From an optimization exercise on the open Yosys and OpenROAD flow, aimed at small area, a short achievable clock period and few clock cycles per item; shortcuts taken in it are not production practice.
RTL that was checked went through simulation tests only; none was proved equivalent to the original.
Some runs may be left out. An edit can pass the tests and still lose a function that they never use.
For runs 2 and 8, only the layout was checked, not whether the RTL still works.

===== flow/config.mk =====
export PLATFORM = sky130hd
export DESIGN_NAME = JAM
export DESIGN_NICKNAME = JAM
export VERILOG_FILES = /design/flow/design.v
export SDC_FILE = /design/flow/constraint.sdc
export NUM_CORES = 4
export LEC_CHECK = 0
export CAP_MARGIN = 20
export CORE_MARGIN = 2
export CORE_UTILIZATION = 40
export SLEW_MARGIN = 20

===== flow/constraint.sdc =====
create_clock -name core_clock -period 10.0 [get_ports {CLK}]
set_input_delay 2.0000 -clock core_clock [delete_from_list [all_inputs] [get_ports {CLK}]]
set_output_delay 2.0000 -clock core_clock [all_outputs]
set_load 0.01 [all_outputs]

===== flow/design.v =====
module JAM (
input              CLK,
input              RST,
output logic [2:0] W,
output logic [2:0] J,
input        [6:0] Cost,
output logic [3:0] MatchCount,
output logic [8:0] MinCost,
output logic       Valid
);
logic [3:0] count_read;   
logic [2:0] arr [7:0];     
logic [9:0] roundCost;    
logic [2:0] P1;
logic [2:0] P2;
logic [2:0] P1_reg;
logic [2:0] P2_reg;
logic [2:0] beforeSort [7:0];
logic [2:0] afterSort [7:0];
logic [2:0] sortMin;
logic [9:0] roundCost_add_Cost;
logic LoopFinish;
assign roundCost_add_Cost = roundCost + Cost;
assign LoopFinish = (arr[0] == 3'd7) &&
                    (arr[1] == 3'd6) &&
                    (arr[2] == 3'd5) &&
                    (arr[3] == 3'd4) &&
                    (arr[4] == 3'd3) &&
                    (arr[5] == 3'd2) &&
                    (arr[6] == 3'd1) &&
                    (arr[7] == 3'd0) ;
genvar idx;
generate
    for(idx=0;idx<8;idx=idx+1)begin:instanceSomething
        setNumber setNumber(
            .selfIdx   (idx[2:0]),
            .self_value(arr[idx]),
            .P1_i      (P1),
            .P1_value  (arr[P1]),
            .number_o  (beforeSort[idx])
        );
    end
endgenerate
sort8 sort8(
  .in1 (beforeSort[0]),
  .in2 (beforeSort[1]),
  .in3 (beforeSort[2]),
  .in4 (beforeSort[3]),
  .in5 (beforeSort[4]),
  .in6 (beforeSort[5]),
  .in7 (beforeSort[6]),
  .in8 (beforeSort[7]),
  .out1( afterSort[0]),
  .out2( afterSort[1]),
  .out3( afterSort[2]),
  .out4( afterSort[3]),
  .out5( afterSort[4]),
  .out6( afterSort[5]),
  .out7( afterSort[6]),
  .out8( afterSort[7])
);
assign sortMin = afterSort[0];
typedef enum logic [2:0] {
    RESET, SWITCH, LIST, READ, FINISH
} fsm;
fsm state;
always_ff @(posedge CLK or posedge RST) begin
    if (RST) begin
        arr[0] <= 3'd0;
        arr[1] <= 3'd1;
        arr[2] <= 3'd2;
        arr[3] <= 3'd3;
        arr[4] <= 3'd4;
        arr[5] <= 3'd5;
        arr[6] <= 3'd6;
        arr[7] <= 3'd7;
    end
    else if (state == SWITCH) begin
        arr[P1] <= arr[P2];
        arr[P2] <= arr[P1];
    end
    else if (state == LIST) begin
        case (P1_reg)
            'd0: begin
                arr[1] <= arr[7];
                arr[7] <= arr[1];
                arr[2] <= arr[6];
                arr[6] <= arr[2];
                arr[3] <= arr[5];
                arr[5] <= arr[3];
            end
            'd1: begin
                arr[2] <= arr[7];
                arr[7] <= arr[2];
                arr[3] <= arr[6];
                arr[6] <= arr[3];
                arr[4] <= arr[5];
                arr[5] <= arr[4];
            end
            'd2: begin
                arr[3] <= arr[7];
                arr[7] <= arr[3];
                arr[4] <= arr[6];
                arr[6] <= arr[4];
            end
            'd3: begin
                arr[4] <= arr[7];
                arr[7] <= arr[4];
                arr[5] <= arr[6];
                arr[6] <= arr[5];
            end
            'd4: begin
                arr[5] <= arr[7];
                arr[7] <= arr[5];
            end
            'd5: begin
                arr[6] <= arr[7];
                arr[7] <= arr[6];
            end
        endcase
    end
    else begin
        arr[0] <= arr[0];
        arr[1] <= arr[1];
        arr[2] <= arr[2];
        arr[3] <= arr[3];
        arr[4] <= arr[4];
        arr[5] <= arr[5];
        arr[6] <= arr[6];
        arr[7] <= arr[7];
    end
end
always_comb begin
    if (arr[7] > arr[6])      P1 = 3'd6;
    else if (arr[6] > arr[5]) P1 = 3'd5;
    else if (arr[5] > arr[4]) P1 = 3'd4;
    else if (arr[4] > arr[3]) P1 = 3'd3;
    else if (arr[3] > arr[2]) P1 = 3'd2;
    else if (arr[2] > arr[1]) P1 = 3'd1;
    else if (arr[1] > arr[0]) P1 = 3'd0;
    else                      P1 = 3'd0;
end
always_comb begin
    if      (arr[7] == sortMin) P2 = 3'd7;
    else if (arr[6] == sortMin) P2 = 3'd6;
    else if (arr[5] == sortMin) P2 = 3'd5;
    else if (arr[4] == sortMin) P2 = 3'd4;
    else if (arr[3] == sortMin) P2 = 3'd3;
    else if (arr[2] == sortMin) P2 = 3'd2;
    else if (arr[1] == sortMin) P2 = 3'd1;
    else                        P2 = 3'd0;
end
always_ff @(posedge CLK or posedge RST) begin
    if (RST)
        state <= RESET;
    else begin
        case (state)
            RESET:
                state <= READ;
            SWITCH:
                state <= LIST;
            LIST:
                state <= READ;
            READ:
                if(count_read == 4'd8 || (roundCost_add_Cost > MinCost && count_read > 4'd1) )begin
                    if(LoopFinish)state <= FINISH;
                    else          state <= SWITCH;
                end
                else state <= READ;
            FINISH:
                state <= RESET;
            default:
                state <= RESET;
        endcase
    end
end
always_ff @(posedge CLK or posedge RST) begin
    if (RST)
        count_read <= 4'd0;
    else if (state == SWITCH)
        count_read <= 4'd0;
    else if (state == READ)
        count_read <= count_read + 4'd1;
    else
        count_read <= count_read;
end
always_ff @(posedge CLK or posedge RST) begin
    if (RST)P1_reg <= 3'd0;
    else if(state == SWITCH)P1_reg <= P1;
end
always_ff @(posedge CLK or posedge RST) begin
    if (RST)P2_reg <= 3'd0;
    else if(state == SWITCH)P2_reg <= P2;
end
always_comb begin
    if (state == READ) begin
        W = count_read;
        J = (count_read == 4'd8)?(3'd0):(arr[count_read]);
    end
    else begin
        W = 3'd0;
        J = 3'd0;
    end
end
always_ff @(posedge CLK or posedge RST) begin
    if (RST)
        roundCost <= 10'd0;
    else if (count_read == 4'd1 && state == READ)
        roundCost <= Cost;
    else if (state == READ)
        roundCost <= roundCost_add_Cost;
    else
        roundCost <= roundCost;
end
always_ff @(posedge CLK or posedge RST) begin
    if (RST)MinCost <= 9'd511;
    else if(state == RESET)MinCost <= 9'd511;
    else if (count_read == 4'd8 && state == READ && roundCost_add_Cost < MinCost)MinCost <= roundCost_add_Cost; 
end
always_ff @(posedge CLK or posedge RST) begin
    if (RST)MatchCount <= 4'd0;
    else if(state == RESET)MatchCount <= 4'd0;
    else if (count_read == 4'd8 && state == READ)begin
        if(roundCost_add_Cost < MinCost)MatchCount <= 4'd1;
        else if(roundCost_add_Cost == MinCost)MatchCount <= MatchCount + 4'd1;
    end 
end
assign Valid = (state == FINISH);
endmodule
module setNumber(
    input  [2:0] selfIdx,
    input  [2:0] self_value,
    input  [2:0] P1_i,
    input  [2:0] P1_value,
    output logic [2:0] number_o
);
always_comb begin
    if(selfIdx <= P1_i)number_o = 3'd7;
    else begin
        if(self_value > P1_value)number_o = self_value;
        else                     number_o = 3'd7;
    end
end
endmodule
module sort2(
  input         [2:0] in1 ,
  input         [2:0] in2 ,
  output logic  [2:0] out1,
  output logic  [2:0] out2
);
always_comb begin
    if(in1 < in2)begin
        out1 = in1;
        out2 = in2;
    end
    else begin
        out1 = in2;
        out2 = in1;
    end
end
endmodule
module sort4(
  input         [2:0] in1 ,
  input         [2:0] in2 ,
  input         [2:0] in3 ,
  input         [2:0] in4 ,
  output logic  [2:0] out1,
  output logic  [2:0] out2,
  output logic  [2:0] out3,
  output logic  [2:0] out4
);
logic  [2:0] stage1_1;
logic  [2:0] stage1_2;
logic  [2:0] stage1_3;
logic  [2:0] stage1_4;
sort2 S1_1(
    .in1 (in1),
    .in2 (in2),
    .out1(stage1_1),
    .out2(stage1_2)
);
sort2 S1_2(
    .in1 (in3),
    .in2 (in4),
    .out1(stage1_3),
    .out2(stage1_4)
);
logic  [2:0] stage2_1;
logic  [2:0] stage2_2;
logic  [2:0] stage2_3;
logic  [2:0] stage2_4;
sort2 S2_1(
    .in1 (stage1_1),
    .in2 (stage1_3),
    .out1(stage2_1),
    .out2(stage2_2)
);
sort2 S2_2(
    .in1 (stage1_2),
    .in2 (stage1_4),
    .out1(stage2_3),
    .out2(stage2_4)
);
logic  [2:0] stage3_1;
logic  [2:0] stage3_2;
sort2 S3_1(
    .in1 (stage2_2),
    .in2 (stage2_3),
    .out1(stage3_1),
    .out2(stage3_2)
);
assign out1 = stage2_1;
assign out2 = stage3_1;
assign out3 = stage3_2;
assign out4 = stage2_4;
endmodule
module sort8(
  input         [2:0] in1 ,
  input         [2:0] in2 ,
  input         [2:0] in3 ,
  input         [2:0] in4 ,
  input         [2:0] in5 ,
  input         [2:0] in6 ,
  input         [2:0] in7 ,
  input         [2:0] in8 ,
  output logic  [2:0] out1,
  output logic  [2:0] out2,
  output logic  [2:0] out3,
  output logic  [2:0] out4,
  output logic  [2:0] out5,
  output logic  [2:0] out6,
  output logic  [2:0] out7,
  output logic  [2:0] out8
);
logic  [2:0] stage1_1;
logic  [2:0] stage1_2;
logic  [2:0] stage1_3;
logic  [2:0] stage1_4;
logic  [2:0] stage1_5;
logic  [2:0] stage1_6;
logic  [2:0] stage1_7;
logic  [2:0] stage1_8;
sort2 S1_1(
    .in1 (in1),
    .in2 (in2),
    .out1(stage1_1),
    .out2(stage1_2)
);
sort2 S1_2(
    .in1 (in3),
    .in2 (in4),
    .out1(stage1_3),
    .out2(stage1_4)
);
sort2 S1_3(
    .in1 (in5),
    .in2 (in6),
    .out1(stage1_5),
    .out2(stage1_6)
);
sort2 S1_4(
    .in1 (in7),
    .in2 (in8),
    .out1(stage1_7),
    .out2(stage1_8)
);
logic  [2:0] stage2_1;
logic  [2:0] stage2_2;
logic  [2:0] stage2_3;
logic  [2:0] stage2_4;
logic  [2:0] stage2_5;
logic  [2:0] stage2_6;
logic  [2:0] stage2_7;
logic  [2:0] stage2_8;
sort4 S2_1(
    .in1 (stage1_1),
    .in2 (stage1_3),
    .in3 (stage1_5),
    .in4 (stage1_7),
    .out1(stage2_1),
    .out2(stage2_2),
    .out3(stage2_3),
    .out4(stage2_4)
);
sort4 S2_2(
    .in1 (stage1_2),
    .in2 (stage1_4),
    .in3 (stage1_6),
    .in4 (stage1_8),
    .out1(stage2_5),
    .out2(stage2_6),
    .out3(stage2_7),
    .out4(stage2_8)
);
logic  [2:0] stage3_1;
logic  [2:0] stage3_2;
logic  [2:0] stage3_3;
logic  [2:0] stage3_4;
logic  [2:0] stage3_5;
logic  [2:0] stage3_6;
sort2 S3_1(
    .in1 (stage2_2),
    .in2 (stage2_5),
    .out1(stage3_1),
    .out2(stage3_2)
);
sort2 S3_2(
    .in1 (stage2_3),
    .in2 (stage2_6),
    .out1(stage3_3),
    .out2(stage3_4)
);
sort2 S3_3(
    .in1 (stage2_4),
    .in2 (stage2_7),
    .out1(stage3_5),
    .out2(stage3_6)
);
logic  [2:0] stage4_1;
logic  [2:0] stage4_2;
logic  [2:0] stage4_3;
logic  [2:0] stage4_4;
sort4 S4_1(
    .in1 (stage2_2),
    .in2 (stage2_3),
    .in3 (stage2_4),
    .in4 (stage2_5),
    .out1(stage4_1),
    .out2(stage4_2),
    .out3(stage4_3),
    .out4(stage4_4)
);
assign out1 = stage2_1;
assign out2 = stage3_1;
assign out3 = stage4_1;
assign out4 = stage4_2;
assign out5 = stage4_3;
assign out6 = stage4_4;
assign out7 = stage3_6;
assign out8 = stage2_8;
endmodule

===== flow/run.sh =====
#!/bin/bash
# synth_recipe.tcl (not shown) runs the flow's synth.tcl, then flattens the netlist and writes it again
# the make line also repeats each setting of config.mk as NAME=value (left out here)
make -C /OpenROAD-flow-scripts/flow DESIGN_CONFIG=/design/flow/config.mk WORK_HOME=/design/flow/orfs CLKGATE_MAP_FILE= SYNTH_SCRIPT=/design/flow/synth_recipe.tcl finish

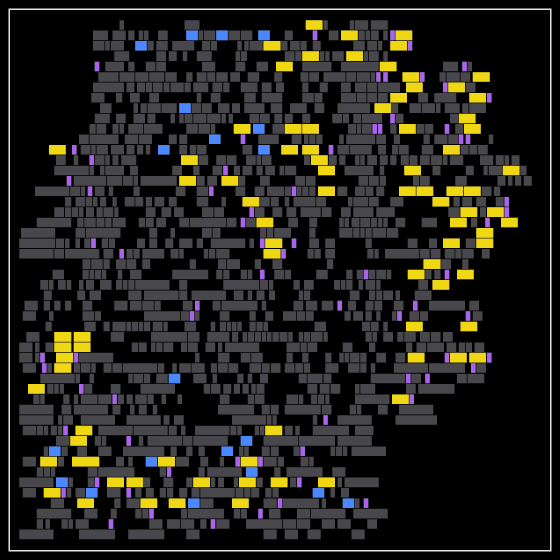
(run_1/gate_families.png)
blue -> XOR/XNOR gates  # cells 20, most used xnor2_1
purple -> inverters  # cells 72, most used inv_1, where widely spread
yellow -> adder and majority cells  # cells 85, most used ha_1, where widely spread

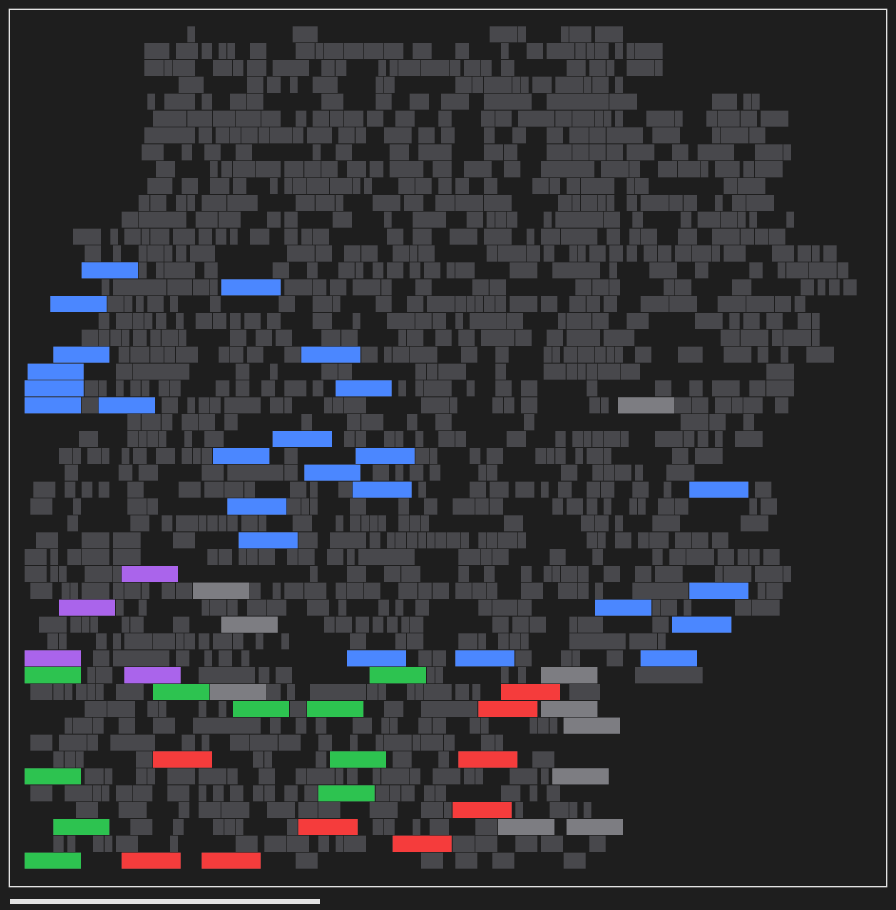
(run_1/registers.png)
Scale bar: 50 um.
blue -> arr  # sequential cells 24
red -> MinCost  # sequential cells 9, where bottom middle
green -> roundCost  # sequential cells 10
purple -> count_read  # sequential cells 4
not colored = 10
Finished Core Util: 50.32%
sequential share of cell area: 15.55%
FF+latch area: 0.001454 mm2

==> flow_summary.toml, run 1 <==
[status]
status = "timing/DRC/antenna clean"

[logic_synthesis]
yosysWarnings = 7
ys_seq_area_share_pct = 19.27
avgSynthCellArea_um2 = 7.583
synth-edff-count = 0
synth_top_area_share_pct = 13.94
syn_inst = 994
synth_flop_cell = "dfrtp_1"
synth.area.top_cells = "ha_1, dfrtp_1, dfstp_2"
syn_area_mm2 = 0.007537
ys_seq_elements = 57
yosysUniqueCellTypes = 101
yosysTopAreaCell = "ha_1"

[global_routing]
antenna_found_initial = 1
grt_first_pass_wirelength_um = 43970
grt-ovfl-total = 0
track_usage_pct = 28.43
grt_pass1_vias = 7861
grt_max_degree = 58

[hold_path]
hp-class = "reg2reg"
holdPathEnd = "roundCost[3]"
hold-path-cell-count = 2

[clock_tree]
cts_root_buf = "clkbuf_16"
cts_sinks = 57
numCtsBuffers = 9
ctsLongestPathBuffers = 2
clk_pin_slew_ns = 0.06
cts_tree = "built"
htree_levels = 3

[setup_path]
r2r_end = "arr[6][0]"
max_stage_delay_ns = 0.59
worstPathArrival_ns = 9.98
crit_top_cell = "ha_1"
crit_fanout = 7
cp-start-kind = "register"
rrSetupSlack_ns = 0.18
slowest_stage = "dfstp_2"
crit_type = "reg2reg"
worstPathRequired_ns = 10.16
r2r_start = "arr[6][1]"
crit_path_end_kind = "register"

[sta]
fin_crit_ns = 9.817
tightest_slew_ns = 0.9831
hold_viol = 0
finClkSkew_ns = 0.009590
maxSlewHeadroom_pct = 34.46
setup_viol_count_final = 0
period_share_pct = 98.17

[die]
core_mm2 = 0.01858
die_height_um = 141.3
initial_utilization_pct = 40.57
io_pins = 29

[drt]
drt_wl_total_um = 29040
num_vias = 8455
vias_per_cell = 6.333
drt_pass1_iterations = 9
wire_per_inst_um = 21.75

[finish]
drive_above_1_share_pct = 21.09
n_fill_cell = 1778
largest_reg_flops = 24
top_register = "arr"
final_nets = 1189

[place]
place_congestion = 1.032
hpwl_um = 21530

[job]
max-cap-violations = 0
Testbench counts for the RTL of run 1, summed over its fixed seeds: cycles 9,385,536, jobs 24.
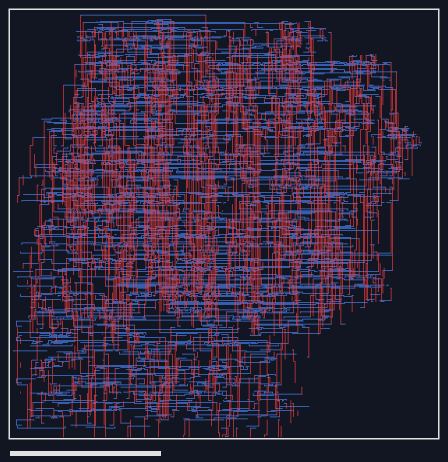
(run_1/metal_stack.png)
Scale bar: 50 um. Only two layers are drawn.
red -> met2  # wire length 12400 um
blue -> met1  # wire length 12700 um

run 1: timing repair:
action | CTS | global route
cloned | 0 | 1
hold buffers | 0 | 0
buffers inserted | 0 | 15
pin swaps | 0 | 14
gates resized for setup | 3 | 51
setup endpoints to repair | 20 | 24
run 1: worst max-delay path, delay by kind of cell (launching register included):
family / cells / cell delay, ns
fa+ha+maj: 5 / 1.36
simple gates: 12 / 2.49
compound gates: 20 / 4.26
mux: 1 / 0.29
flops: 1 / 0.59
buf+inv: 5 / 0.66
run 1: synth_stat cells (all sizes together), types with 17 or more instances:
library cell and instances:
dfrtp 36, mux2i 23, nor2 89, clkbuf 45
ha 84, o22ai 17, dfstp 21, inv 68
o21ai 103, nand3 26, nand2 83, nor3 23
a21oi 56
run 1: per-layer routing:
layer  GRT usage [%]  vias up  share of wire, %
li1                -     3919                 -
met1           39.77     4047                44
met3           7.155       82                10
met5               0        -                 0
met2           41.98      407                43
met4           11.21        0               3.5
run 1: cells in the final DEF (no fill, tap or decap), types with 14 or more instances in the layout:
cell / synthesis / routed
o21ai_0: 95 / 90
a21oi_1: 54 / 52
clkdlybuf4s50_1: 0 / 28
o22ai_1: 16 / 15
nand2_1: 83 / 83
xnor2_1: 16 / 16
ha_1: 84 / 84
inv_1: 68 / 66
nand3_1: 26 / 26
or3_1: 15 / 14
buf_4: 1 / 111
dfstp_2: 21 / 21
dfrtp_1: 36 / 35
a31oi_1: 15 / 14
nor3_1: 22 / 20
mux2i_1: 22 / 21
nor2_1: 86 / 82
run 1: cell type report:
type	count	area share (%)
tap	234	3.131
clock inverter	5	0.8430
multi-input combinational	815	62.93
clock buffer	11	2.596
inverter	72	2.890
timing repair buffer	140	12.03
antenna	1	0.02676
sequential	57	15.55
run 1: cell families (layout without fill, tap and decap cells):
kind of cell / count (synthesis) / in the layout / synth area share, %
AND/OR/NAND/NOR: 336 / 336 / 22.94
XOR/XNOR: 20 / 20 / 2.324
buffers and inverters: 125 / 228 / 6.408
other: 1 / 4 / 0.04975
AO/OA/AOI/OAI: 339 / 339 / 30.50
multiplexers: 31 / 32 / 4.299
adder cells (fa/ha/maj): 85 / 85 / 14.21
flip-flops: 57 / 57 / 19.27
run 1: worst max path at each step:
| stage | cells past startpoint | slack (ns) | startpoint | to |
|---|---|---|---|---|
| finish | 43 | 0.18 | arr[6][1] | arr[6][0] |
| global route | 44 | -0.11 | arr[6][1] | arr[2][2] |
| CTS | 40 | 0.04 | arr[5][2] | arr[2][2] |
| detailed placement | 38 | -0.08 | arr[4][1] | arr[6][0] |
| global placement | 41 | 0.14 | arr[4][1] | arr[2][0] |
| floorplan | 42 | 0.32 | arr[3][1] | arr[6][0] |
run 1: stage by stage:
stage	cells	hold slack, ns	TNS [ns]	setup slack, ns	instance area (um2)
floorplan	996	0.4538	0	0.3177	7545
global placement	1302	0.4744	0	0.1405	8638
detailed placement	1302	0.4885	-0.3197	-0.08190	8638
CTS	1318	0.5011	0	0.03795	8966
global route	1334	0.5213	-0.6698	-0.1132	9348
finish	1335	0.4969	0	0.1834	9350
==> run_1/met2.png <==
Scale bar: 50 um.
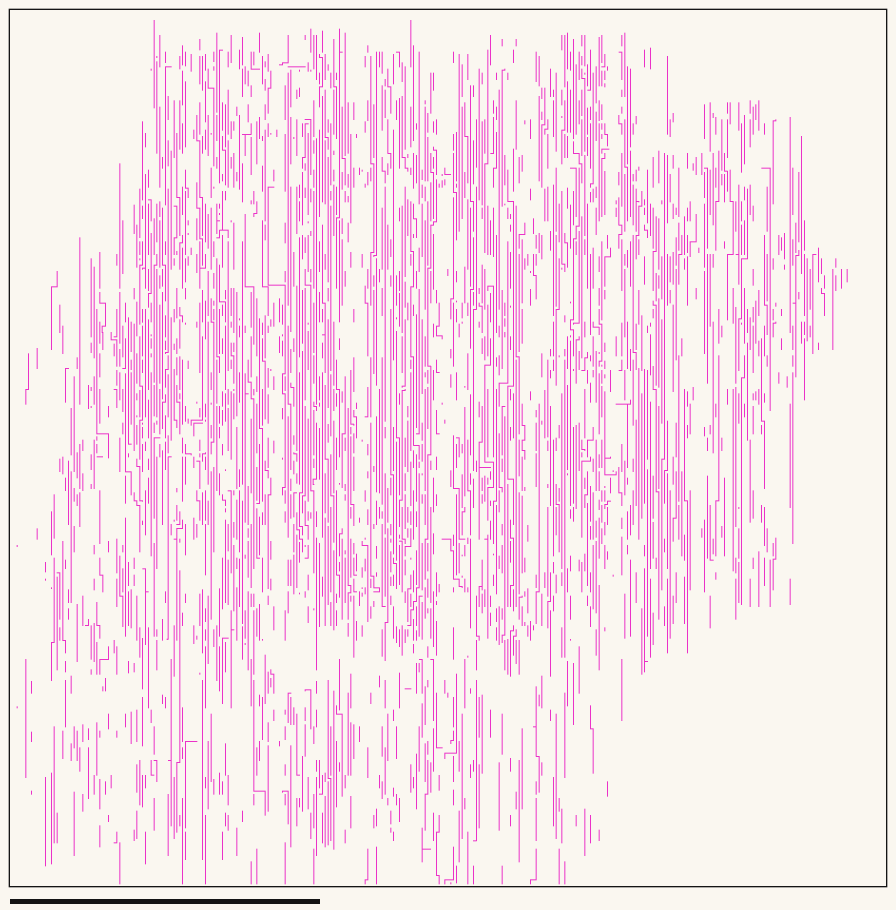

==> run 2: a larger rewrite; changed files in full <==
==> flow/design.v <==
module JAM (
input              CLK,
input              RST,
output logic [2:0] W,
output logic [2:0] J,
input        [6:0] Cost,
output logic [3:0] MatchCount,
output logic [8:0] MinCost,
output logic       Valid
);
localparam logic [1:0] PRE  = 2'd0,
                       DFS  = 2'd1,
                       DONE = 2'd2;
logic [1:0] ph;
logic [7:0] c;            
logic [6:0] u  [0:7];
logic [6:0] v  [0:7];
logic [7:0] Z  [0:7];     
logic [3:0] S  [0:7];     
logic [7:0] Y  [0:7];     
logic [3:0] Tc [0:7];     
logic [6:0] dl [0:7];     
logic [6:0] m;            
logic [7:0] ya;           
logic [3:0] ta;           
logic       iv;           
logic [7:0] mask;         
logic [2:0] col [0:6];    
logic [8:0] D   [0:7];    
logic [7:0] minEx;        
logic       found;
logic [3:0] cnt;
logic       ev;
logic [2:0] ew, ej;
logic [7:0] em;
logic [9:0] E;            
logic [10:0] T;           
function automatic logic [2:0] ffs8(input logic [7:0] x);
    logic [2:0] r;
    r = 3'd0;
    for (int k = 7; k >= 0; k--)
        if (x[k]) r = k;
    ffs8 = r;
endfunction
function automatic logic [7:0] above(input logic [2:0] p);
    above = ~((8'd2 << p) - 8'd1);
endfunction
function automatic logic [3:0] sat4(input logic [6:0] x);
    sat4 = (x > 7'd15) ? 4'd15 : x[3:0];
endfunction
logic [7:0] ohJ, mc;
assign ohJ = 8'd1 << J;
assign mc  = mask | ohJ;
logic       cur_zero;
assign cur_zero = Z[W][J];
logic [7:0] rows_after;        
assign rows_after = above(W);
logic [6:0] lb_row, lb_col, LBc;
always_comb begin
    lb_row = 7'd0;
    lb_col = 7'd0;
    for (int i = 0; i < 8; i++) begin
        if (rows_after[i] && ((Z[i] & ~mc) == 8'd0)) lb_row = lb_row + {3'd0, S[i]};
        if (!mc[i] && ((Y[i] & rows_after) == 8'd0))  lb_col = lb_col + {3'd0, Tc[i]};
    end
    LBc = (lb_row > lb_col) ? lb_row : lb_col;
end
logic [8:0] Dw;
assign Dw = D[W];
logic pass0;
assign pass0 = ({2'd0, LBc} <= Dw);
logic [9:0]  E_iss;
logic [10:0] T_iss;
assign E_iss = {1'b0, Dw} + {3'd0, u[W]} + {3'd0, v[J]};
assign T_iss = {1'b0, E_iss} - {4'd0, LBc};
logic [7:0] sib_v;
assign sib_v = ~mask & above(J);
logic [2:0] pc;
logic [7:0] pmask, pop_v;
assign pc    = col[W - 3'd1];
assign pmask = mask & ~(8'd1 << pc);
assign pop_v = ~mask & above(pc);
logic pass_e;
assign pass_e = !T[10] && ({3'd0, Cost} <= T[9:0]);
logic [10:0] ex_e;
assign ex_e = {4'd0, Cost} - T;
logic [9:0] Dn;
assign Dn = E - {3'd0, Cost};
logic [7:0] emd;
assign emd = em | (8'd1 << ej);
logic e_desc, e_leaf;
assign e_desc = ph == DFS && ev && pass_e && ew != 3'd7;
assign e_leaf = ph == DFS && ev && pass_e && ew == 3'd7;
logic [6:0] rmin;      
logic [6:0] r;         
logic [6:0] cmin;
logic [6:0] red;       
logic [7:0] d1, d2, d3;
assign d1 = c - 8'd1;      
assign d2 = c - 8'd65;     
assign d3 = c - 8'd73;     
assign rmin = (d1[2:0] == 3'd0 || Cost < m) ? Cost : m;
assign r    = Cost - u[d2[2:0]];
assign cmin = (d2[2:0] == 3'd0 || r < m) ? r : m;
assign red  = dl[7] - v[d3[5:3]];
logic [7:0] ex_i, ex_ev, ex_min;
assign ex_i  = (ph == DFS && iv && !e_desc && cur_zero && !pass0) ? 8'(LBc - Dw[6:0]) : 8'hff;
assign ex_ev = (ph == DFS && ev && !pass_e) ? ((ex_e[10:8] != 3'd0) ? 8'hff : ex_e[7:0]) : 8'hff;
always_comb begin
    ex_min = minEx;
    if (ex_i  < ex_min) ex_min = ex_i;
    if (ex_ev < ex_min) ex_min = ex_ev;
end
always_ff @(posedge CLK or posedge RST) begin
    if (RST) begin
        ph      <= PRE;
        c       <= 8'd0;
        W       <= 3'd0;
        J       <= 3'd0;
        iv      <= 1'b0;
        ev      <= 1'b0;
        mask    <= 8'd0;
        minEx   <= 8'hff;
        found   <= 1'b0;
        cnt     <= 4'd0;
        MinCost <= 9'd0;
    end else begin
        case (ph)
        PRE: begin
            c <= c + 8'd1;
            if (c < 8'd63) begin
                {W, J} <= 6'(c + 8'd1);
            end else begin
                W <= 3'(c + 8'd1);
                J <= 3'((c + 8'd1) >> 3);
            end
            if (c >= 8'd1 && c <= 8'd64) begin
                m <= rmin;
                if (d1[2:0] == 3'd7) begin
                    u[d1[5:3]] <= rmin;
                    MinCost    <= MinCost + {2'd0, rmin};
                end
            end
            if (c >= 8'd65 && c <= 8'd128) begin
                m <= cmin;
                if (d2[2:0] == 3'd7) begin
                    v[d2[5:3]] <= cmin;
                    MinCost    <= MinCost + {2'd0, cmin};
                end
            end
            for (int k = 7; k > 0; k--) dl[k] <= dl[k-1];
            dl[0] <= r;
            if (c >= 8'd73) begin
                Z[d3[2:0]][d3[5:3]] <= (red == 7'd0);
                if (d3[5:3] == 3'd0)
                    S[d3[2:0]] <= (red == 7'd0) ? 4'd15 : sat4(red);
                else if (red != 7'd0 && sat4(red) < S[d3[2:0]])
                    S[d3[2:0]] <= sat4(red);
                ya[d3[2:0]] <= (red == 7'd0);
                if (d3[2:0] == 3'd0)
                    ta <= (red == 7'd0) ? 4'd15 : sat4(red);
                else if (red != 7'd0 && sat4(red) < ta)
                    ta <= sat4(red);
                if (d3[2:0] == 3'd7) begin
                    Y[d3[5:3]]  <= {(red == 7'd0), ya[6:0]};
                    Tc[d3[5:3]] <= (red != 7'd0 && sat4(red) < ta) ? sat4(red) : ta;
                end
            end
            if (c == 8'd136) begin
                ph    <= DFS;
                W     <= 3'd0;
                J     <= 3'd0;
                mask  <= 8'd0;
                iv    <= 1'b1;
                D[0]  <= 9'd0;
            end
        end
        DFS: begin
            minEx <= ex_min;
            if (e_leaf) begin
                found <= 1'b1;
                cnt   <= cnt + 4'd1;
            end
            if (e_desc) begin
                col[ew]      <= ej;
                D[ew + 3'd1] <= Dn[8:0];
                mask         <= emd;
                W            <= ew + 3'd1;
                J            <= ffs8(~emd);
                iv           <= 1'b1;
                ev           <= 1'b0;
            end else begin
                ev <= iv && !cur_zero;
                ew <= W;
                ej <= J;
                em <= mask;
                E  <= E_iss;
                T  <= T_iss;
                if (iv && cur_zero && pass0 && W != 3'd7) begin
                    col[W]      <= J;
                    D[W + 3'd1] <= Dw;
                    mask        <= mc;
                    W           <= W + 3'd1;
                    J           <= ffs8(~mc);
                end else begin
                    if (iv && cur_zero && pass0) begin
                        found <= 1'b1;
                        cnt   <= cnt + 4'd1;
                    end
                    if (iv && sib_v != 8'd0) begin
                        J <= ffs8(sib_v);
                    end else if (W != 3'd0) begin
                        W    <= W - 3'd1;
                        mask <= pmask;
                        J    <= ffs8(pop_v);
                        iv   <= (pop_v != 8'd0);
                    end else if (iv) begin
                        iv <= 1'b0;    
                    end else if (found || e_leaf) begin
                        ph <= DONE;
                    end else begin
                        MinCost <= MinCost + {1'b0, ex_min};
                        D[0]    <= D[0] + {1'b0, ex_min};
                        minEx   <= 8'hff;
                        mask    <= 8'd0;
                        J       <= 3'd0;
                        iv      <= 1'b1;
                    end
                end
            end
        end
        default: ;
        endcase
    end
end
assign Valid = (ph == DONE);
assign MatchCount = cnt;
endmodule
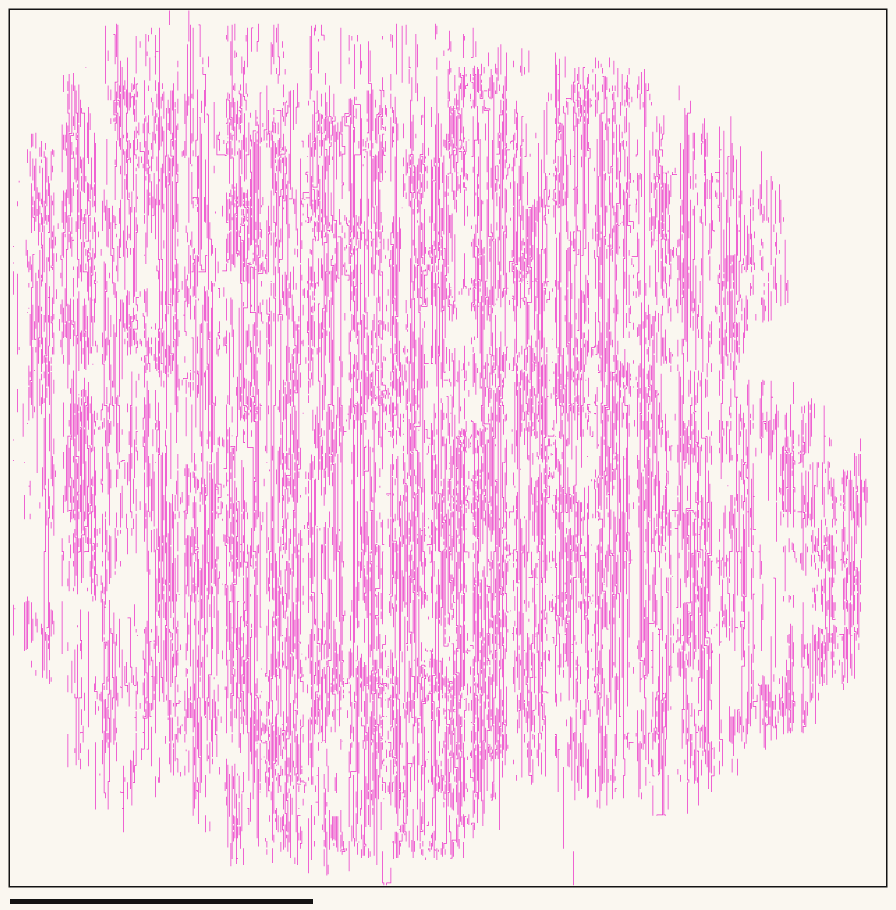
(run_2/met2.png)
Scale bar: 100 um.
longest straight run = 132 um
share of all routed wire = 48%
wire length on this layer = 53.8 mm
main direction = vertical
met2 Use GR: 44.92%
via count: 27054
drt total wl: 112000 um

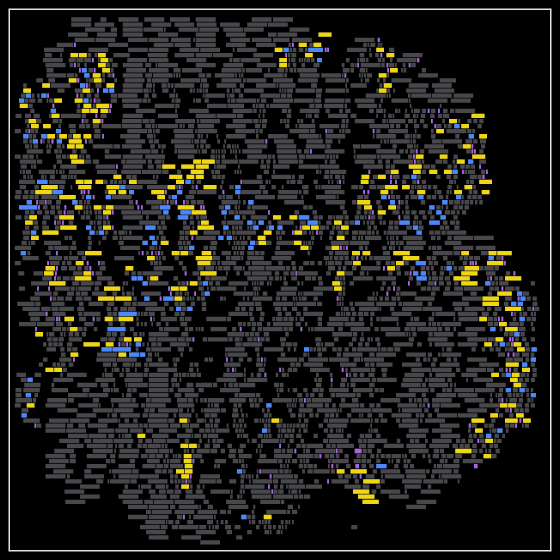
(run_2/gate_families.png)
purple -> inverters  # cells 199, most used inv_1, where widely spread
yellow -> adder and majority cells  # cells 238, most used ha_1, where widely spread
blue -> XOR/XNOR gates  # cells 129, most used xnor2_1
Final Non-Filler Cells: 4580
fraction of area in multi-input gates: 40.11%
most common cell after layout, fill and taps aside: edfxtp_1

==> flow_summary.toml, run 2 <==
[status]
status = "failed layout checks"
violations = "negative setup slack"

[sta]
setup_viol_count_final = 150
fin_ws_ns = -5.615
fin_crit_ns = 15.61
maxSlewHeadroom_pct = 20.85
period_share_pct = 156.1

[setup_path]
max_stage_delay_ns = 0.44
crit_path_end_kind = "register"
cp-start-kind = "register"
crit_type = "reg2reg"
worstPathArrival_ns = 15.98
worstPathRequired_ns = 10.37
crit_buf_inv = 9
crit_top_cell = "a21o_1"

[logic_synthesis]
yosysTopAreaCell = "edfxtp_1"
synth_top_area_share_pct = 45.74
yosysUniqueCellTypes = 93
syn_area_mm2 = 0.03256
ys_seq_area_share_pct = 49.46
synth_most_common_cell = "edfxtp_1"

[global_routing]
grt_pass1_vias = 27053
track_usage_pct = 26.38
grt_max_degree = 60

[place]
place_congestion = 0.9611
hpwl_um = 82370
pre_cts_slack_ns = -5.999

[finish]
largest_reg_flops = 72
fin_util_pct = 51.79
final_cell_mix = "edfxtp_1, buf_4, nand2_1, inv_1, ha_1"
drive_above_1_share_pct = 26.96
n_fill_cell = 6920
insertedDiodeCount = 0

[drt]
vias_per_cell = 5.907
wire_per_inst_um = 24.46

[die]
die_height_um = 289.3
initial_utilization_pct = 40.43
io_pins = 29

[hold_path]
hp-class = "reg2reg"

[clock_tree]
cts_root_buf = "clkbuf_16"
numCtsBuffers = 59
cts_tree = "built"

[job]
max-cap-violations = 0
run 2: metal layers:
metal  global-route usage, %  share of wire (%)
met4                   10.72                4.5
met1                   33.67                 40
met5                       0                  0
met2                   44.92                 48
met3                   3.850                7.4
run 2: repair_timing:
action | in CTS | in global routing
pin swaps | 126 | 76
buffers inserted | 65 | 29
cloned | 5 | 0
setup endpoints to repair | 150 | 150
gates resized for setup | 207 | 70
run 2: logic make-up (layout without fill, tap and decap cells):
family,after synthesis,count (layout),share of synthesized area [%]
compound gates,844,844,17.94
simple gates,767,767,11.20
flops,544,544,49.46
buf+inv,325,870,3.796
fa+ha+maj,238,238,9.859
xor+xnor,129,129,3.512
mux,128,128,4.234
run 2: metrics by stage:
stage               TNS (ns)  cell area, um2
finish               -394.13           41710
global route         -468.63           41710
CTS                  -358.97           41260
detailed placement   -442.55           37820
global placement     -403.43           37810
floorplan            -377.42           33160
run 2: area by class of cell:
cell class | count | area, um2 | share of cell area (%)
Clock buffer | 76 | 1570 | 3.764
Timing Repair Buffer | 561 | 4792 | 11.49
Clock inverter | 34 | 424.2 | 1.017
Inverter | 199 | 759.5 | 1.821
Sequential cell | 544 | 16110 | 38.62
Multi-Input combinational cell | 2106 | 16730 | 40.11
Tap cell | 1060 | 1326 | 3.179
run 2: final timing paths:
kind | from | endpoint | slack [ns] | cells past startpoint
min in group asynchronous | RST | cnt[0] | 2.55 | 3
worst max-delay path | W[1] | D[0][8] | -5.61 | 73
max in group asynchronous | RST | W[0] | 6.87 | 3
worst min register to register | dl[4][5] | dl[5][5] | 0.42 | 0
worst min-delay path | dl[4][5] | dl[5][5] | 0.42 | 0
worst max register to register | W[1] | D[0][8] | -5.61 | 73
==> run_2/final_placement.png <==
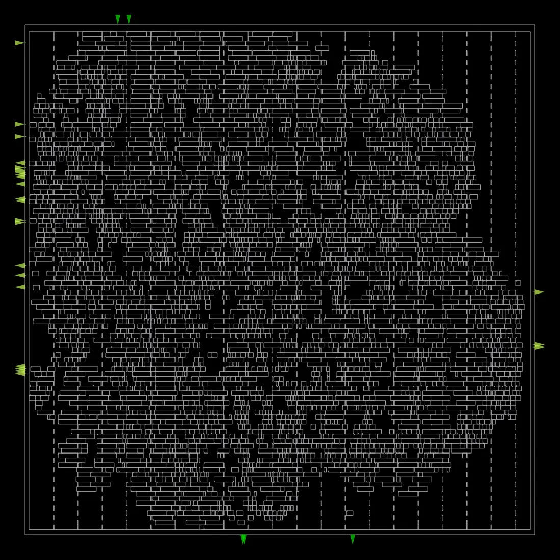

==> run 3: a larger rewrite; changed files in full <==
==> flow/design.v <==
module JAM (
input              CLK,
input              RST,
output logic [2:0] W,
output logic [2:0] J,
input        [6:0] Cost,
output logic [3:0] MatchCount,
output logic [8:0] MinCost,
output logic       Valid
);
localparam logic [1:0] PRE  = 2'd0,
                       DFS  = 2'd1,
                       DONE = 2'd2;
logic [1:0] ph;
logic       p2;           
logic       ev_p2;        
logic       iv;
logic [7:0] mask;         
logic [2:0] col [0:6];    
logic [8:0] R   [1:7];    
logic       ev;
logic [2:0] ew, ej;
logic [9:0] T;            
logic [10:0] Kr;          
logic [6:0] u [0:7];
logic [6:0] v [0:7];
logic [6:0] m;            
logic [9:0] LB;           
logic [8:0] B;            
logic [9:0] nextB;
logic       found;
logic [3:0] cnt;
function automatic logic [2:0] ffs_above(input logic [7:0] used, input logic [2:0] aft, input logic incl);
    logic [2:0] r;
    r = 3'd0;
    for (int k = 7; k >= 0; k--)
        if (!used[k] && ((k > aft) || (incl && k == aft))) r = k;
    ffs_above = r;
endfunction
function automatic logic any_above(input logic [7:0] used, input logic [2:0] aft);
    logic r;
    r = 1'b0;
    for (int k = 0; k < 8; k++)
        if (!used[k] && k > aft) r = 1'b1;
    any_above = r;
endfunction
logic [8:0] Rcur;
assign Rcur = (W == 3'd0) ? 9'd0 : R[W];
logic [9:0] T_iss;
logic [10:0] Kr_iss;
assign T_iss  = {1'b0, B - Rcur} + {3'd0, u[W]} + {3'd0, v[J]};
assign Kr_iss = {2'b0, Rcur} - {4'b0, u[W]} - {4'b0, v[J]};
logic pass_e;
logic [9:0] ns;
assign pass_e = ({3'd0, Cost} <= T);
logic [10:0] ns_w;
assign ns_w   = Kr + {4'b0, Cost};
assign ns     = ns_w[9:0];
logic descend;
assign descend = ph == DFS && ev && pass_e && ew != 3'd7;
logic [7:0] mask_d;
assign mask_d = mask | (8'd1 << ej);
logic       sib_ok;
logic [2:0] sib;
assign sib_ok = any_above(mask, J);
assign sib    = ffs_above(mask, J, 1'b0);
logic [2:0] pcol;
logic [7:0] mask_p;
assign pcol   = col[W - 3'd1];
assign mask_p = mask & ~(8'd1 << pcol);
logic [6:0] rmin;
assign rmin = (ej == 3'd0 || Cost < m) ? Cost : m;
logic [6:0] cr;
assign cr = Cost - u[ew];
always_ff @(posedge CLK or posedge RST) begin
    if (RST) begin
        ph    <= PRE;
        p2    <= 1'b0;
        ev_p2 <= 1'b0;
        W     <= 3'd0;
        J     <= 3'd0;
        iv    <= 1'b1;
        mask  <= 8'd0;
        ev    <= 1'b0;
        ew    <= 3'd0;
        ej    <= 3'd0;
        T     <= 10'd0;
        Kr    <= 11'd0;
        m     <= 7'd0;
        LB    <= 10'd0;
        B     <= 9'd0;
        nextB <= 10'h3ff;
        found <= 1'b0;
        cnt   <= 4'd0;
        MinCost <= 9'd0;
        for (int k = 0; k < 7; k++) col[k] <= 3'd0;
        for (int k = 1; k < 8; k++) R[k] <= 9'd0;
        for (int k = 0; k < 8; k++) begin u[k] <= 7'd0; v[k] <= 7'd0; end
    end else begin
        case (ph)
        PRE: begin
            if (ev) begin
                if (!ev_p2) begin
                    m <= rmin;
                    if (ej == 3'd7) begin
                        u[ew] <= rmin;
                        LB    <= LB + {3'd0, rmin};
                    end
                end else begin
                    if (ew == 3'd0 || cr < v[ej]) v[ej] <= cr;
                    if (ew == 3'd7)
                        LB <= LB + {3'd0, (cr < v[ej]) ? cr : v[ej]};
                end
            end
            ev_p2 <= p2;
            ew    <= W;
            ej    <= J;
            if (p2 && W == 3'd7 && J == 3'd7) begin
                ph <= DFS;
                ev <= 1'b0;
                W  <= 3'd0;
                J  <= 3'd0;
                iv <= 1'b1;
            end else begin
                ev <= 1'b1;
                {W, J} <= {W, J} + 6'd1;
                if (W == 3'd7 && J == 3'd7) p2 <= 1'b1;
            end
        end
        DFS: begin
            if (ev_p2) begin
                ev_p2 <= 1'b0;
                if (cr < v[ej]) v[ej] <= cr;
                LB <= LB + {3'd0, (cr < v[ej]) ? cr : v[ej]};
            end
            if (ev && !ev_p2) begin
                if (pass_e) begin
                    if (ew == 3'd7) begin
                        found <= 1'b1;
                        cnt   <= cnt + 4'd1;
                    end
                end else if (ns < nextB) begin
                    nextB <= ns;
                end
            end
            if (descend) begin
                col[ew]      <= ej;
                R[ew + 3'd1] <= ns[8:0];
                mask         <= mask_d;
                W            <= ew + 3'd1;
                J            <= ffs_above(mask_d, 3'd0, 1'b1);
                iv           <= 1'b1;
                ev           <= 1'b0;
            end else if (iv) begin
                ev <= 1'b1;
                ew <= W;
                ej <= J;
                T  <= T_iss;
                Kr <= Kr_iss;
                iv <= sib_ok;
                J  <= sib;
            end else begin
                ev <= 1'b0;
                if (W != 3'd0) begin
                    W    <= W - 3'd1;
                    mask <= mask_p;
                    J    <= ffs_above(mask_p, pcol, 1'b0);
                    iv   <= any_above(mask_p, pcol);
                end else if (found || (ev && pass_e && ew == 3'd7)) begin
                    ph <= DONE;
                    MinCost <= 9'(LB + {1'b0, B});
                end else begin
                    B     <= ((!pass_e && ev && ns < nextB) ? ns[8:0] : nextB[8:0]);
                    nextB <= 10'h3ff;
                    mask  <= 8'd0;
                    J     <= 3'd0;
                    iv    <= 1'b1;
                end
            end
        end
        default: ;
        endcase
    end
end
assign Valid = (ph == DONE);
always_comb MatchCount = cnt;
endmodule
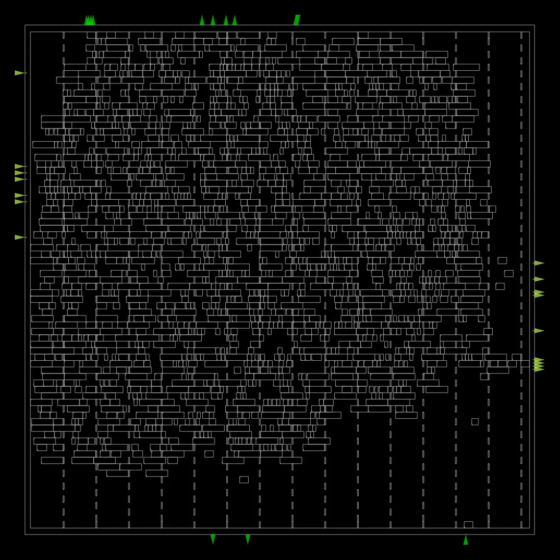
(run_3/final_placement.png)
Row Count: 77
Taps Inserted: 592

==> flow_summary.toml, run 3 <==
[drt]
met2RoutedLength_um = 23530
vias_per_cell = 5.755
drt_wl_total_um = 50950
drc = 0
drt_iter0_markers = 1267
drt-met1-wl_um = 23310
num_vias = 14003
wire_per_inst_um = 20.94
routed.top_layer = "met4"
drt_pass1_iterations = 7
wl_met3_um = 2829

[setup_path]
crit_type = "reg2reg"
crit_top_cell = "ha_1"
crit_fanout = 19
cp-start-kind = "register"
max_stage_delay_ns = 0.69
slowest_stage = "dfrtp_1"
crit_path_end_kind = "register"
worstPathArrival_ns = 8.15
rrSetupSlack_ns = 2.31
worstPathRequired_ns = 10.46

[finish]
stdcell_area_mm2 = 0.01983
final_nets = 1947
final_cell_mix = "dfrtp_1, nand2_1, o21ai_0, a21oi_1, mux2_2"
drive_above_1_share_pct = 14.18
insertedDiodeCount = 0
top_register = "R"
n_fill_cell = 4234
largest_reg_flops = 63

[logic_synthesis]
synth-edff-count = 0
synth_common_cells = "dfrtp_1, nand2_1, o21ai_0"
synth.area.top_cells = "dfrtp_1, mux2_2, ha_1"
ys_seq_elements = 291
yosysWarnings = 5
avgSynthCellArea_um2 = 9.759
syn_area_mm2 = 0.01782
syn_inst = 1826
synth_flop_cell = "dfrtp_1"
synth_top_area_share_pct = 39.32
ys_seq_area_share_pct = 40.94
async_flop_share_pct = 100.0
yosysTopAreaCell = "dfrtp_1"
synth_most_common_cell = "dfrtp_1"
yosysUniqueCellTypes = 79

[sta]
fin_ws_ns = 2.308
period_share_pct = 76.92
finClkSkew_ns = 0.01842
rsz0062_at_grt = "no"
fin_tns_setup_ns = 0
drv_slew = 0
fin_crit_ns = 7.692
maxSlewHeadroom_pct = 24.18
tightest_slew_ns = 1.106
hold_viol = 0
setup_viol_count_final = 0
hold_slack_ns = 0.4691

[global_routing]
grt_max_degree = 143
grt-ovfl-total = 0
grt_pass1_vias = 13951
track_usage_pct = 21.98
antenna_found_initial = 0
grt_first_pass_wirelength_um = 80700

[place]
hpwl_um = 35590
place_area_mm2 = 0.01861
portBuffers = 28
place_congestion = 0.8801
pre_cts_slack_ns = 2.035
dp.cells = 2369

[clock_tree]
clk_pin_slew_ns = 0.06
ctsLongestPathBuffers = 3
ctsHoldBuffers = 0
cts_sinks = 291
cts_tree = "built"
insertion_delay_ns = 0.55
htree_levels = 2
cts_root_buf = "clkbuf_16"
numCtsBuffers = 35
postCtsResizedCells = 0
cts_setup_buffers = 0

[die]
die_w_um = 215.1
die_height_um = 215.1
io_pins = 29
core_mm2 = 0.04412
die_area_mm2 = 0.04626
initial_utilization_pct = 40.39

[job]
max-cap-violations = 0

[status]
status = "timing/DRC/antenna clean"

[hold_path]
hp-class = "reg2reg"
Testbench counts for the RTL of run 3, summed over its fixed seeds: cycles 30,167, jobs 24.
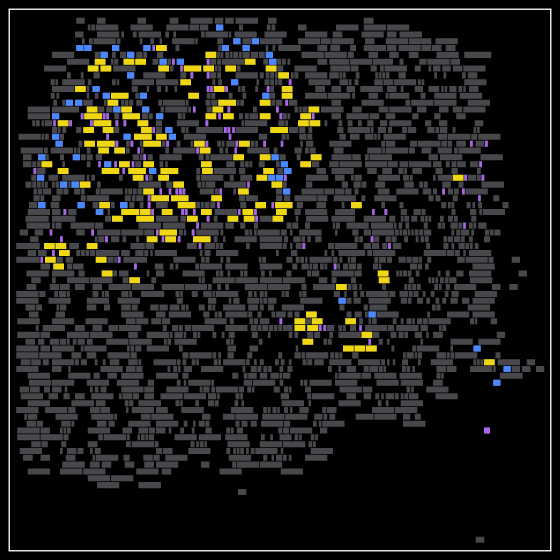
(run_3/gate_families.png)
blue -> XOR/XNOR gates  # cells 54, most used xnor2_1
purple -> inverters  # cells 106, most used inv_1
yellow -> adder and majority cells  # cells 124, most used ha_1
most common cell after layout, fill and taps aside: dfrtp_1
fraction of area in multi-input gates: 49.06%
Final Non-Filler Cells: 2433

[run 3: worst paths after layout]
path | end | from | cells after the start
setup / recovery | LB[7] | ew[2] | 25
hold / removal | cnt[3] | cnt[3] | 1
setup reg to reg | LB[7] | ew[2] | 25
hold reg to reg | cnt[3] | cnt[3] | 1
max in group asynchronous | LB[5] | RST | 4
min in group asynchronous | cnt[3] | RST | 2
[run 3: kinds of logic after synthesis]
family,Yosys count,share of synthesized area (%)
xor+xnor,54,2.654
mux,178,11.40
fa+ha+maj,124,9.591
simple gates,436,11.28
flops,291,40.94
compound gates,539,19.55
buf+inv,204,4.585
[run 3: worst max-delay path: cells and delay by family (launching register included)]
kind | cells | cell delay (ns)
flops | 1 | 0.69
compound gates | 13 | 2.97
simple gates | 3 | 0.68
xor+xnor | 2 | 0.82
mux | 2 | 0.70
buf+inv | 1 | 0.35
fa+ha+maj | 4 | 1.38
[run 3: area by class of cell]
type	count	area, um2	area share, %
Timing Repair Buffer	49	450.4	2.272
Tap cell	592	740.7	3.736
Inverter	106	401.6	2.026
Clock inverter	16	226.5	1.142
Clock buffer	48	984.7	4.967
Sequential cell	291	7296	36.80
Multi-Input combinational cell	1331	9726	49.06
[run 3: per-stage QoR]
stage / util [%]
final: 44.93
after detailed placement: 42.17
after global routing: 44.93
after floorplan: -
after CTS: 44.91
after global placement: 42.15
[run 3: routing by layer]
| layer | global-route usage [%] | vias to the layer above |
|---|---|---|
| met4 | 6.483 | 0 |
| met5 | 0 | - |
| li1 | - | 6564 |
| met3 | 3.015 | 90 |
| met2 | 35.73 | 427 |
| met1 | 30.63 | 6922 |
==> run_3/metal_stack.png <==
Scale bar: 50 um. Only two layers are drawn.
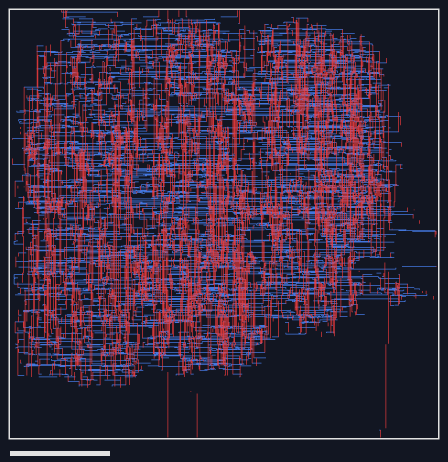

## Run 4: files that changed since run 3, shown whole
==> flow/design.v <==
module JAM (
input              CLK,
input              RST,
output logic [2:0] W,
output logic [2:0] J,
input        [6:0] Cost,
output logic [3:0] MatchCount,
output logic [8:0] MinCost,
output logic       Valid
);
localparam logic [1:0] PRE  = 2'd0,
                       DFS  = 2'd1,
                       DONE = 2'd2;
logic [1:0] ph;
logic [7:0] c;            
logic       srch;
assign srch = (ph == DFS);
logic [6:0] u  [0:7];
logic [6:0] v  [0:7];
logic [7:0] Z  [0:7];     
logic [3:0] S  [0:7];     
logic [3:0] Tc [0:7];     
logic [6:0] dl [0:7];     
logic [6:0] m;            
logic [3:0] ta;           
logic       iv;           
logic [7:0] mask;         
logic [2:0] col [0:6];    
logic [8:0] D   [0:7];    
logic [7:0] minEx;        
logic       found;
logic [3:0] cnt;
logic       ev;
logic [2:0] ew, ej;
logic [7:0] em;
logic [9:0] E;            
logic [6:0] LBr, LBk;     
function automatic logic [2:0] ffs8(input logic [7:0] x);
    logic [2:0] r;
    r = 3'd0;
    for (int k = 7; k >= 0; k--)
        if (x[k]) r = k;
    ffs8 = r;
endfunction
function automatic logic [7:0] above(input logic [2:0] p);
    above = ~((8'd2 << p) - 8'd1);
endfunction
function automatic logic [3:0] sat4(input logic [6:0] x);
    sat4 = (x > 7'd15) ? 4'd15 : x[3:0];
endfunction
logic [7:0] d1, d3;
assign d1 = c - 8'd1;      
assign d3 = c - 8'd73;     
logic [2:0] ui, vj;
logic [6:0] u_s, v_s;
assign u_s = u[ui];
assign v_s = v[vj];
logic [7:0] mc;
assign mc = mask | (8'd1 << J);
logic [7:0] Zt [0:7];          
always_comb
    for (int i = 0; i < 8; i++)
        for (int j = 0; j < 8; j++)
            Zt[j][i] = Z[i][j];
logic [7:0] rows_after;        
assign rows_after = above(W);
logic [3:0] gr [0:7];          
logic [3:0] gc [0:7];          
always_comb
    for (int i = 0; i < 8; i++) begin
        gr[i] = (rows_after[i] && ((Z[i] & ~mc) == 8'd0))  ? S[i]  : 4'd0;
        gc[i] = (!mc[i] && ((Zt[i] & rows_after) == 8'd0)) ? Tc[i] : 4'd0;
    end
logic [8:0] Dw;
assign Dw = D[W];
logic [9:0] E_iss;
logic [6:0] LBr_iss, LBk_iss;
logic [4:0] sr01, sr23, sr45, sr67, sk01, sk23, sk45, sk67;
logic [5:0] sr03, sr47, sk03, sk47;
assign E_iss = {1'b0, Dw} + {3'd0, u_s} + {3'd0, v_s};
assign sr01 = {1'b0, gr[0]} + {1'b0, gr[1]};
assign sr23 = {1'b0, gr[2]} + {1'b0, gr[3]};
assign sr45 = {1'b0, gr[4]} + {1'b0, gr[5]};
assign sr67 = {1'b0, gr[6]} + {1'b0, gr[7]};
assign sr03 = {1'b0, sr01} + {1'b0, sr23};
assign sr47 = {1'b0, sr45} + {1'b0, sr67};
assign LBr_iss = {1'b0, sr03} + {1'b0, sr47};
assign sk01 = {1'b0, gc[0]} + {1'b0, gc[1]};
assign sk23 = {1'b0, gc[2]} + {1'b0, gc[3]};
assign sk45 = {1'b0, gc[4]} + {1'b0, gc[5]};
assign sk67 = {1'b0, gc[6]} + {1'b0, gc[7]};
assign sk03 = {1'b0, sk01} + {1'b0, sk23};
assign sk47 = {1'b0, sk45} + {1'b0, sk67};
assign LBk_iss = {1'b0, sk03} + {1'b0, sk47};
logic       skipw, skipp;
logic [7:0] okw, okp;
assign skipw = ({5'd0, S[W]} > Dw);
assign okw   = skipw ? Z[W] : 8'hff;
logic [7:0] sib_v, skipped;
assign sib_v   = ~mask & above(J) & okw;
assign skipped = ~mask & above(J) & ~okw;
logic [2:0] pc, Wp;
logic [8:0] Dp;
logic [7:0] pmask, pop_v;
assign Wp    = W - 3'd1;
assign pc    = col[Wp];
assign Dp    = D[Wp];
assign skipp = ({5'd0, S[Wp]} > Dp);
assign okp   = 8'hff;
assign pmask = mask & ~(8'd1 << pc);
assign pop_v = ~mask & above(pc) & okp;
logic [10:0] Tr, Tk, Tm, ex_e;
assign Tr = {1'b0, E} - {4'd0, LBr};
assign Tk = {1'b0, E} - {4'd0, LBk};
assign Tm = (LBr > LBk) ? Tr : Tk;
logic pass_e;
assign pass_e = !Tr[10] && !Tk[10] && ({3'd0, Cost} <= Tr[9:0]) && ({3'd0, Cost} <= Tk[9:0]);
assign ex_e = {4'd0, Cost} - Tm;
logic [9:0] Dn;
assign Dn = E - {3'd0, Cost};
logic [7:0] emd;
assign emd = em | (8'd1 << ej);
logic e_desc, e_leaf;
assign e_desc = srch && ev && pass_e && ew != 3'd7;
assign e_leaf = srch && ev && pass_e && ew == 3'd7;
logic       p1;            
assign p1 = (c <= 8'd64);
logic [6:0] r;             
assign r = Cost - u_s;
logic [6:0] x, mn;
assign x  = p1 ? Cost : r;
assign mn = (d1[2:0] == 3'd0 || x < m) ? x : m;
logic [6:0] red;           
assign red = dl[7] - v_s;
logic       rz;
logic [3:0] rs;            
assign rz = (red == 7'd0);
assign rs = rz ? 4'd15 : sat4(red);
logic [7:0] ex_ev, exr, ex_s, exs, ex_min;
assign ex_ev = (srch && ev && !ex_e[10] && ex_e != 11'd0) ? ((ex_e[9:8] != 2'd0) ? 8'hff : ex_e[7:0]) : 8'hff;
assign ex_s  = (srch && iv && !e_desc && skipped != 8'd0) ? 8'({5'd0, S[W]} - Dw) : 8'hff;
always_comb begin
    ex_min = minEx;
    if (exr  < ex_min) ex_min = exr;
    if (exs  < ex_min) ex_min = exs;
end
logic pre_last, pass_end, fin, acc;
assign pre_last = (ph == PRE) && (c == 8'd136);
assign pass_end = srch && !iv && !ev && W == 3'd0;
assign fin      = pass_end && found;
assign acc      = (ph == PRE) && c >= 8'd9 && c <= 8'd129 && c[2:0] == 3'd1;
logic step_sib, step_pop;
assign step_sib = iv && sib_v != 8'd0;
assign step_pop = !step_sib && W != 3'd0;
logic [2:0] W_nx, J_nx;
always_comb begin
    W_nx = W;
    J_nx = J;
    if (ph == PRE) begin
        if (pre_last) begin
            W_nx = 3'd0;
            J_nx = 3'd0;
        end else if (c < 8'd63) begin
            {W_nx, J_nx} = 6'(c + 8'd1);
        end else begin
            W_nx = 3'(c + 8'd1);
            J_nx = 3'((c + 8'd1) >> 3);
        end
    end else if (srch) begin
        if (e_desc) begin
            W_nx = ew + 3'd1;
            J_nx = ffs8(~emd);
        end else if (step_sib) begin
            J_nx = ffs8(sib_v);
        end else if (step_pop) begin
            W_nx = Wp;
            J_nx = ffs8(pop_v);
        end else if (!iv && !ev && !found) begin
            J_nx = 3'd0;
        end
    end
end
always_ff @(posedge CLK) begin
    ui <= (ph == PRE && !pre_last) ? W : W_nx;
    vj <= (ph == PRE && !pre_last) ? 3'((d3 + 8'd1) >> 3) : J_nx;
end
always_ff @(posedge CLK or posedge RST) begin
    if (RST) begin
        ph      <= PRE;
        c       <= 8'd0;
        W       <= 3'd0;
        J       <= 3'd0;
        iv      <= 1'b0;
        ev      <= 1'b0;
        mask    <= 8'd0;
        minEx   <= 8'hff;
        exr     <= 8'hff;
        exs     <= 8'hff;
        found   <= 1'b0;
        cnt     <= 4'd0;
        MinCost <= 9'd0;
    end else begin
        W <= W_nx;
        J <= J_nx;
        if (acc || fin)
            MinCost <= MinCost + (fin ? D[0] : {2'd0, m});
        case (ph)
        PRE: begin
            c <= c + 8'd1;
            if (pre_last) begin
                ph   <= DFS;
                mask <= 8'd0;
                iv   <= 1'b1;
            end
        end
        DFS: begin
            minEx <= ex_min;
            exr   <= ex_ev;
            exs   <= ex_s;
            if (e_leaf) begin
                found <= 1'b1;
                cnt   <= cnt + 4'd1;
            end
            ev <= !e_desc && iv;
            if (e_desc) begin
                mask <= emd;
                iv   <= 1'b1;
            end else if (step_sib) begin
            end else if (step_pop) begin
                mask <= pmask;
                iv   <= (pop_v != 8'd0);
            end else if (iv || ev) begin
                iv <= 1'b0;    
            end else if (fin) begin
                ph <= DONE;
            end else begin
                minEx <= 8'hff;
                mask  <= 8'd0;
                iv    <= 1'b1;
            end
        end
        default: ;
        endcase
    end
end
always_ff @(posedge CLK) begin
    ew <= W;
    ej <= J;
    em <= mask;
    E  <= E_iss;
    LBr <= LBr_iss;
    LBk <= LBk_iss;
    m  <= mn;
    for (int k = 7; k > 0; k--) dl[k] <= dl[k-1];
    dl[0] <= r;
    if (ph == PRE && c <= 8'd128 && d1[2:0] == 3'd7) begin
        if (p1) u[d1[5:3]] <= mn;
        else    v[d1[5:3]] <= mn;
    end
    if (ph == PRE && c >= 8'd73) begin
        Z[d3[2:0]][d3[5:3]] <= rz;
        if (d3[5:3] == 3'd0 || rs < S[d3[2:0]])
            S[d3[2:0]] <= rs;
        if (d3[2:0] == 3'd7)
            Tc[d3[5:3]] <= (rs < ta) ? rs : ta;
    end
    ta <= (d3[2:0] == 3'd0 || rs < ta) ? rs : ta;
    if (pre_last)
        D[0] <= 9'd0;
    else if (pass_end && !fin)
        D[0] <= D[0] + {1'b0, ex_min};
    if (e_desc) begin
        col[ew]      <= ej;
        D[ew + 3'd1] <= Dn[8:0];
    end
end
assign Valid = (ph == DONE);
assign MatchCount = cnt;
endmodule
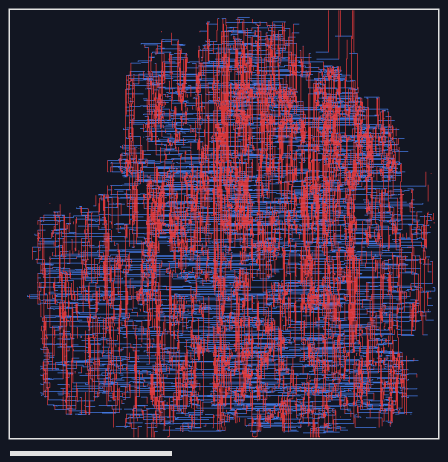
(run_4/metal_stack.png)
Scale bar: 100 um. Only two layers are drawn.
blue -> met1  # wire length 32.2 mm
red -> met2  # wire length 34.5 mm
via count: 18341
average wire per standard cell: 22.72 um
Total Routing Usage GR: 20.83%
drt total wl: 72870 um

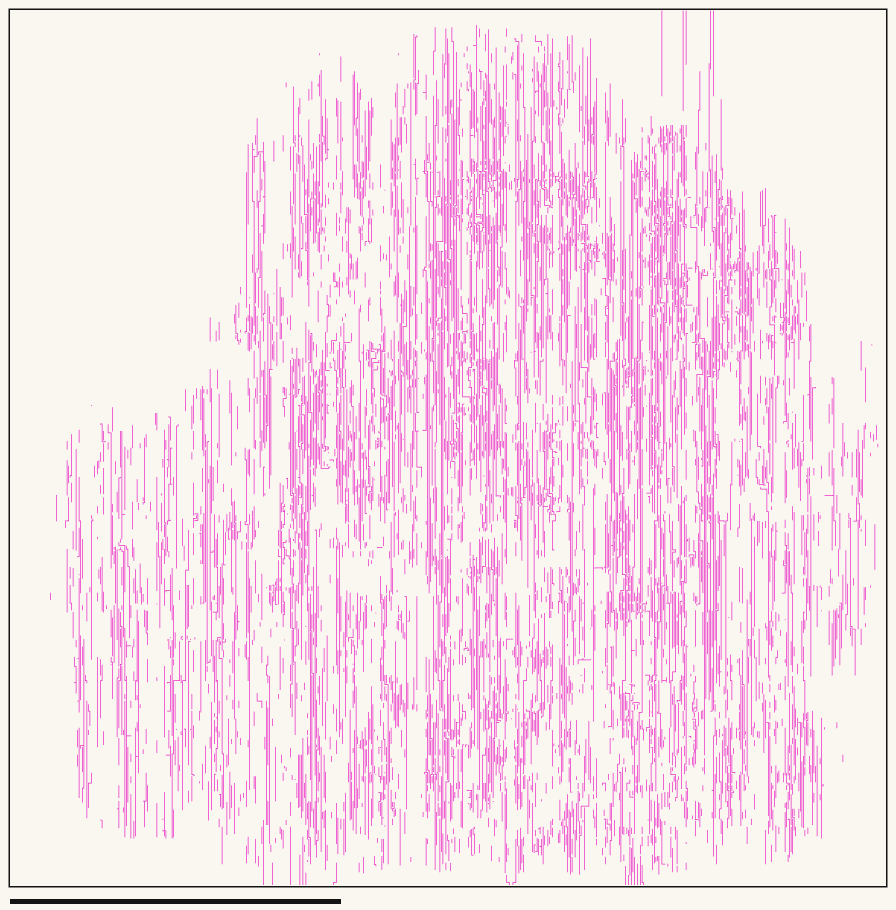
(run_4/met2.png)
Scale bar: 100 um.
share of all routed wire = 47%
main direction = vertical
nets with wire on the layer = 2197
longest straight run = 126 um
met2 Use GR: 34.39%

==> flow_summary.toml, run 4 <==
[finish]
stdcell_area_mm2 = 0.03030
largest_reg_flops = 72
final_nets = 2503
layout.cells.most_common = "edfxtp_1"
final_cell_mix = "edfxtp_1, nor2_1, inv_1, ha_1, nand2_1"
fin_util_pct = 45.04
multi_input_area_mm2 = 0.01237
top_register = "D"
n_fill_cell = 6081
seq_area_mm2 = 0.01387
drive_above_1_share_pct = 11.52

[setup_path]
r2r_end = "LBk[6]"
crit_fanout = 21
slowest_stage = "nor2b_1"
cp-start-kind = "register"
r2r_start = "W[1]"
reg2reg_depth = 20
rrSetupSlack_ns = 2.08
worstPathRequired_ns = 10.51
crit_top_cell = "fa_1"
crit_type = "reg2reg"

[die]
die_w_um = 264.9
die_area_mm2 = 0.07016

[place]
place_area_mm2 = 0.02844
dp.cells = 3103
hpwl_um = 55030

[logic_synthesis]
synth.area.top_cells = "edfxtp_1, dfxtp_1, ha_1"
syn_inst = 2257
synth_most_common_cell = "edfxtp_1"
syn_area_mm2 = 0.02722
avgSynthCellArea_um2 = 12.06
ys_seq_elements = 507
synth_top_area_share_pct = 37.06
async_flop_share_pct = 12.62
yosysWarnings = 5

[clock_tree]
numCtsBuffers = 56
postCtsResizedCells = 0
cts_setup_buffers = 0
htree_levels = 2
insertion_delay_ns = 0.66
cts_sinks = 507
cts_tree = "built"
clk_pin_slew_ns = 0.07
cts_root_buf = "clkbuf_16"
ctsLongestPathBuffers = 3

[sta]
finClkSkew_ns = 0.04243
fin_tns_setup_ns = 0
fin_crit_ns = 7.918
tightest_slew_ns = 1.149
hold_slack_ns = 0.3213
period_share_pct = 79.18
drv_slew = 0

[hold_path]
hold-path-cell-count = 0
worstHoldStart = "dl[1][5]"
holdPathEnd = "dl[2][5]"

[drt]
drt_iter0_markers = 1771
drt_pass1_iterations = 8
vias_per_cell = 5.717

[status]
status = "timing/DRC/antenna clean"

[job]
max-cap-violations = 0

[global_routing]
grt_max_degree = 65
grt-ovfl-total = 0
Testbench counts for the RTL of run 4, summed over its fixed seeds: cycles 8,151, jobs 24.
-- run 4: worst max-delay path by stage --
stage | startpoint | to | slack (ns) | depth (start not counted)
3_5_place_dp | W[1] | LBk[6] | 2.27 | 21
2_1_floorplan | W[1] | LBk[6] | 3.31 | 26
5_1_grt | W[1] | LBk[6] | 1.70 | 20
6_report | W[1] | LBk[6] | 2.08 | 20
4_1_cts | W[1] | LBk[6] | 2.26 | 21
3_3_place_gp | W[1] | LBk[6] | 2.39 | 21
-- run 4: per-layer routing --
metal | part of all wire (%) | track usage (%) | wire (um) | vias to the layer above
met3 | 5.5 | 2.898 | 4009 | 130
li1 | - | - | - | 8380
met4 | 3.0 | 6.306 | 2165 | 2
met1 | 44 | 28.57 | 32170 | 9228
met5 | 0.018 | 0 | 13 | -
met2 | 47 | 34.39 | 34520 | 601
-- run 4: through the flow --
stage | setup WS, ns
2_1_floorplan | 3.312
3_3_place_gp | 2.388
3_5_place_dp | 2.266
4_1_cts | 2.255
5_1_grt | 1.696
6_report | 2.082
-- run 4: area by class of cell --
| class | count | share of cell area [%] |
|---|---|---|
| Clock buffer | 70 | 4.864 |
| Timing Repair Buffer | 47 | 1.396 |
| Inverter | 182 | 2.255 |
| Sequential cell | 507 | 45.77 |
| Multi-Input combinational cell | 1494 | 40.82 |
| Clock inverter | 35 | 1.288 |
| Tap cell | 873 | 3.605 |
-- run 4: cells by family (layout without fill, tap and decap cells) --
family,after synthesis,after routing,synth area share [%]
xor+xnor,94,94,3.125
flops,507,507,50.92
buf+inv,256,334,3.649
mux,175,175,9.987
compound gates,426,426,10.75
fa+ha+maj,206,206,11.09
simple gates,593,593,10.47
-- run 4: critical path: cells and delay by family, from the launching register on --
kind	cells	cell delay, ns
adder cells (fa/ha/maj)	8	3.41
AO/OA/AOI/OAI	5	1.70
AND/OR/NAND/NOR	2	1.06
buffers and inverters	4	0.84
flip-flops	1	0.60
XOR/XNOR	1	0.18
==> run_4/registers.png <==
Scale bar: 100 um.
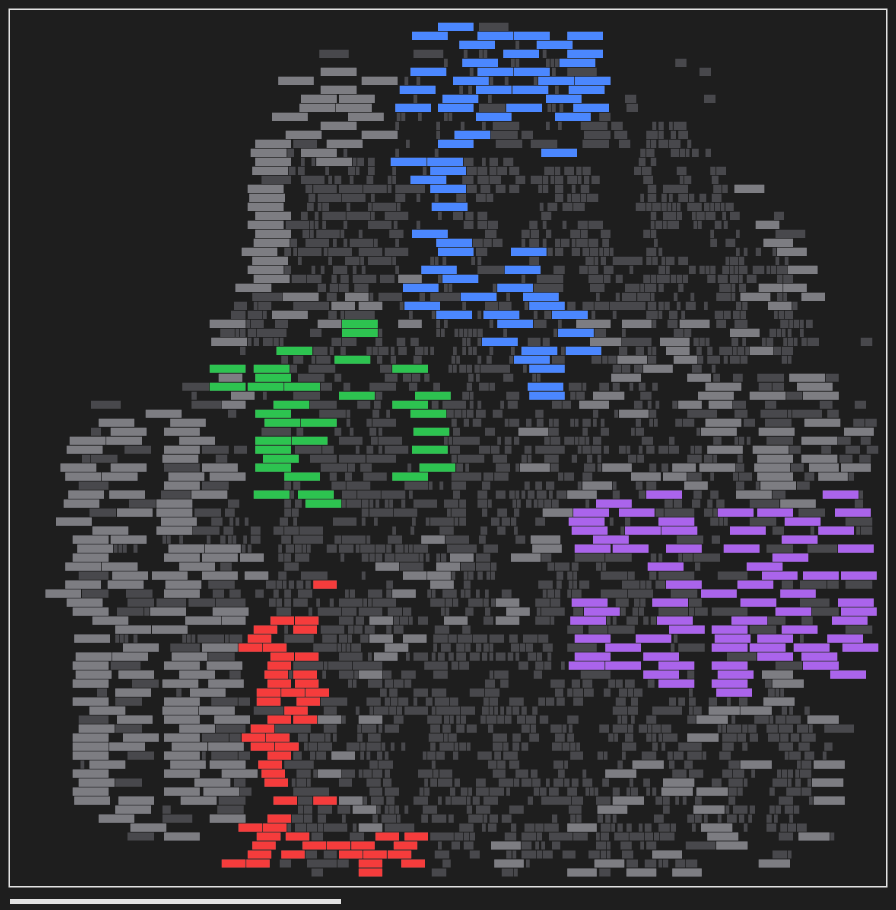

==> run 5: a larger rewrite; changed files in full <==
==> flow/design.v <==
module JAM (
input              CLK,
input              RST,
output logic [2:0] W,
output logic [2:0] J,
input        [6:0] Cost,
output logic [3:0] MatchCount,
output logic [8:0] MinCost,
output logic       Valid
);
localparam logic [1:0] PRE  = 2'd0,
                       DFS  = 2'd1,
                       DONE = 2'd2;
logic [1:0] ph;
logic [7:0] c;            
logic       srch;
assign srch = (ph == DFS);
logic [6:0] u  [0:7];     
logic [6:0] v  [0:7];     
logic [2:0] key [0:7];    
logic [2:0] perm [0:7];   
logic [7:0] rm;           
logic [7:0] Z  [0:7];     
logic [3:0] S  [0:7];     
logic [3:0] Tc [0:7];     
logic [6:0] dl [0:7];     
logic [6:0] m;            
logic [2:0] kc;           
logic [3:0] ta;           
logic [2:0] L;            
logic       iv;           
logic [7:0] mask;         
logic [2:0] col [0:6];    
logic [8:0] D   [0:7];    
logic [7:0] minEx;        
logic       found;
logic [3:0] cnt;
logic       ev;
logic [2:0] ew, ej;
logic [7:0] em;
logic [9:0] E;            
logic [6:0] LBr, LBk;     
function automatic logic [2:0] ffs8(input logic [7:0] x);
    logic [2:0] r;
    r = 3'd0;
    for (int k = 7; k >= 0; k--)
        if (x[k]) r = k;
    ffs8 = r;
endfunction
function automatic logic [7:0] above(input logic [2:0] p);
    above = ~((8'd2 << p) - 8'd1);
endfunction
function automatic logic [7:0] low1(input logic [7:0] x);
    low1 = x & ~(x - 8'd1);
endfunction
function automatic logic [3:0] sat4(input logic [6:0] x);
    sat4 = (x > 7'd15) ? 4'd15 : x[3:0];
endfunction
logic [6:0] Cost_r;
logic [2:0] wd;            
logic [5:0] a1, a2, a3;    
logic [7:0] i2;
assign i2 = c - 8'd66;     
logic p1d, p2d, dout;
assign p1d  = (c >= 8'd2)  && (c <= 8'd65);
assign p2d  = (c >= 8'd69) && (c <= 8'd132);
assign dout = (c >= 8'd77);
logic [2:0] ui, vj;
logic [6:0] u_s, v_s;
assign u_s = u[ui];
assign v_s = v[vj];
logic [3:0] kk [0:7];
always_comb
    for (int i = 0; i < 8; i++)
        kk[i] = rm[i] ? {1'b0, key[i]} : 4'd8;
logic [3:0] k01, k23, k45, k67, k03, k47;
logic [2:0] i01, i23, i45, i67, i03, i47, ipick;
assign {k01, i01} = (kk[1] < kk[0]) ? {kk[1], 3'd1} : {kk[0], 3'd0};
assign {k23, i23} = (kk[3] < kk[2]) ? {kk[3], 3'd3} : {kk[2], 3'd2};
assign {k45, i45} = (kk[5] < kk[4]) ? {kk[5], 3'd5} : {kk[4], 3'd4};
assign {k67, i67} = (kk[7] < kk[6]) ? {kk[7], 3'd7} : {kk[6], 3'd6};
assign {k03, i03} = (k23 < k01) ? {k23, i23} : {k01, i01};
assign {k47, i47} = (k67 < k45) ? {k67, i67} : {k45, i45};
assign ipick      = (k47 < k03) ? i47 : i03;
logic [7:0] Joh;               
logic [7:0] mc;
assign mc = mask | Joh;
logic [7:0] Zt [0:7];          
always_comb
    for (int i = 0; i < 8; i++)
        for (int j = 0; j < 8; j++)
            Zt[j][i] = Z[i][j];
logic [7:0] lv_after;          
logic [3:0] gr [0:7];          
logic [3:0] gc [0:7];          
always_comb
    for (int i = 0; i < 8; i++) begin
        gr[i] = (lv_after[i] && ((Z[i] & ~mc) == 8'd0))  ? S[i]  : 4'd0;
        gc[i] = (!mc[i] && ((Zt[i] & lv_after) == 8'd0)) ? Tc[i] : 4'd0;
    end
logic [8:0] Dw;
assign Dw = D[L];
logic [9:0] E_iss;
logic [6:0] LBr_iss, LBk_iss;
logic [4:0] sr01, sr23, sr45, sr67, sk01, sk23, sk45, sk67;
logic [5:0] sr03, sr47, sk03, sk47;
assign E_iss = {1'b0, Dw} + {3'd0, u_s} + {3'd0, v_s};
assign sr01 = {1'b0, gr[0]} + {1'b0, gr[1]};
assign sr23 = {1'b0, gr[2]} + {1'b0, gr[3]};
assign sr45 = {1'b0, gr[4]} + {1'b0, gr[5]};
assign sr67 = {1'b0, gr[6]} + {1'b0, gr[7]};
assign sr03 = {1'b0, sr01} + {1'b0, sr23};
assign sr47 = {1'b0, sr45} + {1'b0, sr67};
assign LBr_iss = {1'b0, sr03} + {1'b0, sr47};
assign sk01 = {1'b0, gc[0]} + {1'b0, gc[1]};
assign sk23 = {1'b0, gc[2]} + {1'b0, gc[3]};
assign sk45 = {1'b0, gc[4]} + {1'b0, gc[5]};
assign sk67 = {1'b0, gc[6]} + {1'b0, gc[7]};
assign sk03 = {1'b0, sk01} + {1'b0, sk23};
assign sk47 = {1'b0, sk45} + {1'b0, sk67};
assign LBk_iss = {1'b0, sk03} + {1'b0, sk47};
logic       skipw;
logic [7:0] okw;
assign skipw = ({5'd0, S[L]} > Dw);
assign okw   = skipw ? Z[L] : 8'hff;
logic [7:0] sib_v, skipped;
assign sib_v   = ~mask & above(J) & okw;
assign skipped = ~mask & above(J) & ~okw;
logic [2:0] pc, Lp;
logic [7:0] pmask, pop_v;
assign Lp    = L - 3'd1;
assign pc    = col[Lp];
assign pmask = mask & ~(8'd1 << pc);
assign pop_v = ~mask & above(pc);
logic [10:0] Tr, Tk, Tm, ex_e;
assign Tr = {1'b0, E} - {4'd0, LBr};
assign Tk = {1'b0, E} - {4'd0, LBk};
assign Tm = (LBr > LBk) ? Tr : Tk;
logic pass_e;
assign pass_e = !Tr[10] && !Tk[10] && ({3'd0, Cost} <= Tr[9:0]) && ({3'd0, Cost} <= Tk[9:0]);
assign ex_e = {4'd0, Cost} - Tm;
logic [9:0] Dn;
assign Dn = E - {3'd0, Cost};
logic [7:0] emd;
assign emd = em | (8'd1 << ej);
logic e_desc, e_leaf;
assign e_desc = srch && ev && pass_e && ew != 3'd7;
assign e_leaf = srch && ev && pass_e && ew == 3'd7;
logic [6:0] r;             
assign r = Cost_r - u_s;
logic [6:0] x, mn;
logic       first;
logic [2:0] kn;
assign x     = p1d ? Cost_r : r;
assign first = p1d ? (a1[2:0] == 3'd0) : (a2[2:0] == 3'd0);
assign mn    = (first || x < m) ? x : m;
assign kn    = (first || x < m) ? 3'd1 : (x == m && kc != 3'd7) ? kc + 3'd1 : kc;
logic [6:0] red;           
assign red = dl[7] - v_s;
logic       rz;
logic [3:0] rs;            
assign rz = (red == 7'd0);
assign rs = rz ? 4'd15 : sat4(red);
logic [7:0] ex_ev, exr, ex_s, exs, ex_min;
assign ex_ev = (srch && ev && !ex_e[10] && ex_e != 11'd0) ? ((ex_e[9:8] != 2'd0) ? 8'hff : ex_e[7:0]) : 8'hff;
assign ex_s  = (srch && iv && !e_desc && skipped != 8'd0) ? 8'({5'd0, S[L]} - Dw) : 8'hff;
always_comb begin
    ex_min = minEx;
    if (exr < ex_min) ex_min = exr;
    if (exs < ex_min) ex_min = exs;
end
logic pre_last, pass_end, fin, acc;
assign pre_last = (ph == PRE) && (c == 8'd140);
assign pass_end = srch && !iv && !ev && L == 3'd0;
assign fin      = pass_end && found;
logic pe;                  
assign acc      = (ph == PRE) && ((c >= 8'd10 && c <= 8'd66  && c[2:0] == 3'd2) ||
                                  (c >= 8'd77 && c <= 8'd133 && c[2:0] == 3'd5));
logic step_sib, step_pop;
assign step_sib = iv && sib_v != 8'd0;
assign step_pop = !step_sib && L != 3'd0;
logic [2:0] L_nx, J_nx, W_nx;
logic [7:0] Joh_nx, la_nx;
always_comb begin
    L_nx   = L;
    J_nx   = J;
    Joh_nx = Joh;
    la_nx  = lv_after;
    if (ph == PRE) begin
        if (pre_last) begin
            L_nx = 3'd0;
            J_nx = 3'd0;
        end else if (c < 8'd63) begin
            {L_nx, J_nx} = 6'(c + 8'd1);
        end else begin
            L_nx = i2[2:0];
            J_nx = i2[5:3];
        end
        Joh_nx = 8'd1 << J_nx;
        la_nx  = 8'hfe;
    end else if (srch) begin
        if (e_desc) begin
            L_nx   = ew + 3'd1;
            J_nx   = ffs8(~emd);
            Joh_nx = low1(~emd);
            la_nx  = above(ew + 3'd1);
        end else if (step_sib) begin
            J_nx   = ffs8(sib_v);
            Joh_nx = low1(sib_v);
        end else if (step_pop) begin
            L_nx   = Lp;
            J_nx   = ffs8(pop_v);
            Joh_nx = low1(pop_v);
            la_nx  = above(Lp);
        end else if (!iv && !ev && !found) begin
            J_nx   = 3'd0;
            Joh_nx = 8'd1;
        end
    end
    if (ph == PRE && c < 8'd63)
        W_nx = L_nx;
    else if (ph == PRE && c >= 8'd66 && c <= 8'd73)
        W_nx = ipick;            
    else
        W_nx = perm[L_nx];
end
always_ff @(posedge CLK) begin
    ui  <= (ph == PRE && !pre_last) ? wd : W_nx;
    wd  <= W;
    Cost_r <= Cost;
    Joh <= Joh_nx;
    lv_after <= la_nx;
    vj <= (ph == PRE && !pre_last) ? 3'((a3 + 6'd1) >> 3) : J_nx;
end
always_ff @(posedge CLK or posedge RST) begin
    if (RST) begin
        ph      <= PRE;
        c       <= 8'd0;
        a1      <= 6'd62;
        a2      <= 6'd59;
        a3      <= 6'd51;
        pe      <= 1'b0;
        L       <= 3'd0;
        W       <= 3'd0;
        J       <= 3'd0;
        iv      <= 1'b0;
        ev      <= 1'b0;
        mask    <= 8'd0;
        minEx   <= 8'hff;
        exr     <= 8'hff;
        exs     <= 8'hff;
        found   <= 1'b0;
        cnt     <= 4'd0;
        MinCost <= 9'd0;
    end else begin
        L <= L_nx;
        W <= W_nx;
        J <= J_nx;
        if (acc || fin)
            MinCost <= MinCost + (fin ? D[0] : {2'd0, m});
        case (ph)
        PRE: begin
            c  <= c + 8'd1;
            a1 <= a1 + 6'd1;
            a2 <= a2 + 6'd1;
            a3 <= a3 + 6'd1;
            if (pre_last) begin
                ph   <= DFS;
                mask <= 8'd0;
                iv   <= 1'b1;
            end
        end
        DFS: begin
            pe    <= pass_end && !pe;
            minEx <= ex_min;
            exr   <= ex_ev;
            exs   <= ex_s;
            if (e_leaf) begin
                found <= 1'b1;
                cnt   <= cnt + 4'd1;
            end
            ev <= !e_desc && iv;
            if (e_desc) begin
                mask <= emd;
                iv   <= 1'b1;
            end else if (step_sib) begin
            end else if (step_pop) begin
                mask <= pmask;
                iv   <= (pop_v != 8'd0);
            end else if (iv || ev) begin
                iv <= 1'b0;    
            end else if (fin) begin
                ph <= DONE;
            end else if (pe) begin
                minEx <= 8'hff;
                mask  <= 8'd0;
                iv    <= 1'b1;
            end
        end
        default: ;
        endcase
    end
end
always_ff @(posedge CLK) begin
    ew  <= L;
    ej  <= J;
    em  <= mask;
    E   <= E_iss;
    LBr <= LBr_iss;
    LBk <= LBk_iss;
    m  <= mn;
    kc <= kn;
    for (int k = 7; k > 0; k--) dl[k] <= dl[k-1];
    dl[0] <= r;
    if (p1d && a1[2:0] == 3'd7) begin
        u[a1[5:3]]   <= mn;
        key[a1[5:3]] <= kn;
    end
    if (p2d && a2[2:0] == 3'd7)
        v[a2[5:3]] <= mn;
    if (c == 8'd65)
        rm <= 8'hff;
    if (ph == PRE && c >= 8'd66 && c <= 8'd73) begin
        perm[i2[2:0]] <= ipick;
        rm[ipick]     <= 1'b0;
    end
    if (ph == PRE && dout) begin
        Z[a3[2:0]][a3[5:3]] <= rz;
        if (a3[5:3] == 3'd0 || rs < S[a3[2:0]])
            S[a3[2:0]] <= rs;
        if (a3[2:0] == 3'd7)
            Tc[a3[5:3]] <= (rs < ta) ? rs : ta;
    end
    ta <= (a3[2:0] == 3'd0 || rs < ta) ? rs : ta;
    if (pre_last)
        D[0] <= 9'd0;
    else if (pass_end && pe && !fin)
        D[0] <= D[0] + {1'b0, minEx};
    if (e_desc) begin
        col[ew]      <= ej;
        D[ew + 3'd1] <= Dn[8:0];
    end
end
assign Valid = (ph == DONE);
assign MatchCount = cnt;
endmodule
==> flow/config.mk <==
export PLATFORM = sky130hd
export DESIGN_NAME = JAM
export DESIGN_NICKNAME = JAM
export VERILOG_FILES = /design/flow/design.v
export SDC_FILE = /design/flow/constraint.sdc
export NUM_CORES = 4
export LEC_CHECK = 0
export CAP_MARGIN = 20
export CORE_MARGIN = 2
export CORE_UTILIZATION = 40
export SETUP_SLACK_MARGIN = 5
export SLEW_MARGIN = 20
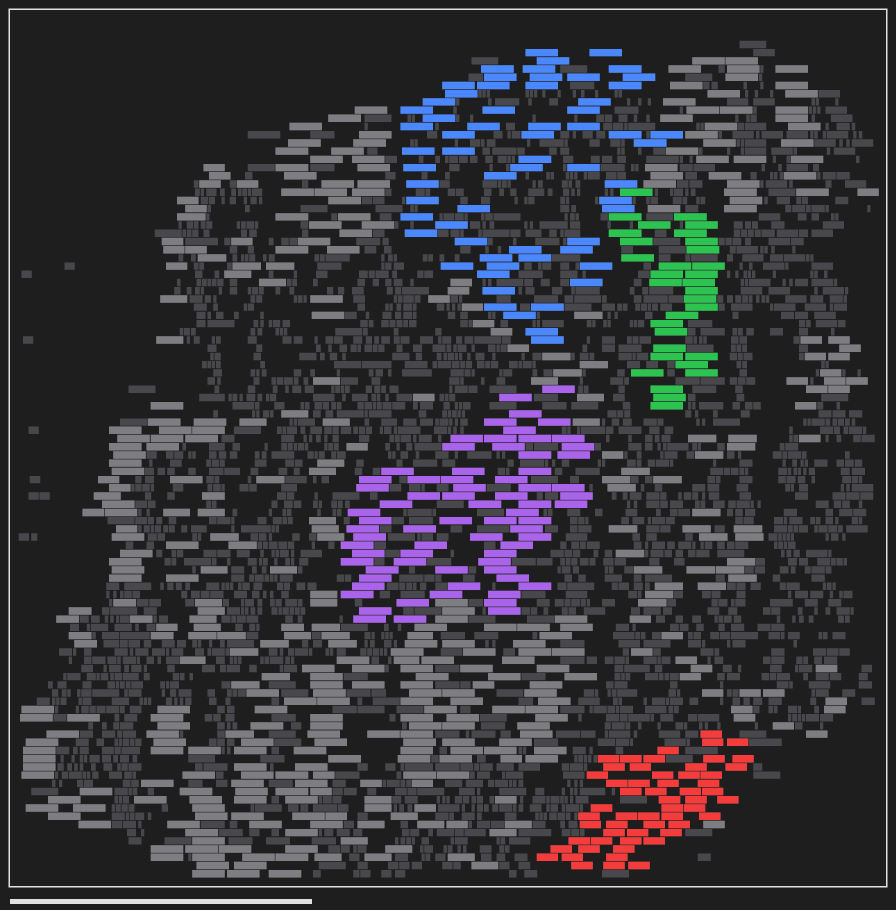
(run_5/registers.png)
Scale bar: 100 um.
red -> dl  # sequential cells 56, where bottom right
purple -> D  # sequential cells 72, where middle
green -> S  # sequential cells 32
blue -> Z  # sequential cells 63, where top middle

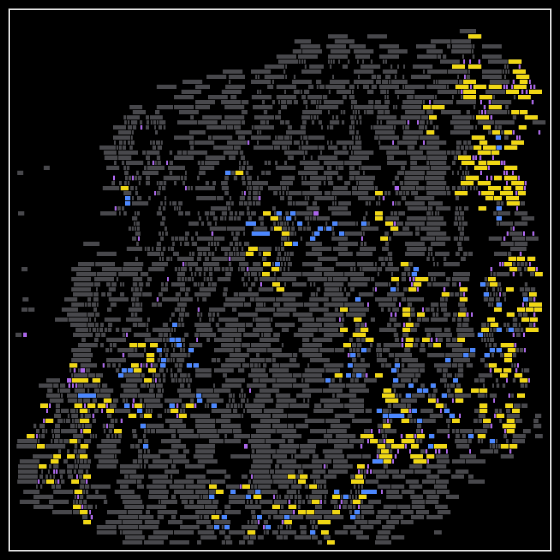
(run_5/gate_families.png)
yellow -> adder and majority cells  # cells 258, most used ha_1, where widely spread
blue -> XOR/XNOR gates  # cells 105, most used xnor2_1
purple -> inverters  # cells 222, most used inv_1, where widely spread
fraction of area in multi-input gates: 40.84%
most common cell after layout, fill and taps aside: edfxtp_1

==> flow_summary.toml, run 5 <==
[clock_tree]
clk_pin_slew_ns = 0.06
cts_sinks = 613
cts_tree = "built"
ctsHoldBuffers = 0
numCtsBuffers = 70
ctsLongestPathBuffers = 3
htree_levels = 3

[logic_synthesis]
ys_seq_elements = 613
yosysTopAreaCell = "edfxtp_1"
yosysWarnings = 6
avgSynthCellArea_um2 = 11.58
synth-compound-area-share_pct = 11.51
synth_most_common_cell = "edfxtp_1"
async_flop_share_pct = 14.03
synth_flop_cell = "edfxtp_1"
synth-edff-count = 392
synth_top_family_by_area = "simple AND/OR/NAND/NOR gates"
synth.area.top_cells = "edfxtp_1, dfxtp_1, ha_1"
syn_inst = 2829
syn_area_mm2 = 0.03277
yosys.area_share.simple_pct = 11.75
synth_xor_area_share_pct = 2.898
synth_top_area_share_pct = 35.93
ys_seq_area_share_pct = 50.89
synthMuxAreaShare_pct = 7.977
yosysUniqueCellTypes = 93

[finish]
drive_above_1_share_pct = 17.56
fin_util_pct = 47.12
seq_area_mm2 = 0.01670
stdcell_area_mm2 = 0.03808
top_register = "D"
insertedDiodeCount = 0
final_nets = 3200
multi_input_area_mm2 = 0.01555
final_cell_mix = "edfxtp_1, nand2_1, nor2_1, inv_1, ha_1"
area_delta_synth_final_pct = 16.21

[sta]
finClkSkew_ns = 0.03034
fin_tns_setup_ns = 0
tightest_slew_ns = 1.049
hold_viol = 0
fin_crit_ns = 4.854
maxSlewHeadroom_pct = 30.06
setup_viol_count_final = 0
rsz0062_at_grt = "yes"
drv_slew = 0

[place]
portBuffers = 28
hpwl_um = 68720
place_congestion = 0.9112
place_area_mm2 = 0.03421

[global_routing]
grt-ovfl-total = 0
track_usage_pct = 21.66
grt_pass1_vias = 22952
grt_first_pass_wirelength_um = 140400

[die]
io_pins = 29
num_rows = 104
initial_utilization_pct = 40.55
die_w_um = 290.2
core_mm2 = 0.08081
die_height_um = 290.2
die_area_mm2 = 0.08422

[status]
status = "timing/DRC/antenna clean"

[setup_path]
crit_type = "reg2reg"
reg2reg_depth = 17
worstPathRequired_ns = 10.31
cp-start-kind = "register"
crit_fanout = 17
rrSetupSlack_ns = 5.15

[drt]
drt_pass1_iterations = 6
wire_per_inst_um = 23.28
num_vias = 23210
vias_per_cell = 5.731
drt_iter0_markers = 2195
drt_wl_total_um = 94290
drc = 0

[job]
max-cap-violations = 0

[hold_path]
holdPathEnd = "dl[4][5]"
hold-path-cell-count = 0
hp-class = "reg2reg"
worstHoldStart = "dl[3][5]"
Testbench counts for the RTL of run 5, summed over its fixed seeds: cycles 6,631, jobs 24.
==> run 5: timing repair <==
| item | in CTS | in global routing |
|---|---|---|
| cloned | 0 | 5 |
| pin swaps | 9 | 30 |
| resized for setup | 87 | 115 |
| endpoints found under the setup margin | 398 | 320 |
| buffers inserted | 12 | 52 |
==> run 5: worst max-delay path: stages, from the launching register on <==
cell,delay [ns]
dfxtp_4,0.49
mux4_2,0.53
mux2i_1,0.53
ha_1,0.35
a21o_1,0.18
a21o_1,0.20
a21o_1,0.18
a21oi_1,0.18
xnor2_1,0.11
nand2_1,0.07
nand2_1,0.12
ha_1,0.32
o21ai_0,0.08
nand2b_1,0.08
a21oi_1,0.11
a311oi_4,0.29
buf_4,0.21
mux2_2,0.51
==> run 5: kinds of logic after synthesis <==
logic type | count (synthesis)
mux | 170
flops | 613
buf+inv | 316
fa+ha+maj | 258
xor+xnor | 105
simple gates | 810
compound gates | 557
==> run 5: worst max path at each step <==
stage | from | to | cells past startpoint
5_1_grt | key[1][1] | W[0] | 26
6_report | register | u[1][2] | 17
3_3_place_gp | Cost[1] | exs[2] | 11
3_5_place_dp | register | S[2][0] | 16
4_1_cts | L[0] | register | 17
2_1_floorplan | register | u[0][3] | 23
==> run 5: per-layer routing <==
layer / global-route usage (%) / part of all wire, %
met4: 6.110 / 2.6
met5: 0 / 0
met1: 30.09 / 43
met3: 3.028 / 6.8
met2: 35.46 / 47
==> run 5: per-stage QoR <==
step | hold slack (ns) | setup slack [ns] | cells
after floorplan | 0.3096 | 5.022 | 2829
after global placement | 0.3096 | 3.766 | 3850
after detailed placement | 0.3121 | 3.643 | 3852
after CTS | 0.3228 | 5.010 | 3993
after global routing | 0.3284 | 4.925 | 4050
final | 0.3240 | 5.146 | 4050
==> run 5: area by class of cell <==
| class | instances | share of cell area [%] |
|---|---|---|
| flip-flops and latches | 613 | 43.87 |
| repair buffers | 125 | 3.224 |
| clock buffers | 93 | 5.182 |
| inverters | 222 | 2.244 |
| well taps | 1060 | 3.483 |
| clock inverters | 36 | 1.153 |
| multi-input cells | 1901 | 40.84 |
==> run_5/met2.png <==
Scale bar: 100 um.
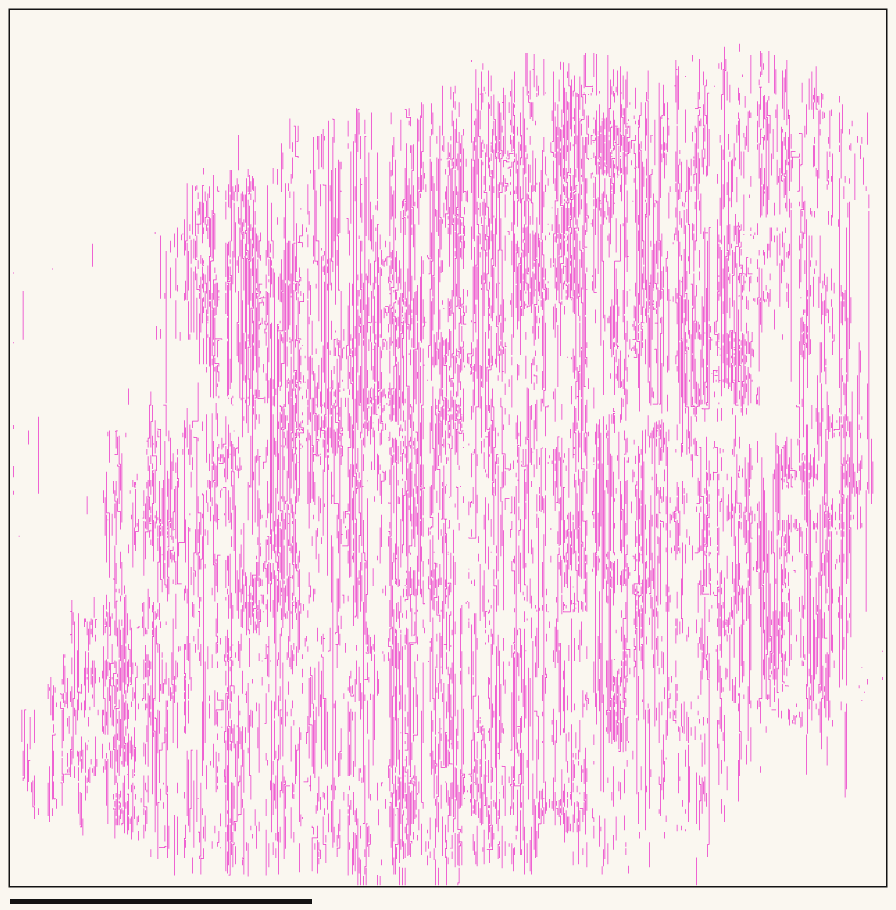

==> run 6: changes to the inputs <==
--- a/flow/config.mk
+++ b/flow/config.mk
@@ -8,5 +8,5 @@
 export CAP_MARGIN = 20
 export CORE_MARGIN = 2
-export CORE_UTILIZATION = 40
+export CORE_UTILIZATION = 65
 export SETUP_SLACK_MARGIN = 5
 export SLEW_MARGIN = 20
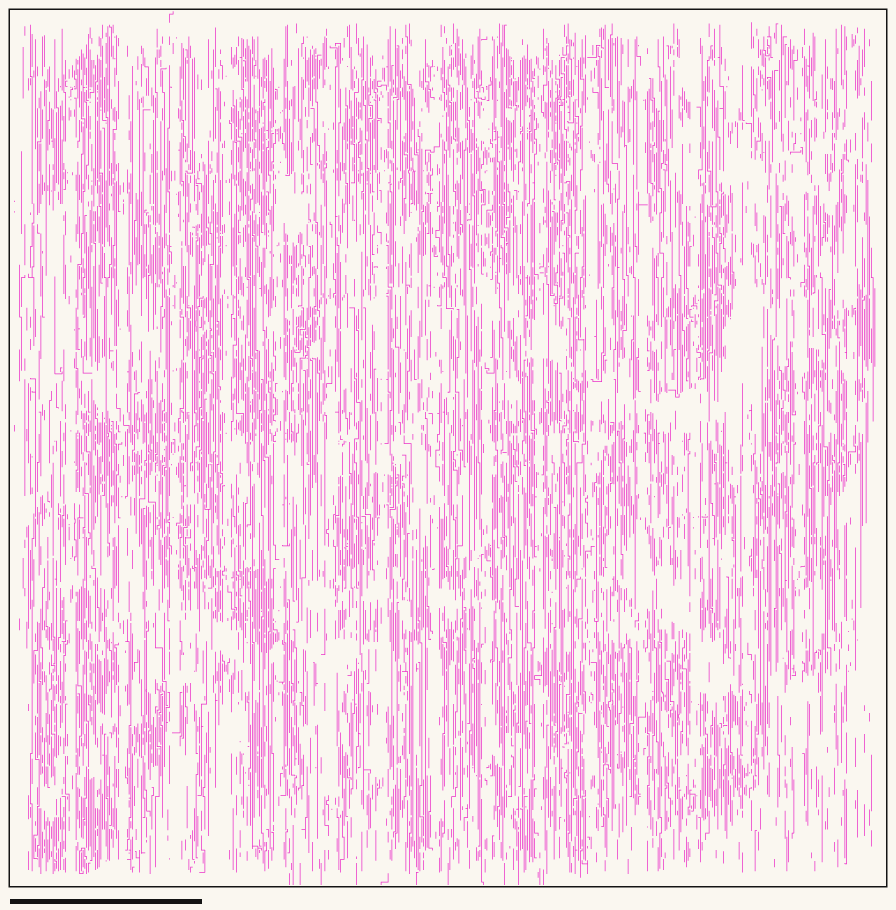
(run_6/met2.png)
Scale bar: 50 um.
main direction = vertical
wire length on this layer = 41.7 mm
nets with wire on the layer = 2821

==> flow_summary.toml, run 6 <==
[logic_synthesis]
ys_seq_elements = 613
synth_top_area_share_pct = 35.93
yosysUniqueCellTypes = 93
yosysWarnings = 6
avgSynthCellArea_um2 = 11.58
synth.area.top_cells = "edfxtp_1, dfxtp_1, ha_1"
syn_area_mm2 = 0.03277

[sta]
tightest_slew_ns = 1.054
rsz0062_at_grt = "no"
maxSlewHeadroom_pct = 29.47
fin_crit_ns = 4.874
fin_ws_ns = 5.126
finClkSkew_ns = 0.01902
setup_viol_count_final = 0

[setup_path]
r2r_start = "rm[1]"
worstPathArrival_ns = 5.45
cp-start-kind = "register"
crit_type = "reg2reg"
worstPathRequired_ns = 10.57
crit_fanout = 8

[finish]
drive_above_1_share_pct = 17.66
final_cell_mix = "edfxtp_1, nor2_1, nand2_1, inv_1, ha_1"
fin_util_pct = 74.69
final_nets = 3183

[clock_tree]
ctsLongestPathBuffers = 3
numCtsBuffers = 61
cts_tree = "built"

[status]
status = "timing/DRC/antenna clean"

[place]
portBuffers = 28
pre_cts_slack_ns = 3.443
place_congestion = 0.9554

[hold_path]
hp-class = "reg2reg"

[drt]
drt_iter0_markers = 2646
drt_wl_total_um = 90220
vias_per_cell = 6.529

[global_routing]
grt-ovfl-total = 0
grt_first_pass_wirelength_um = 137200

[die]
core_mm2 = 0.04997
num_rows = 82
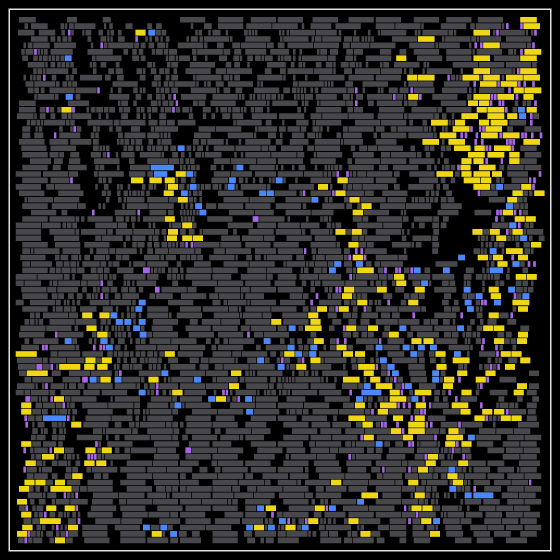
(run_6/gate_families.png)
yellow -> adder and majority cells  # cells 258, most used ha_1, where widely spread
blue -> XOR/XNOR gates  # cells 105, most used xnor2_1
purple -> inverters  # cells 222, most used inv_1, where widely spread
fraction of area in multi-input gates: 42.13%
Final Non-Filler Cells: 3639

==> run 6: worst paths after layout <==
path                            end  slack (ns)  cells after the start
max                           rm[3]        5.13                     22
min                        dl[1][4]        0.32                      0
max in group asynchronous     a3[3]        7.07                      3
max reg2reg                   rm[3]        5.13                     22
min reg2reg                dl[1][4]        0.32                      0
min in group asynchronous      W[2]        1.72                      2
==> run 6: what timing repair did <==
action | in CTS | in global routing
resized for setup | 108 | 120
setup endpoints to repair | 450 | 305
buffers inserted | 21 | 40
gates cloned | 1 | 1
pin swaps | 8 | 39
==> run 6: critical path, stage by stage, from the launching register on <==
cell,delay (ns)
dfxtp_1,0.42
and2_1,0.19
ha_1,0.23
inv_1,0.06
a31oi_1,0.04
o21ai_0,0.25
a21oi_2,0.12
nor2_4,0.17
buf_4,0.16
mux2_2,0.33
o21ai_0,0.39
a21oi_4,0.12
a21o_1,0.21
ha_1,0.30
a211o_1,0.27
nor3b_2,0.18
a41oi_2,0.22
a211oi_2,0.24
a31o_2,0.21
clkinvlp_4,0.26
ha_4,0.24
nand2_2,0.06
o22a_1,0.13
==> run 6: routing by layer <==
layer  up-vias  track usage, %  share of wire, %
met5         -               0                 0
met4         0           10.99               3.8
met3       231           6.786               9.9
met2      1327           54.23                46
met1     11668           47.95                40
li1      10533               -                 -
==> run 6: layout make-up <==
| cell class | count | area, um2 |
|---|---|---|
| inverters | 222 | 858.3 |
| clock inverters | 31 | 340.3 |
| fillers | 3315 | 12650 |
| multi-input cells | 1901 | 15720 |
| clock buffers | 83 | 1808 |
| well taps | 672 | 840.8 |
| repair buffers | 117 | 1033 |
| flip-flops and latches | 613 | 16710 |
==> run 6: kinds of logic (layout without fill, tap and decap cells) <==
family                     count (synthesis)  in the layout  synth area share, %
xor gates and xnor gates                 105            105                2.898
DFF                                      613            613                50.89
AOI/OAI and AO/OA                        557            558                11.51
and+or+nand+nor                          810            810                11.75
adders and majority gates                258            258                11.20
muxes                                    170            170                7.977
buffers and inverters                    316            453                3.765
==> run 6: through the flow <==
step | hold WS (ns) | area [um2] | instances
after floorplan | 0.3096 | 32780 | 2829
after global placement | 0.3095 | 33710 | 3462
after detailed placement | 0.3121 | 33710 | 3462
after CTS | 0.3256 | 36490 | 3598
after global routing | 0.3294 | 37320 | 3639
final | 0.3224 | 37320 | 3639
==> run_6/final_placement.png <==
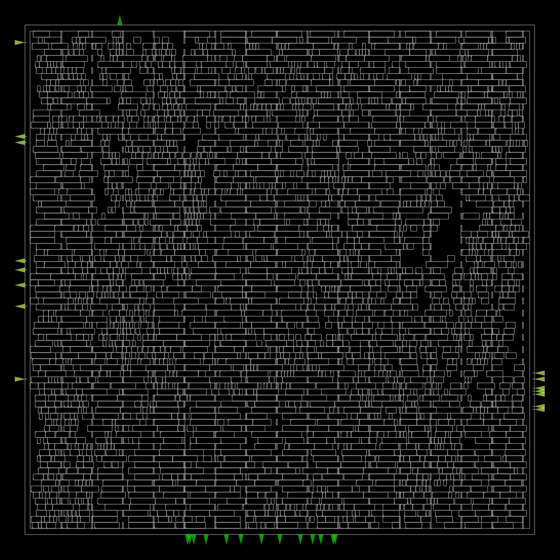

==> run 7: changes to the inputs <==
--- a/flow/config.mk
+++ b/flow/config.mk
@@ -8,5 +8,4 @@
 export CAP_MARGIN = 20
 export CORE_MARGIN = 2
-export CORE_UTILIZATION = 65
-export SETUP_SLACK_MARGIN = 5
+export CORE_UTILIZATION = 40
 export SLEW_MARGIN = 20
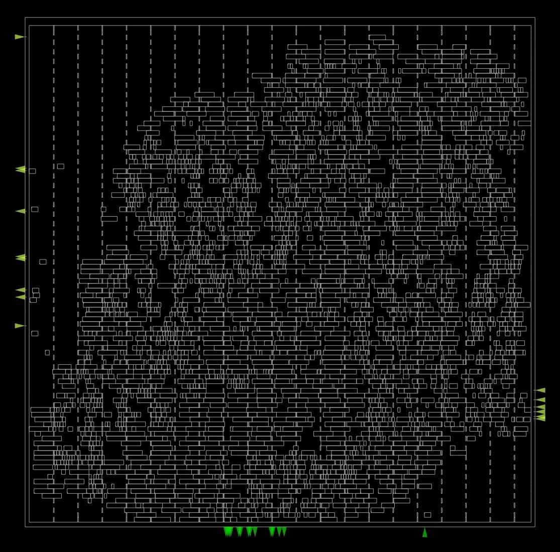
(run_7/final_placement.png)
Final Non-Filler Cells: 3979
area of the core: 0.08081 mm2

==> flow_summary.toml, run 7 <==
[die]
die_w_um = 290.2
die_height_um = 290.2
die_area_mm2 = 0.08422
initial_utilization_pct = 40.55
num_rows = 104

[finish]
area_delta_synth_final_pct = 11.84
drive_above_1_share_pct = 11.82
insertedDiodeCount = 0
layout.cells.most_common = "edfxtp_1"
top_register = "D"
final_nets = 3129
final_cell_mix = "edfxtp_1, nor2_1, nand2_1, inv_1, ha_1"
largest_reg_flops = 72

[logic_synthesis]
synth.area.top_cells = "edfxtp_1, dfxtp_1, ha_1"
synth-edff-count = 392
synth_flop_cell = "edfxtp_1"
synth_top_area_share_pct = 35.93
ys_seq_area_share_pct = 50.89
yosysWarnings = 6
yosysTopAreaCell = "edfxtp_1"
synth_common_cells = "edfxtp_1, nor2_1, nand2_1"
yosysUniqueCellTypes = 93
synth_most_common_cell = "edfxtp_1"
ys_seq_elements = 613
syn_inst = 2829
avgSynthCellArea_um2 = 11.58
async_flop_share_pct = 14.03

[setup_path]
worstPathArrival_ns = 6.58
r2r_end = "S[6][0]"
crit_fanout = 14
path_cells = "mux4_2 > mux2i_1 > ha_1 > a21o_1 > a21oi_1 > o21bai_1 > a21oi_1 > xor3_1 > or2_2 > nor3b_1 > nand2_1 > ha_1 > o211ai_1 > a31oi_1 > o41a_1 > nor2_1"
crit_type = "reg2reg"
crit_path_end_kind = "register"
slowest_stage = "dfxtp_1"
max_stage_delay_ns = 0.94
crit_family = "simple AND/OR/NAND/NOR gates"
crit_buf_inv = 0
worstPathRequired_ns = 10.27
cp-start-kind = "register"
reg2reg_depth = 16

[status]
status = "timing/DRC/antenna clean"

[clock_tree]
cts_root_buf = "clkbuf_16"
clk_pin_slew_ns = 0.06
cts_tree = "built"
ctsHoldBuffers = 0
htree_levels = 3
cts_setup_buffers = 0
ctsLongestPathBuffers = 3
postCtsResizedCells = 0
numCtsBuffers = 70
insertion_delay_ns = 0.62

[global_routing]
antenna_found_initial = 0
use_met3_pct = 3.151
grt_pass1_vias = 23104
met2_usage_pct = 34.75
track_usage_pct = 21.28
grt-ovfl-total = 0
top_usage_layer = "met2"
grt_first_pass_wirelength_um = 138300
grt_max_degree = 58

[place]
hpwl_um = 67680
dp.cells = 3850
place_area_mm2 = 0.03420
place_congestion = 0.9191
portBuffers = 28

[drt]
drc = 0
wire_per_inst_um = 22.76
num_vias = 22738
drt_wl_total_um = 90580
drt_iter0_markers = 2374
vias_per_cell = 5.715

[sta]
period_share_pct = 63.16
maxSlewHeadroom_pct = 22.40
hold_viol = 0
tightest_slew_ns = 1.156
rsz0062_at_grt = "no"
finClkSkew_ns = 0.02683
fin_tns_setup_ns = 0
setup_viol_count_final = 0

[hold_path]
hold-path-cell-count = 0
worstHoldStart = "dl[4][4]"
hp-class = "reg2reg"
holdPathEnd = "dl[5][4]"
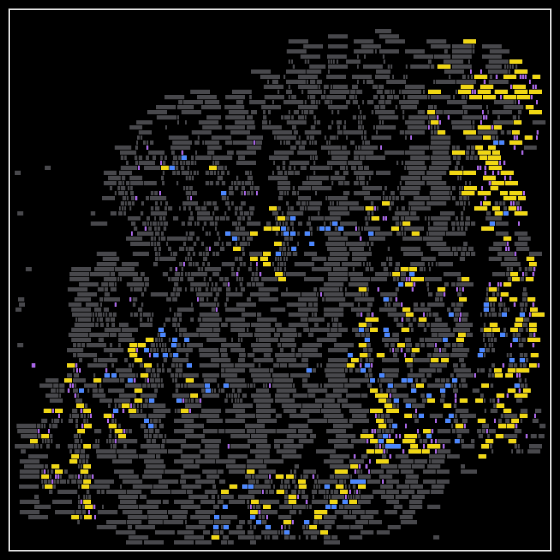
(run_7/gate_families.png)
purple -> inverters  # cells 222, most used inv_1, where widely spread
blue -> XOR/XNOR gates  # cells 105, most used xnor2_1
yellow -> adder and majority cells  # cells 258, most used ha_1, where widely spread
fraction of area in multi-input gates: 40.70%

[run 7: final cells by class]
| class | count | area, um2 | share of cell area (%) |
|---|---|---|---|
| clock buffers | 86 | 1863 | 5.084 |
| clock inverters | 43 | 545.5 | 1.489 |
| inverters | 222 | 835.8 | 2.281 |
| multi-input cells | 1900 | 14910 | 40.70 |
| flip-flops and latches | 613 | 16680 | 45.51 |
| well taps | 1060 | 1326 | 3.619 |
| repair buffers | 55 | 483.0 | 1.318 |
[run 7: stage by stage]
step           utilization, %  setup WS (ns)  hold slack, ns
2_1_floorplan               -          4.470          0.3096
3_3_place_gp            42.31          3.577          0.3102
3_5_place_dp            42.32          3.572          0.3121
4_1_cts                 45.30          3.604          0.3128
5_1_grt                 45.35          3.294          0.3180
6_report                45.35          3.684          0.3221
[run 7: per-layer routing]
| metal | vias up | wire length (um) |
|---|---|---|
| li1 | 10406 | - |
| met1 | 11338 | 40130 |
| met2 | 829 | 42370 |
| met3 | 165 | 5560 |
| met4 | 0 | 2514 |
| met5 | - | 0 |
[run 7: how the worst max path moves through the flow]
| stage | startpoint | to | slack, ns | cells after the start |
|---|---|---|---|---|
| floorplan | L[0] | register | 4.47 | 20 |
| global placement | Cost[5] | exs[2] | 3.58 | 11 |
| detailed placement | Cost[5] | exs[1] | 3.57 | 11 |
| CTS | register | S[6][0] | 3.60 | 16 |
| global route | register | S[6][0] | 3.29 | 19 |
| finish | register | S[6][0] | 3.68 | 16 |
[run 7: cells by family after synthesis]
kind of cell | count (synthesis) | synth area share [%]
AND/OR/NAND/NOR | 810 | 11.75
flip-flops | 613 | 50.89
AO/OA/AOI/OAI | 557 | 11.51
buffers and inverters | 316 | 3.765
adder cells (fa/ha/maj) | 258 | 11.20
multiplexers | 170 | 7.977
XOR/XNOR | 105 | 2.898
==> run_7/met2.png <==
Scale bar: 100 um.
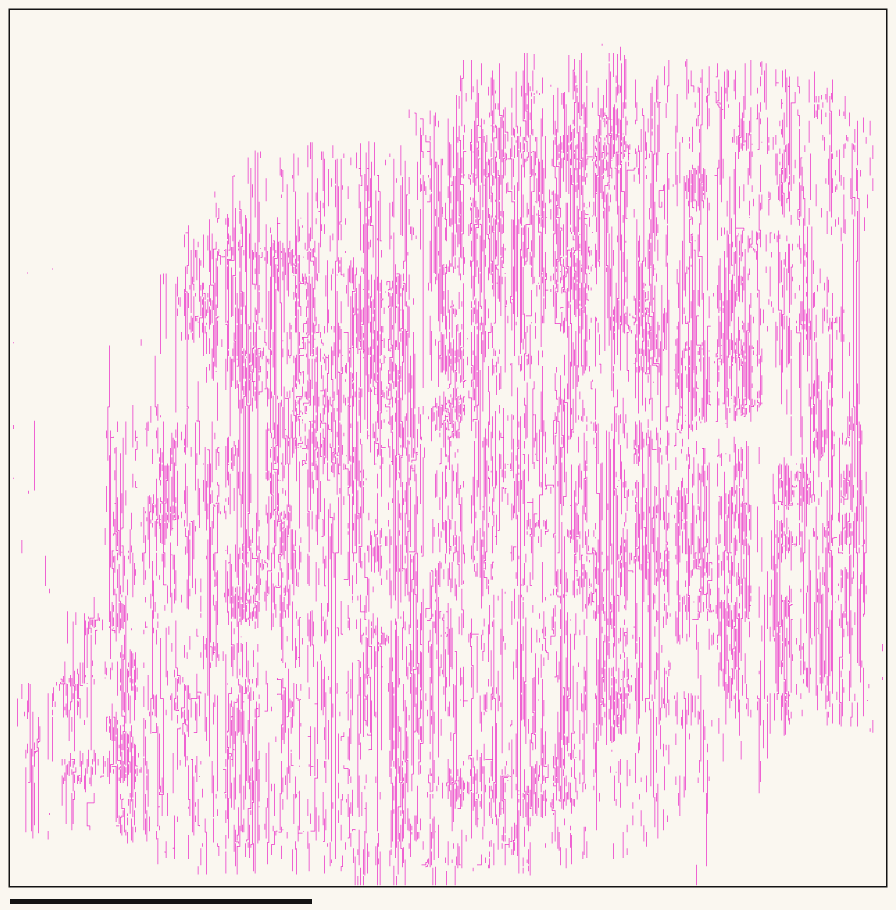

==> run 8: changes to the inputs <==
--- a/flow/design.v
+++ b/flow/design.v
@@ -41,4 +41,5 @@
 logic [9:0] E;            
 logic [6:0] LBr, LBk;     
+logic [3:0] Sn;           
 function automatic logic [2:0] ffs8(input logic [7:0] x);
     logic [2:0] r;
@@ -58,5 +59,4 @@
 endfunction
 logic [6:0] Cost_r;
-logic [2:0] wd;            
 logic [5:0] a1, a2, a3;    
 logic [7:0] i2;
@@ -65,5 +65,5 @@
 assign p1d  = (c >= 8'd2)  && (c <= 8'd65);
 assign p2d  = (c >= 8'd69) && (c <= 8'd132);
-assign dout = (c >= 8'd77);
+assign dout = (c >= 8'd78);
 logic [2:0] ui, vj;
 logic [6:0] u_s, v_s;
@@ -120,8 +120,7 @@
 assign sk47 = {1'b0, sk45} + {1'b0, sk67};
 assign LBk_iss = {1'b0, sk03} + {1'b0, sk47};
-logic       skipw;
+logic [7:0] skb;
 logic [7:0] okw;
-assign skipw = ({5'd0, S[L]} > Dw);
-assign okw   = skipw ? Z[L] : 8'hff;
+assign okw = skb[L] ? Z[L] : 8'hff;
 logic [7:0] sib_v, skipped;
 assign sib_v   = ~mask & above(J) & okw;
@@ -142,4 +141,10 @@
 logic [9:0] Dn;
 assign Dn = E - {3'd0, Cost};
+logic [9:0] Tsk;
+logic       sk_e;
+assign Tsk  = E - {6'd0, Sn};
+assign sk_e = Tsk[9] || ({3'd0, Cost} > Tsk);
+logic [8:0] D0n;
+assign D0n = D[0] + {1'b0, minEx};
 logic [7:0] emd;
 assign emd = em | (8'd1 << ej);
@@ -147,19 +152,18 @@
 assign e_desc = srch && ev && pass_e && ew != 3'd7;
 assign e_leaf = srch && ev && pass_e && ew == 3'd7;
-logic [6:0] r;             
-assign r = Cost_r - u_s;
+logic [6:0] rr;            
 logic [6:0] x, mn;
 logic       first;
 logic [2:0] kn;
-assign x     = p1d ? Cost_r : r;
+assign x     = p1d ? Cost_r : rr;
 assign first = p1d ? (a1[2:0] == 3'd0) : (a2[2:0] == 3'd0);
 assign mn    = (first || x < m) ? x : m;
 assign kn    = (first || x < m) ? 3'd1 : (x == m && kc != 3'd7) ? kc + 3'd1 : kc;
-logic [6:0] red;           
+logic [6:0] red, redr;     
 assign red = dl[7] - v_s;
 logic       rz;
 logic [3:0] rs;            
-assign rz = (red == 7'd0);
-assign rs = rz ? 4'd15 : sat4(red);
+assign rz = (redr == 7'd0);
+assign rs = rz ? 4'd15 : sat4(redr);
 logic [7:0] ex_ev, exr, ex_s, exs, ex_min;
 assign ex_ev = (srch && ev && !ex_e[10] && ex_e != 11'd0) ? ((ex_e[9:8] != 2'd0) ? 8'hff : ex_e[7:0]) : 8'hff;
@@ -171,5 +175,5 @@
 end
 logic pre_last, pass_end, fin, acc;
-assign pre_last = (ph == PRE) && (c == 8'd140);
+assign pre_last = (ph == PRE) && (c == 8'd141);
 assign pass_end = srch && !iv && !ev && L == 3'd0;
 assign fin      = pass_end && found;
@@ -180,4 +184,7 @@
 assign step_sib = iv && sib_v != 8'd0;
 assign step_pop = !step_sib && L != 3'd0;
+logic [2:0] pw_d, pw_p;
+assign pw_d = perm[ew + 3'd1];
+assign pw_p = perm[Lp];
 logic [2:0] L_nx, J_nx, W_nx;
 logic [7:0] Joh_nx, la_nx;
@@ -223,13 +230,13 @@
         W_nx = ipick;            
     else
-        W_nx = perm[L_nx];
+        W_nx = (srch && e_desc) ? pw_d : (srch && step_pop && !step_sib) ? pw_p : perm[L_nx];
 end
 always_ff @(posedge CLK) begin
-    ui  <= (ph == PRE && !pre_last) ? wd : W_nx;
-    wd  <= W;
+    ui  <= (ph == PRE && !pre_last) ? W : W_nx;
+    rr  <= Cost - u_s;
     Cost_r <= Cost;
     Joh <= Joh_nx;
     lv_after <= la_nx;
-    vj <= (ph == PRE && !pre_last) ? 3'((a3 + 6'd1) >> 3) : J_nx;
+    vj <= (ph == PRE && !pre_last) ? 3'((a3 + 6'd2) >> 3) : J_nx;
 end
 always_ff @(posedge CLK or posedge RST) begin
@@ -239,5 +246,5 @@
         a1      <= 6'd62;
         a2      <= 6'd59;
-        a3      <= 6'd51;
+        a3      <= 6'd50;
         pe      <= 1'b0;
         L       <= 3'd0;
@@ -258,5 +265,5 @@
         J <= J_nx;
         if (acc || fin)
-            MinCost <= MinCost + (fin ? D[0] : {2'd0, m});
+            MinCost <= MinCost + ((ph == PRE) ? {2'd0, m} : D[0]);
         case (ph)
         PRE: begin
@@ -308,9 +315,11 @@
     E   <= E_iss;
     LBr <= LBr_iss;
+    Sn  <= S[L + 3'd1];
     LBk <= LBk_iss;
     m  <= mn;
+    redr <= red;
     kc <= kn;
     for (int k = 7; k > 0; k--) dl[k] <= dl[k-1];
-    dl[0] <= r;
+    dl[0] <= rr;
     if (p1d && a1[2:0] == 3'd7) begin
         u[a1[5:3]]   <= mn;
@@ -333,11 +342,17 @@
     end
     ta <= (a3[2:0] == 3'd0 || rs < ta) ? rs : ta;
-    if (pre_last)
-        D[0] <= 9'd0;
-    else if (pass_end && pe && !fin)
-        D[0] <= D[0] + {1'b0, minEx};
-    if (e_desc) begin
-        col[ew]      <= ej;
-        D[ew + 3'd1] <= Dn[8:0];
+    if (pre_last) begin
+        D[0]   <= 9'd0;
+        skb[0] <= 1'b1;
+    end else if (pass_end && pe && !fin) begin
+        D[0]   <= D0n;
+        skb[0] <= ({5'd0, S[0]} > D0n);
+    end
+    if (srch && ev) begin
+        col[ew] <= ej;
+        if (ew != 3'd7) begin
+            D[ew + 3'd1]   <= Dn[8:0];
+            skb[ew + 3'd1] <= sk_e;
+        end
     end
 end
--- a/flow/config.mk
+++ b/flow/config.mk
@@ -9,3 +9,4 @@
 export CORE_MARGIN = 2
 export CORE_UTILIZATION = 40
+export SETUP_SLACK_MARGIN = 5
 export SLEW_MARGIN = 20
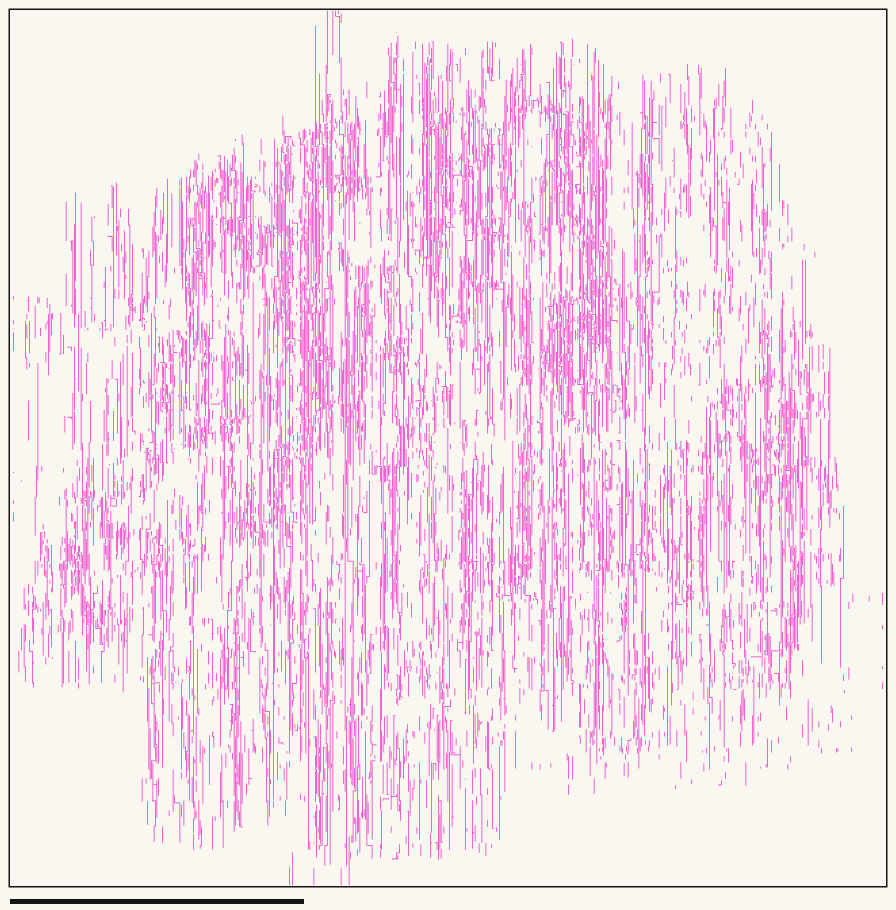
(run_8/met2.png)
Scale bar: 100 um.
nets with wire on the layer = 2806
main direction = vertical
longest straight run = 126 um
share of all routed wire = 44%
met2 Use GR: 31.52%
via count: 23772
drt total wl: 91460 um

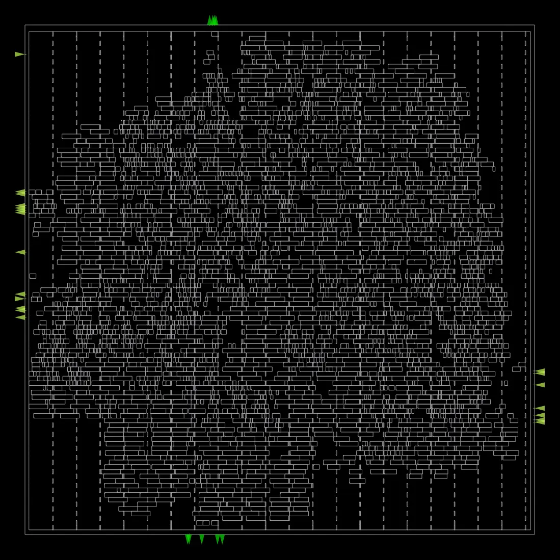
(run_8/final_placement.png)
Finished Core Util: 46.10%
Final Non-Filler Cells: 4279
sequential share of cell area: 43.81%

==> flow_summary.toml, run 8 <==
[finish]
seq_area_mm2 = 0.01722
n_fill_cell = 7715
largest_cell_class = "flip-flops and latches"
nClkBuffers = 98

[logic_synthesis]
synth_top_area_share_pct = 34.74
synth_most_common_cell = "edfxtp_1"
synth-compound-area-share_pct = 11.43

[clock_tree]
cts_root_buf = "clkbuf_16"
cts_sinks = 636
ctsLongestPathBuffers = 3

[setup_path]
crit_path_end_kind = "register"
reg2reg_depth = 17

[die]
num_rows = 107

[drt]
wire_per_inst_um = 21.37

[sta]
period_share_pct = 49.02

[status]
status = "timing/DRC/antenna clean"
==> run 8: cell types whose count changed in the layout (fill, tap and decap cells not counted), moves of 14 or more <==
cell and delta:
buf_4 +39, ha_1 +18, inv_1 +17, mux2_2 -17
mux2i_1 +20, mux4_2 +19, nand2_1 -15, nor2_1 +15
nor2b_1 +14, o21ai_0 +18
==> run 8: worst paths after layout <==
check | from | to | slack, ns
max reg2reg | mask[6] | LBr[6] | 5.10
min reg2reg | dl[3][3] | dl[4][3] | 0.32
max in group asynchronous | RST | ph[1] | 7.15
min in group asynchronous | RST | MinCost[8] | 1.73
max | mask[6] | LBr[6] | 5.10
min | dl[3][3] | dl[4][3] | 0.32

==> notes/layouts.md <==
Pictures saved along the way, in no particular order.

Placement view.
image #1
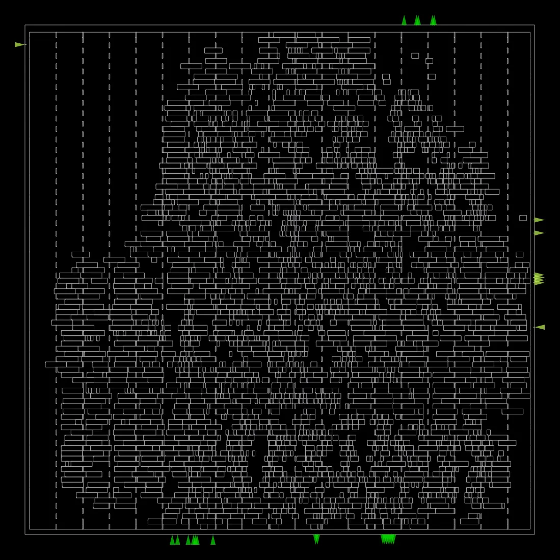
image #2
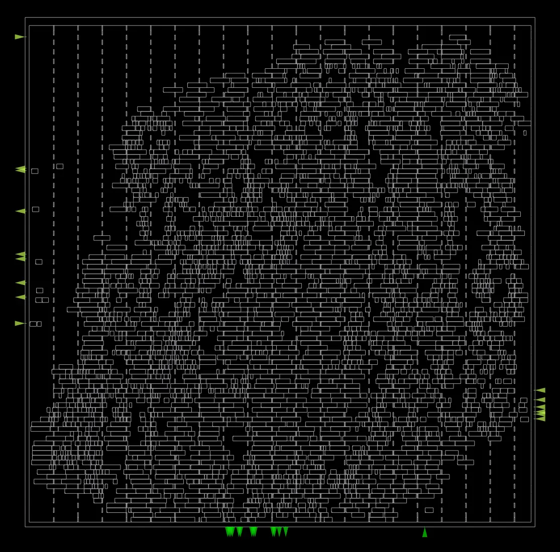
image #3
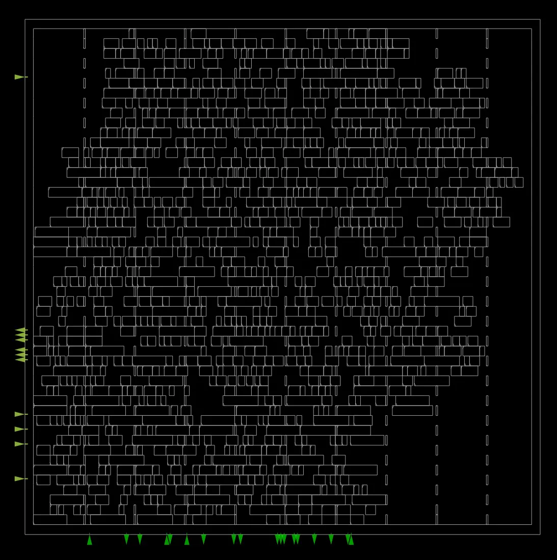
For run 5, see image #2.
For run 1, see image #3.
For run 4, see image #1.


==> gallery <==
Sequential cells grouped by signal name.
panel A
Scale bar: 50 um.
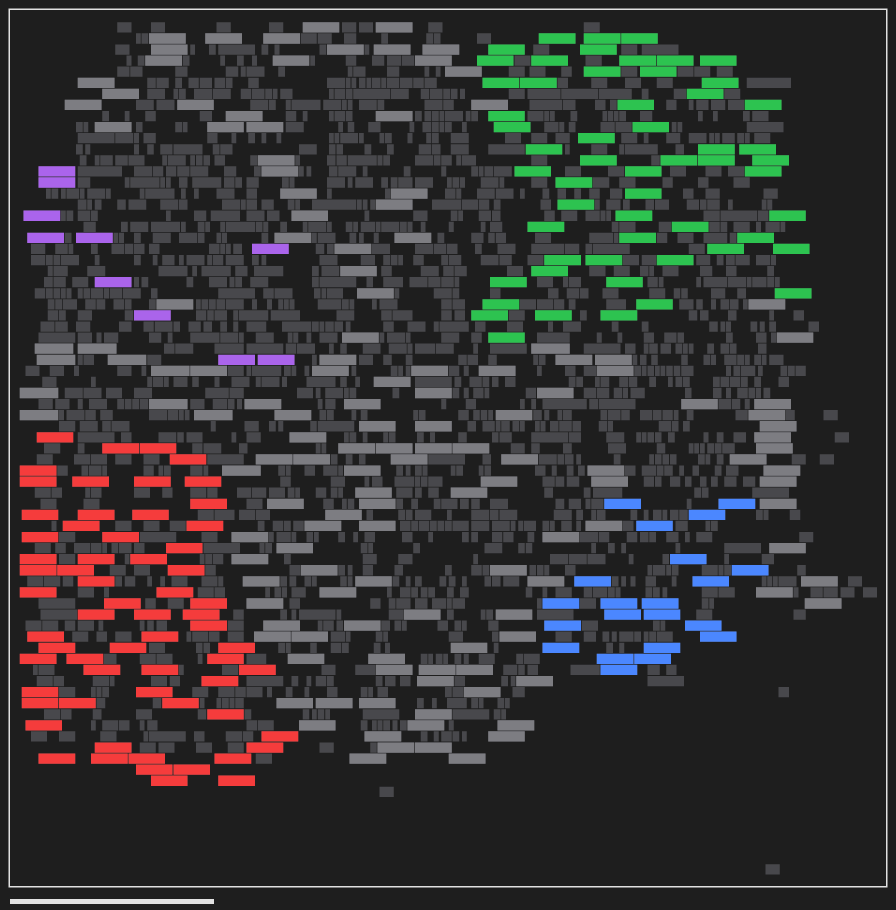
panel B
Scale bar: 100 um.
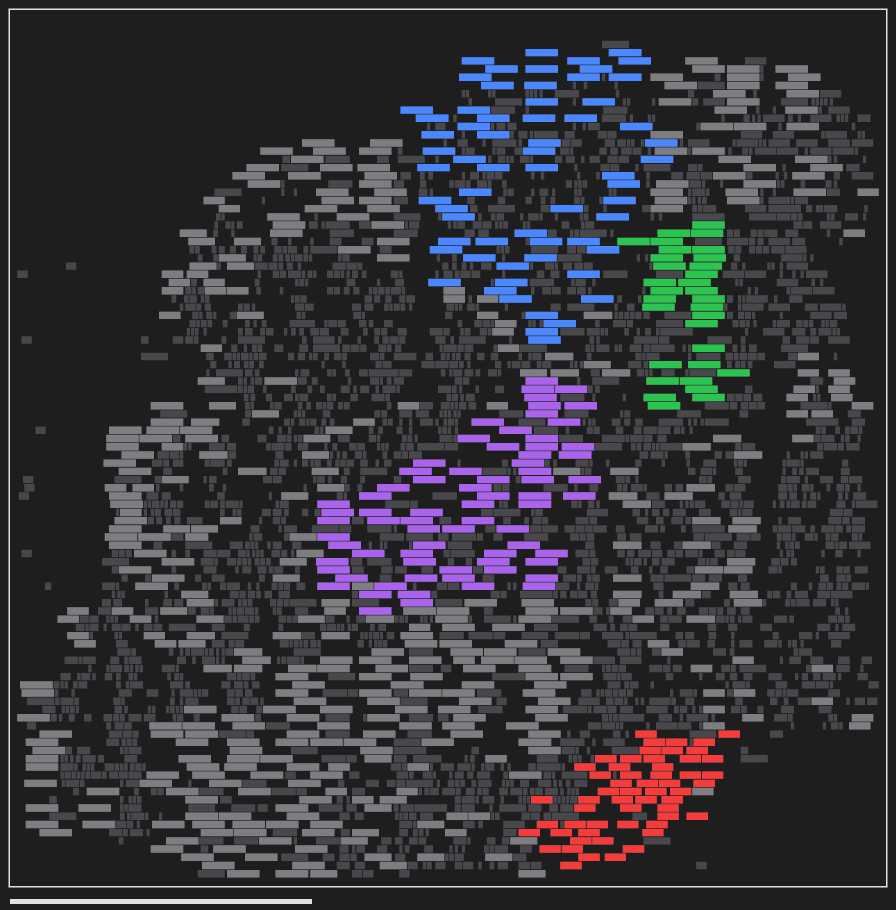
| from | picture |
|---|---|
| run 7 | panel B |
| run 3 | panel A |

Key to panel A:
blue -> col  # sequential cells 21
green -> v  # sequential cells 56
red -> R  # sequential cells 63
purple -> Kr  # sequential cells 10, where top left
not colored = 141

static timing again, ports no longer ideal:
Ports are ideal in the flow. The routed layouts listed here were re-timed in OpenROAD. Step 1: set_driving_cell puts a clkbuf_16 on CLK and a buf_2 on each other input, an assumption about the parent block. Step 2, shift: input delay + t, output delay - t, t = (earliest + latest rising clock arrival at the registers) / 2. This alone moves slack from input paths to output paths. Slacks: no drivers / after step 1 / after step 2; pairs: no drivers / after step 1.
run	shift t [ns]	setup slack, ns	latest minus earliest clock arrival (ns)	slew at the worst register clock pin (ns)	worst data-port slew with drivers (ns)
run 1	0.382	0.183 / 0.183 / 0.183	0.012 / 0.012	0.06 / 0.06	0.03
run 2	0.699	-5.615 / -5.615 / -5.615	0.033 / 0.033	0.07 / 0.07	0.06
run 3	0.591	2.308 / 2.308 / 1.929	0.019 / 0.018	0.06 / 0.06	0.03
run 4	0.701	2.082 / 2.082 / 2.082	0.043 / 0.043	0.07 / 0.07	0.04
run 5	0.683	5.146 / 5.146 / 4.524	0.033 / 0.032	0.07 / 0.07	0.03
run 6	0.700	5.126 / 5.126 / 4.569	0.019 / 0.019	0.07 / 0.07	0.03
run 7	0.669	3.684 / 3.684 / 3.581	0.027 / 0.027	0.07 / 0.07	0.03
run 8	0.697	5.098 / 5.098 / 4.546	0.027 / 0.027	0.07 / 0.07	0.04
The setup slack of run 5, which loses most, moves by 0.000 ns with the drivers and by -0.622 ns with both steps.
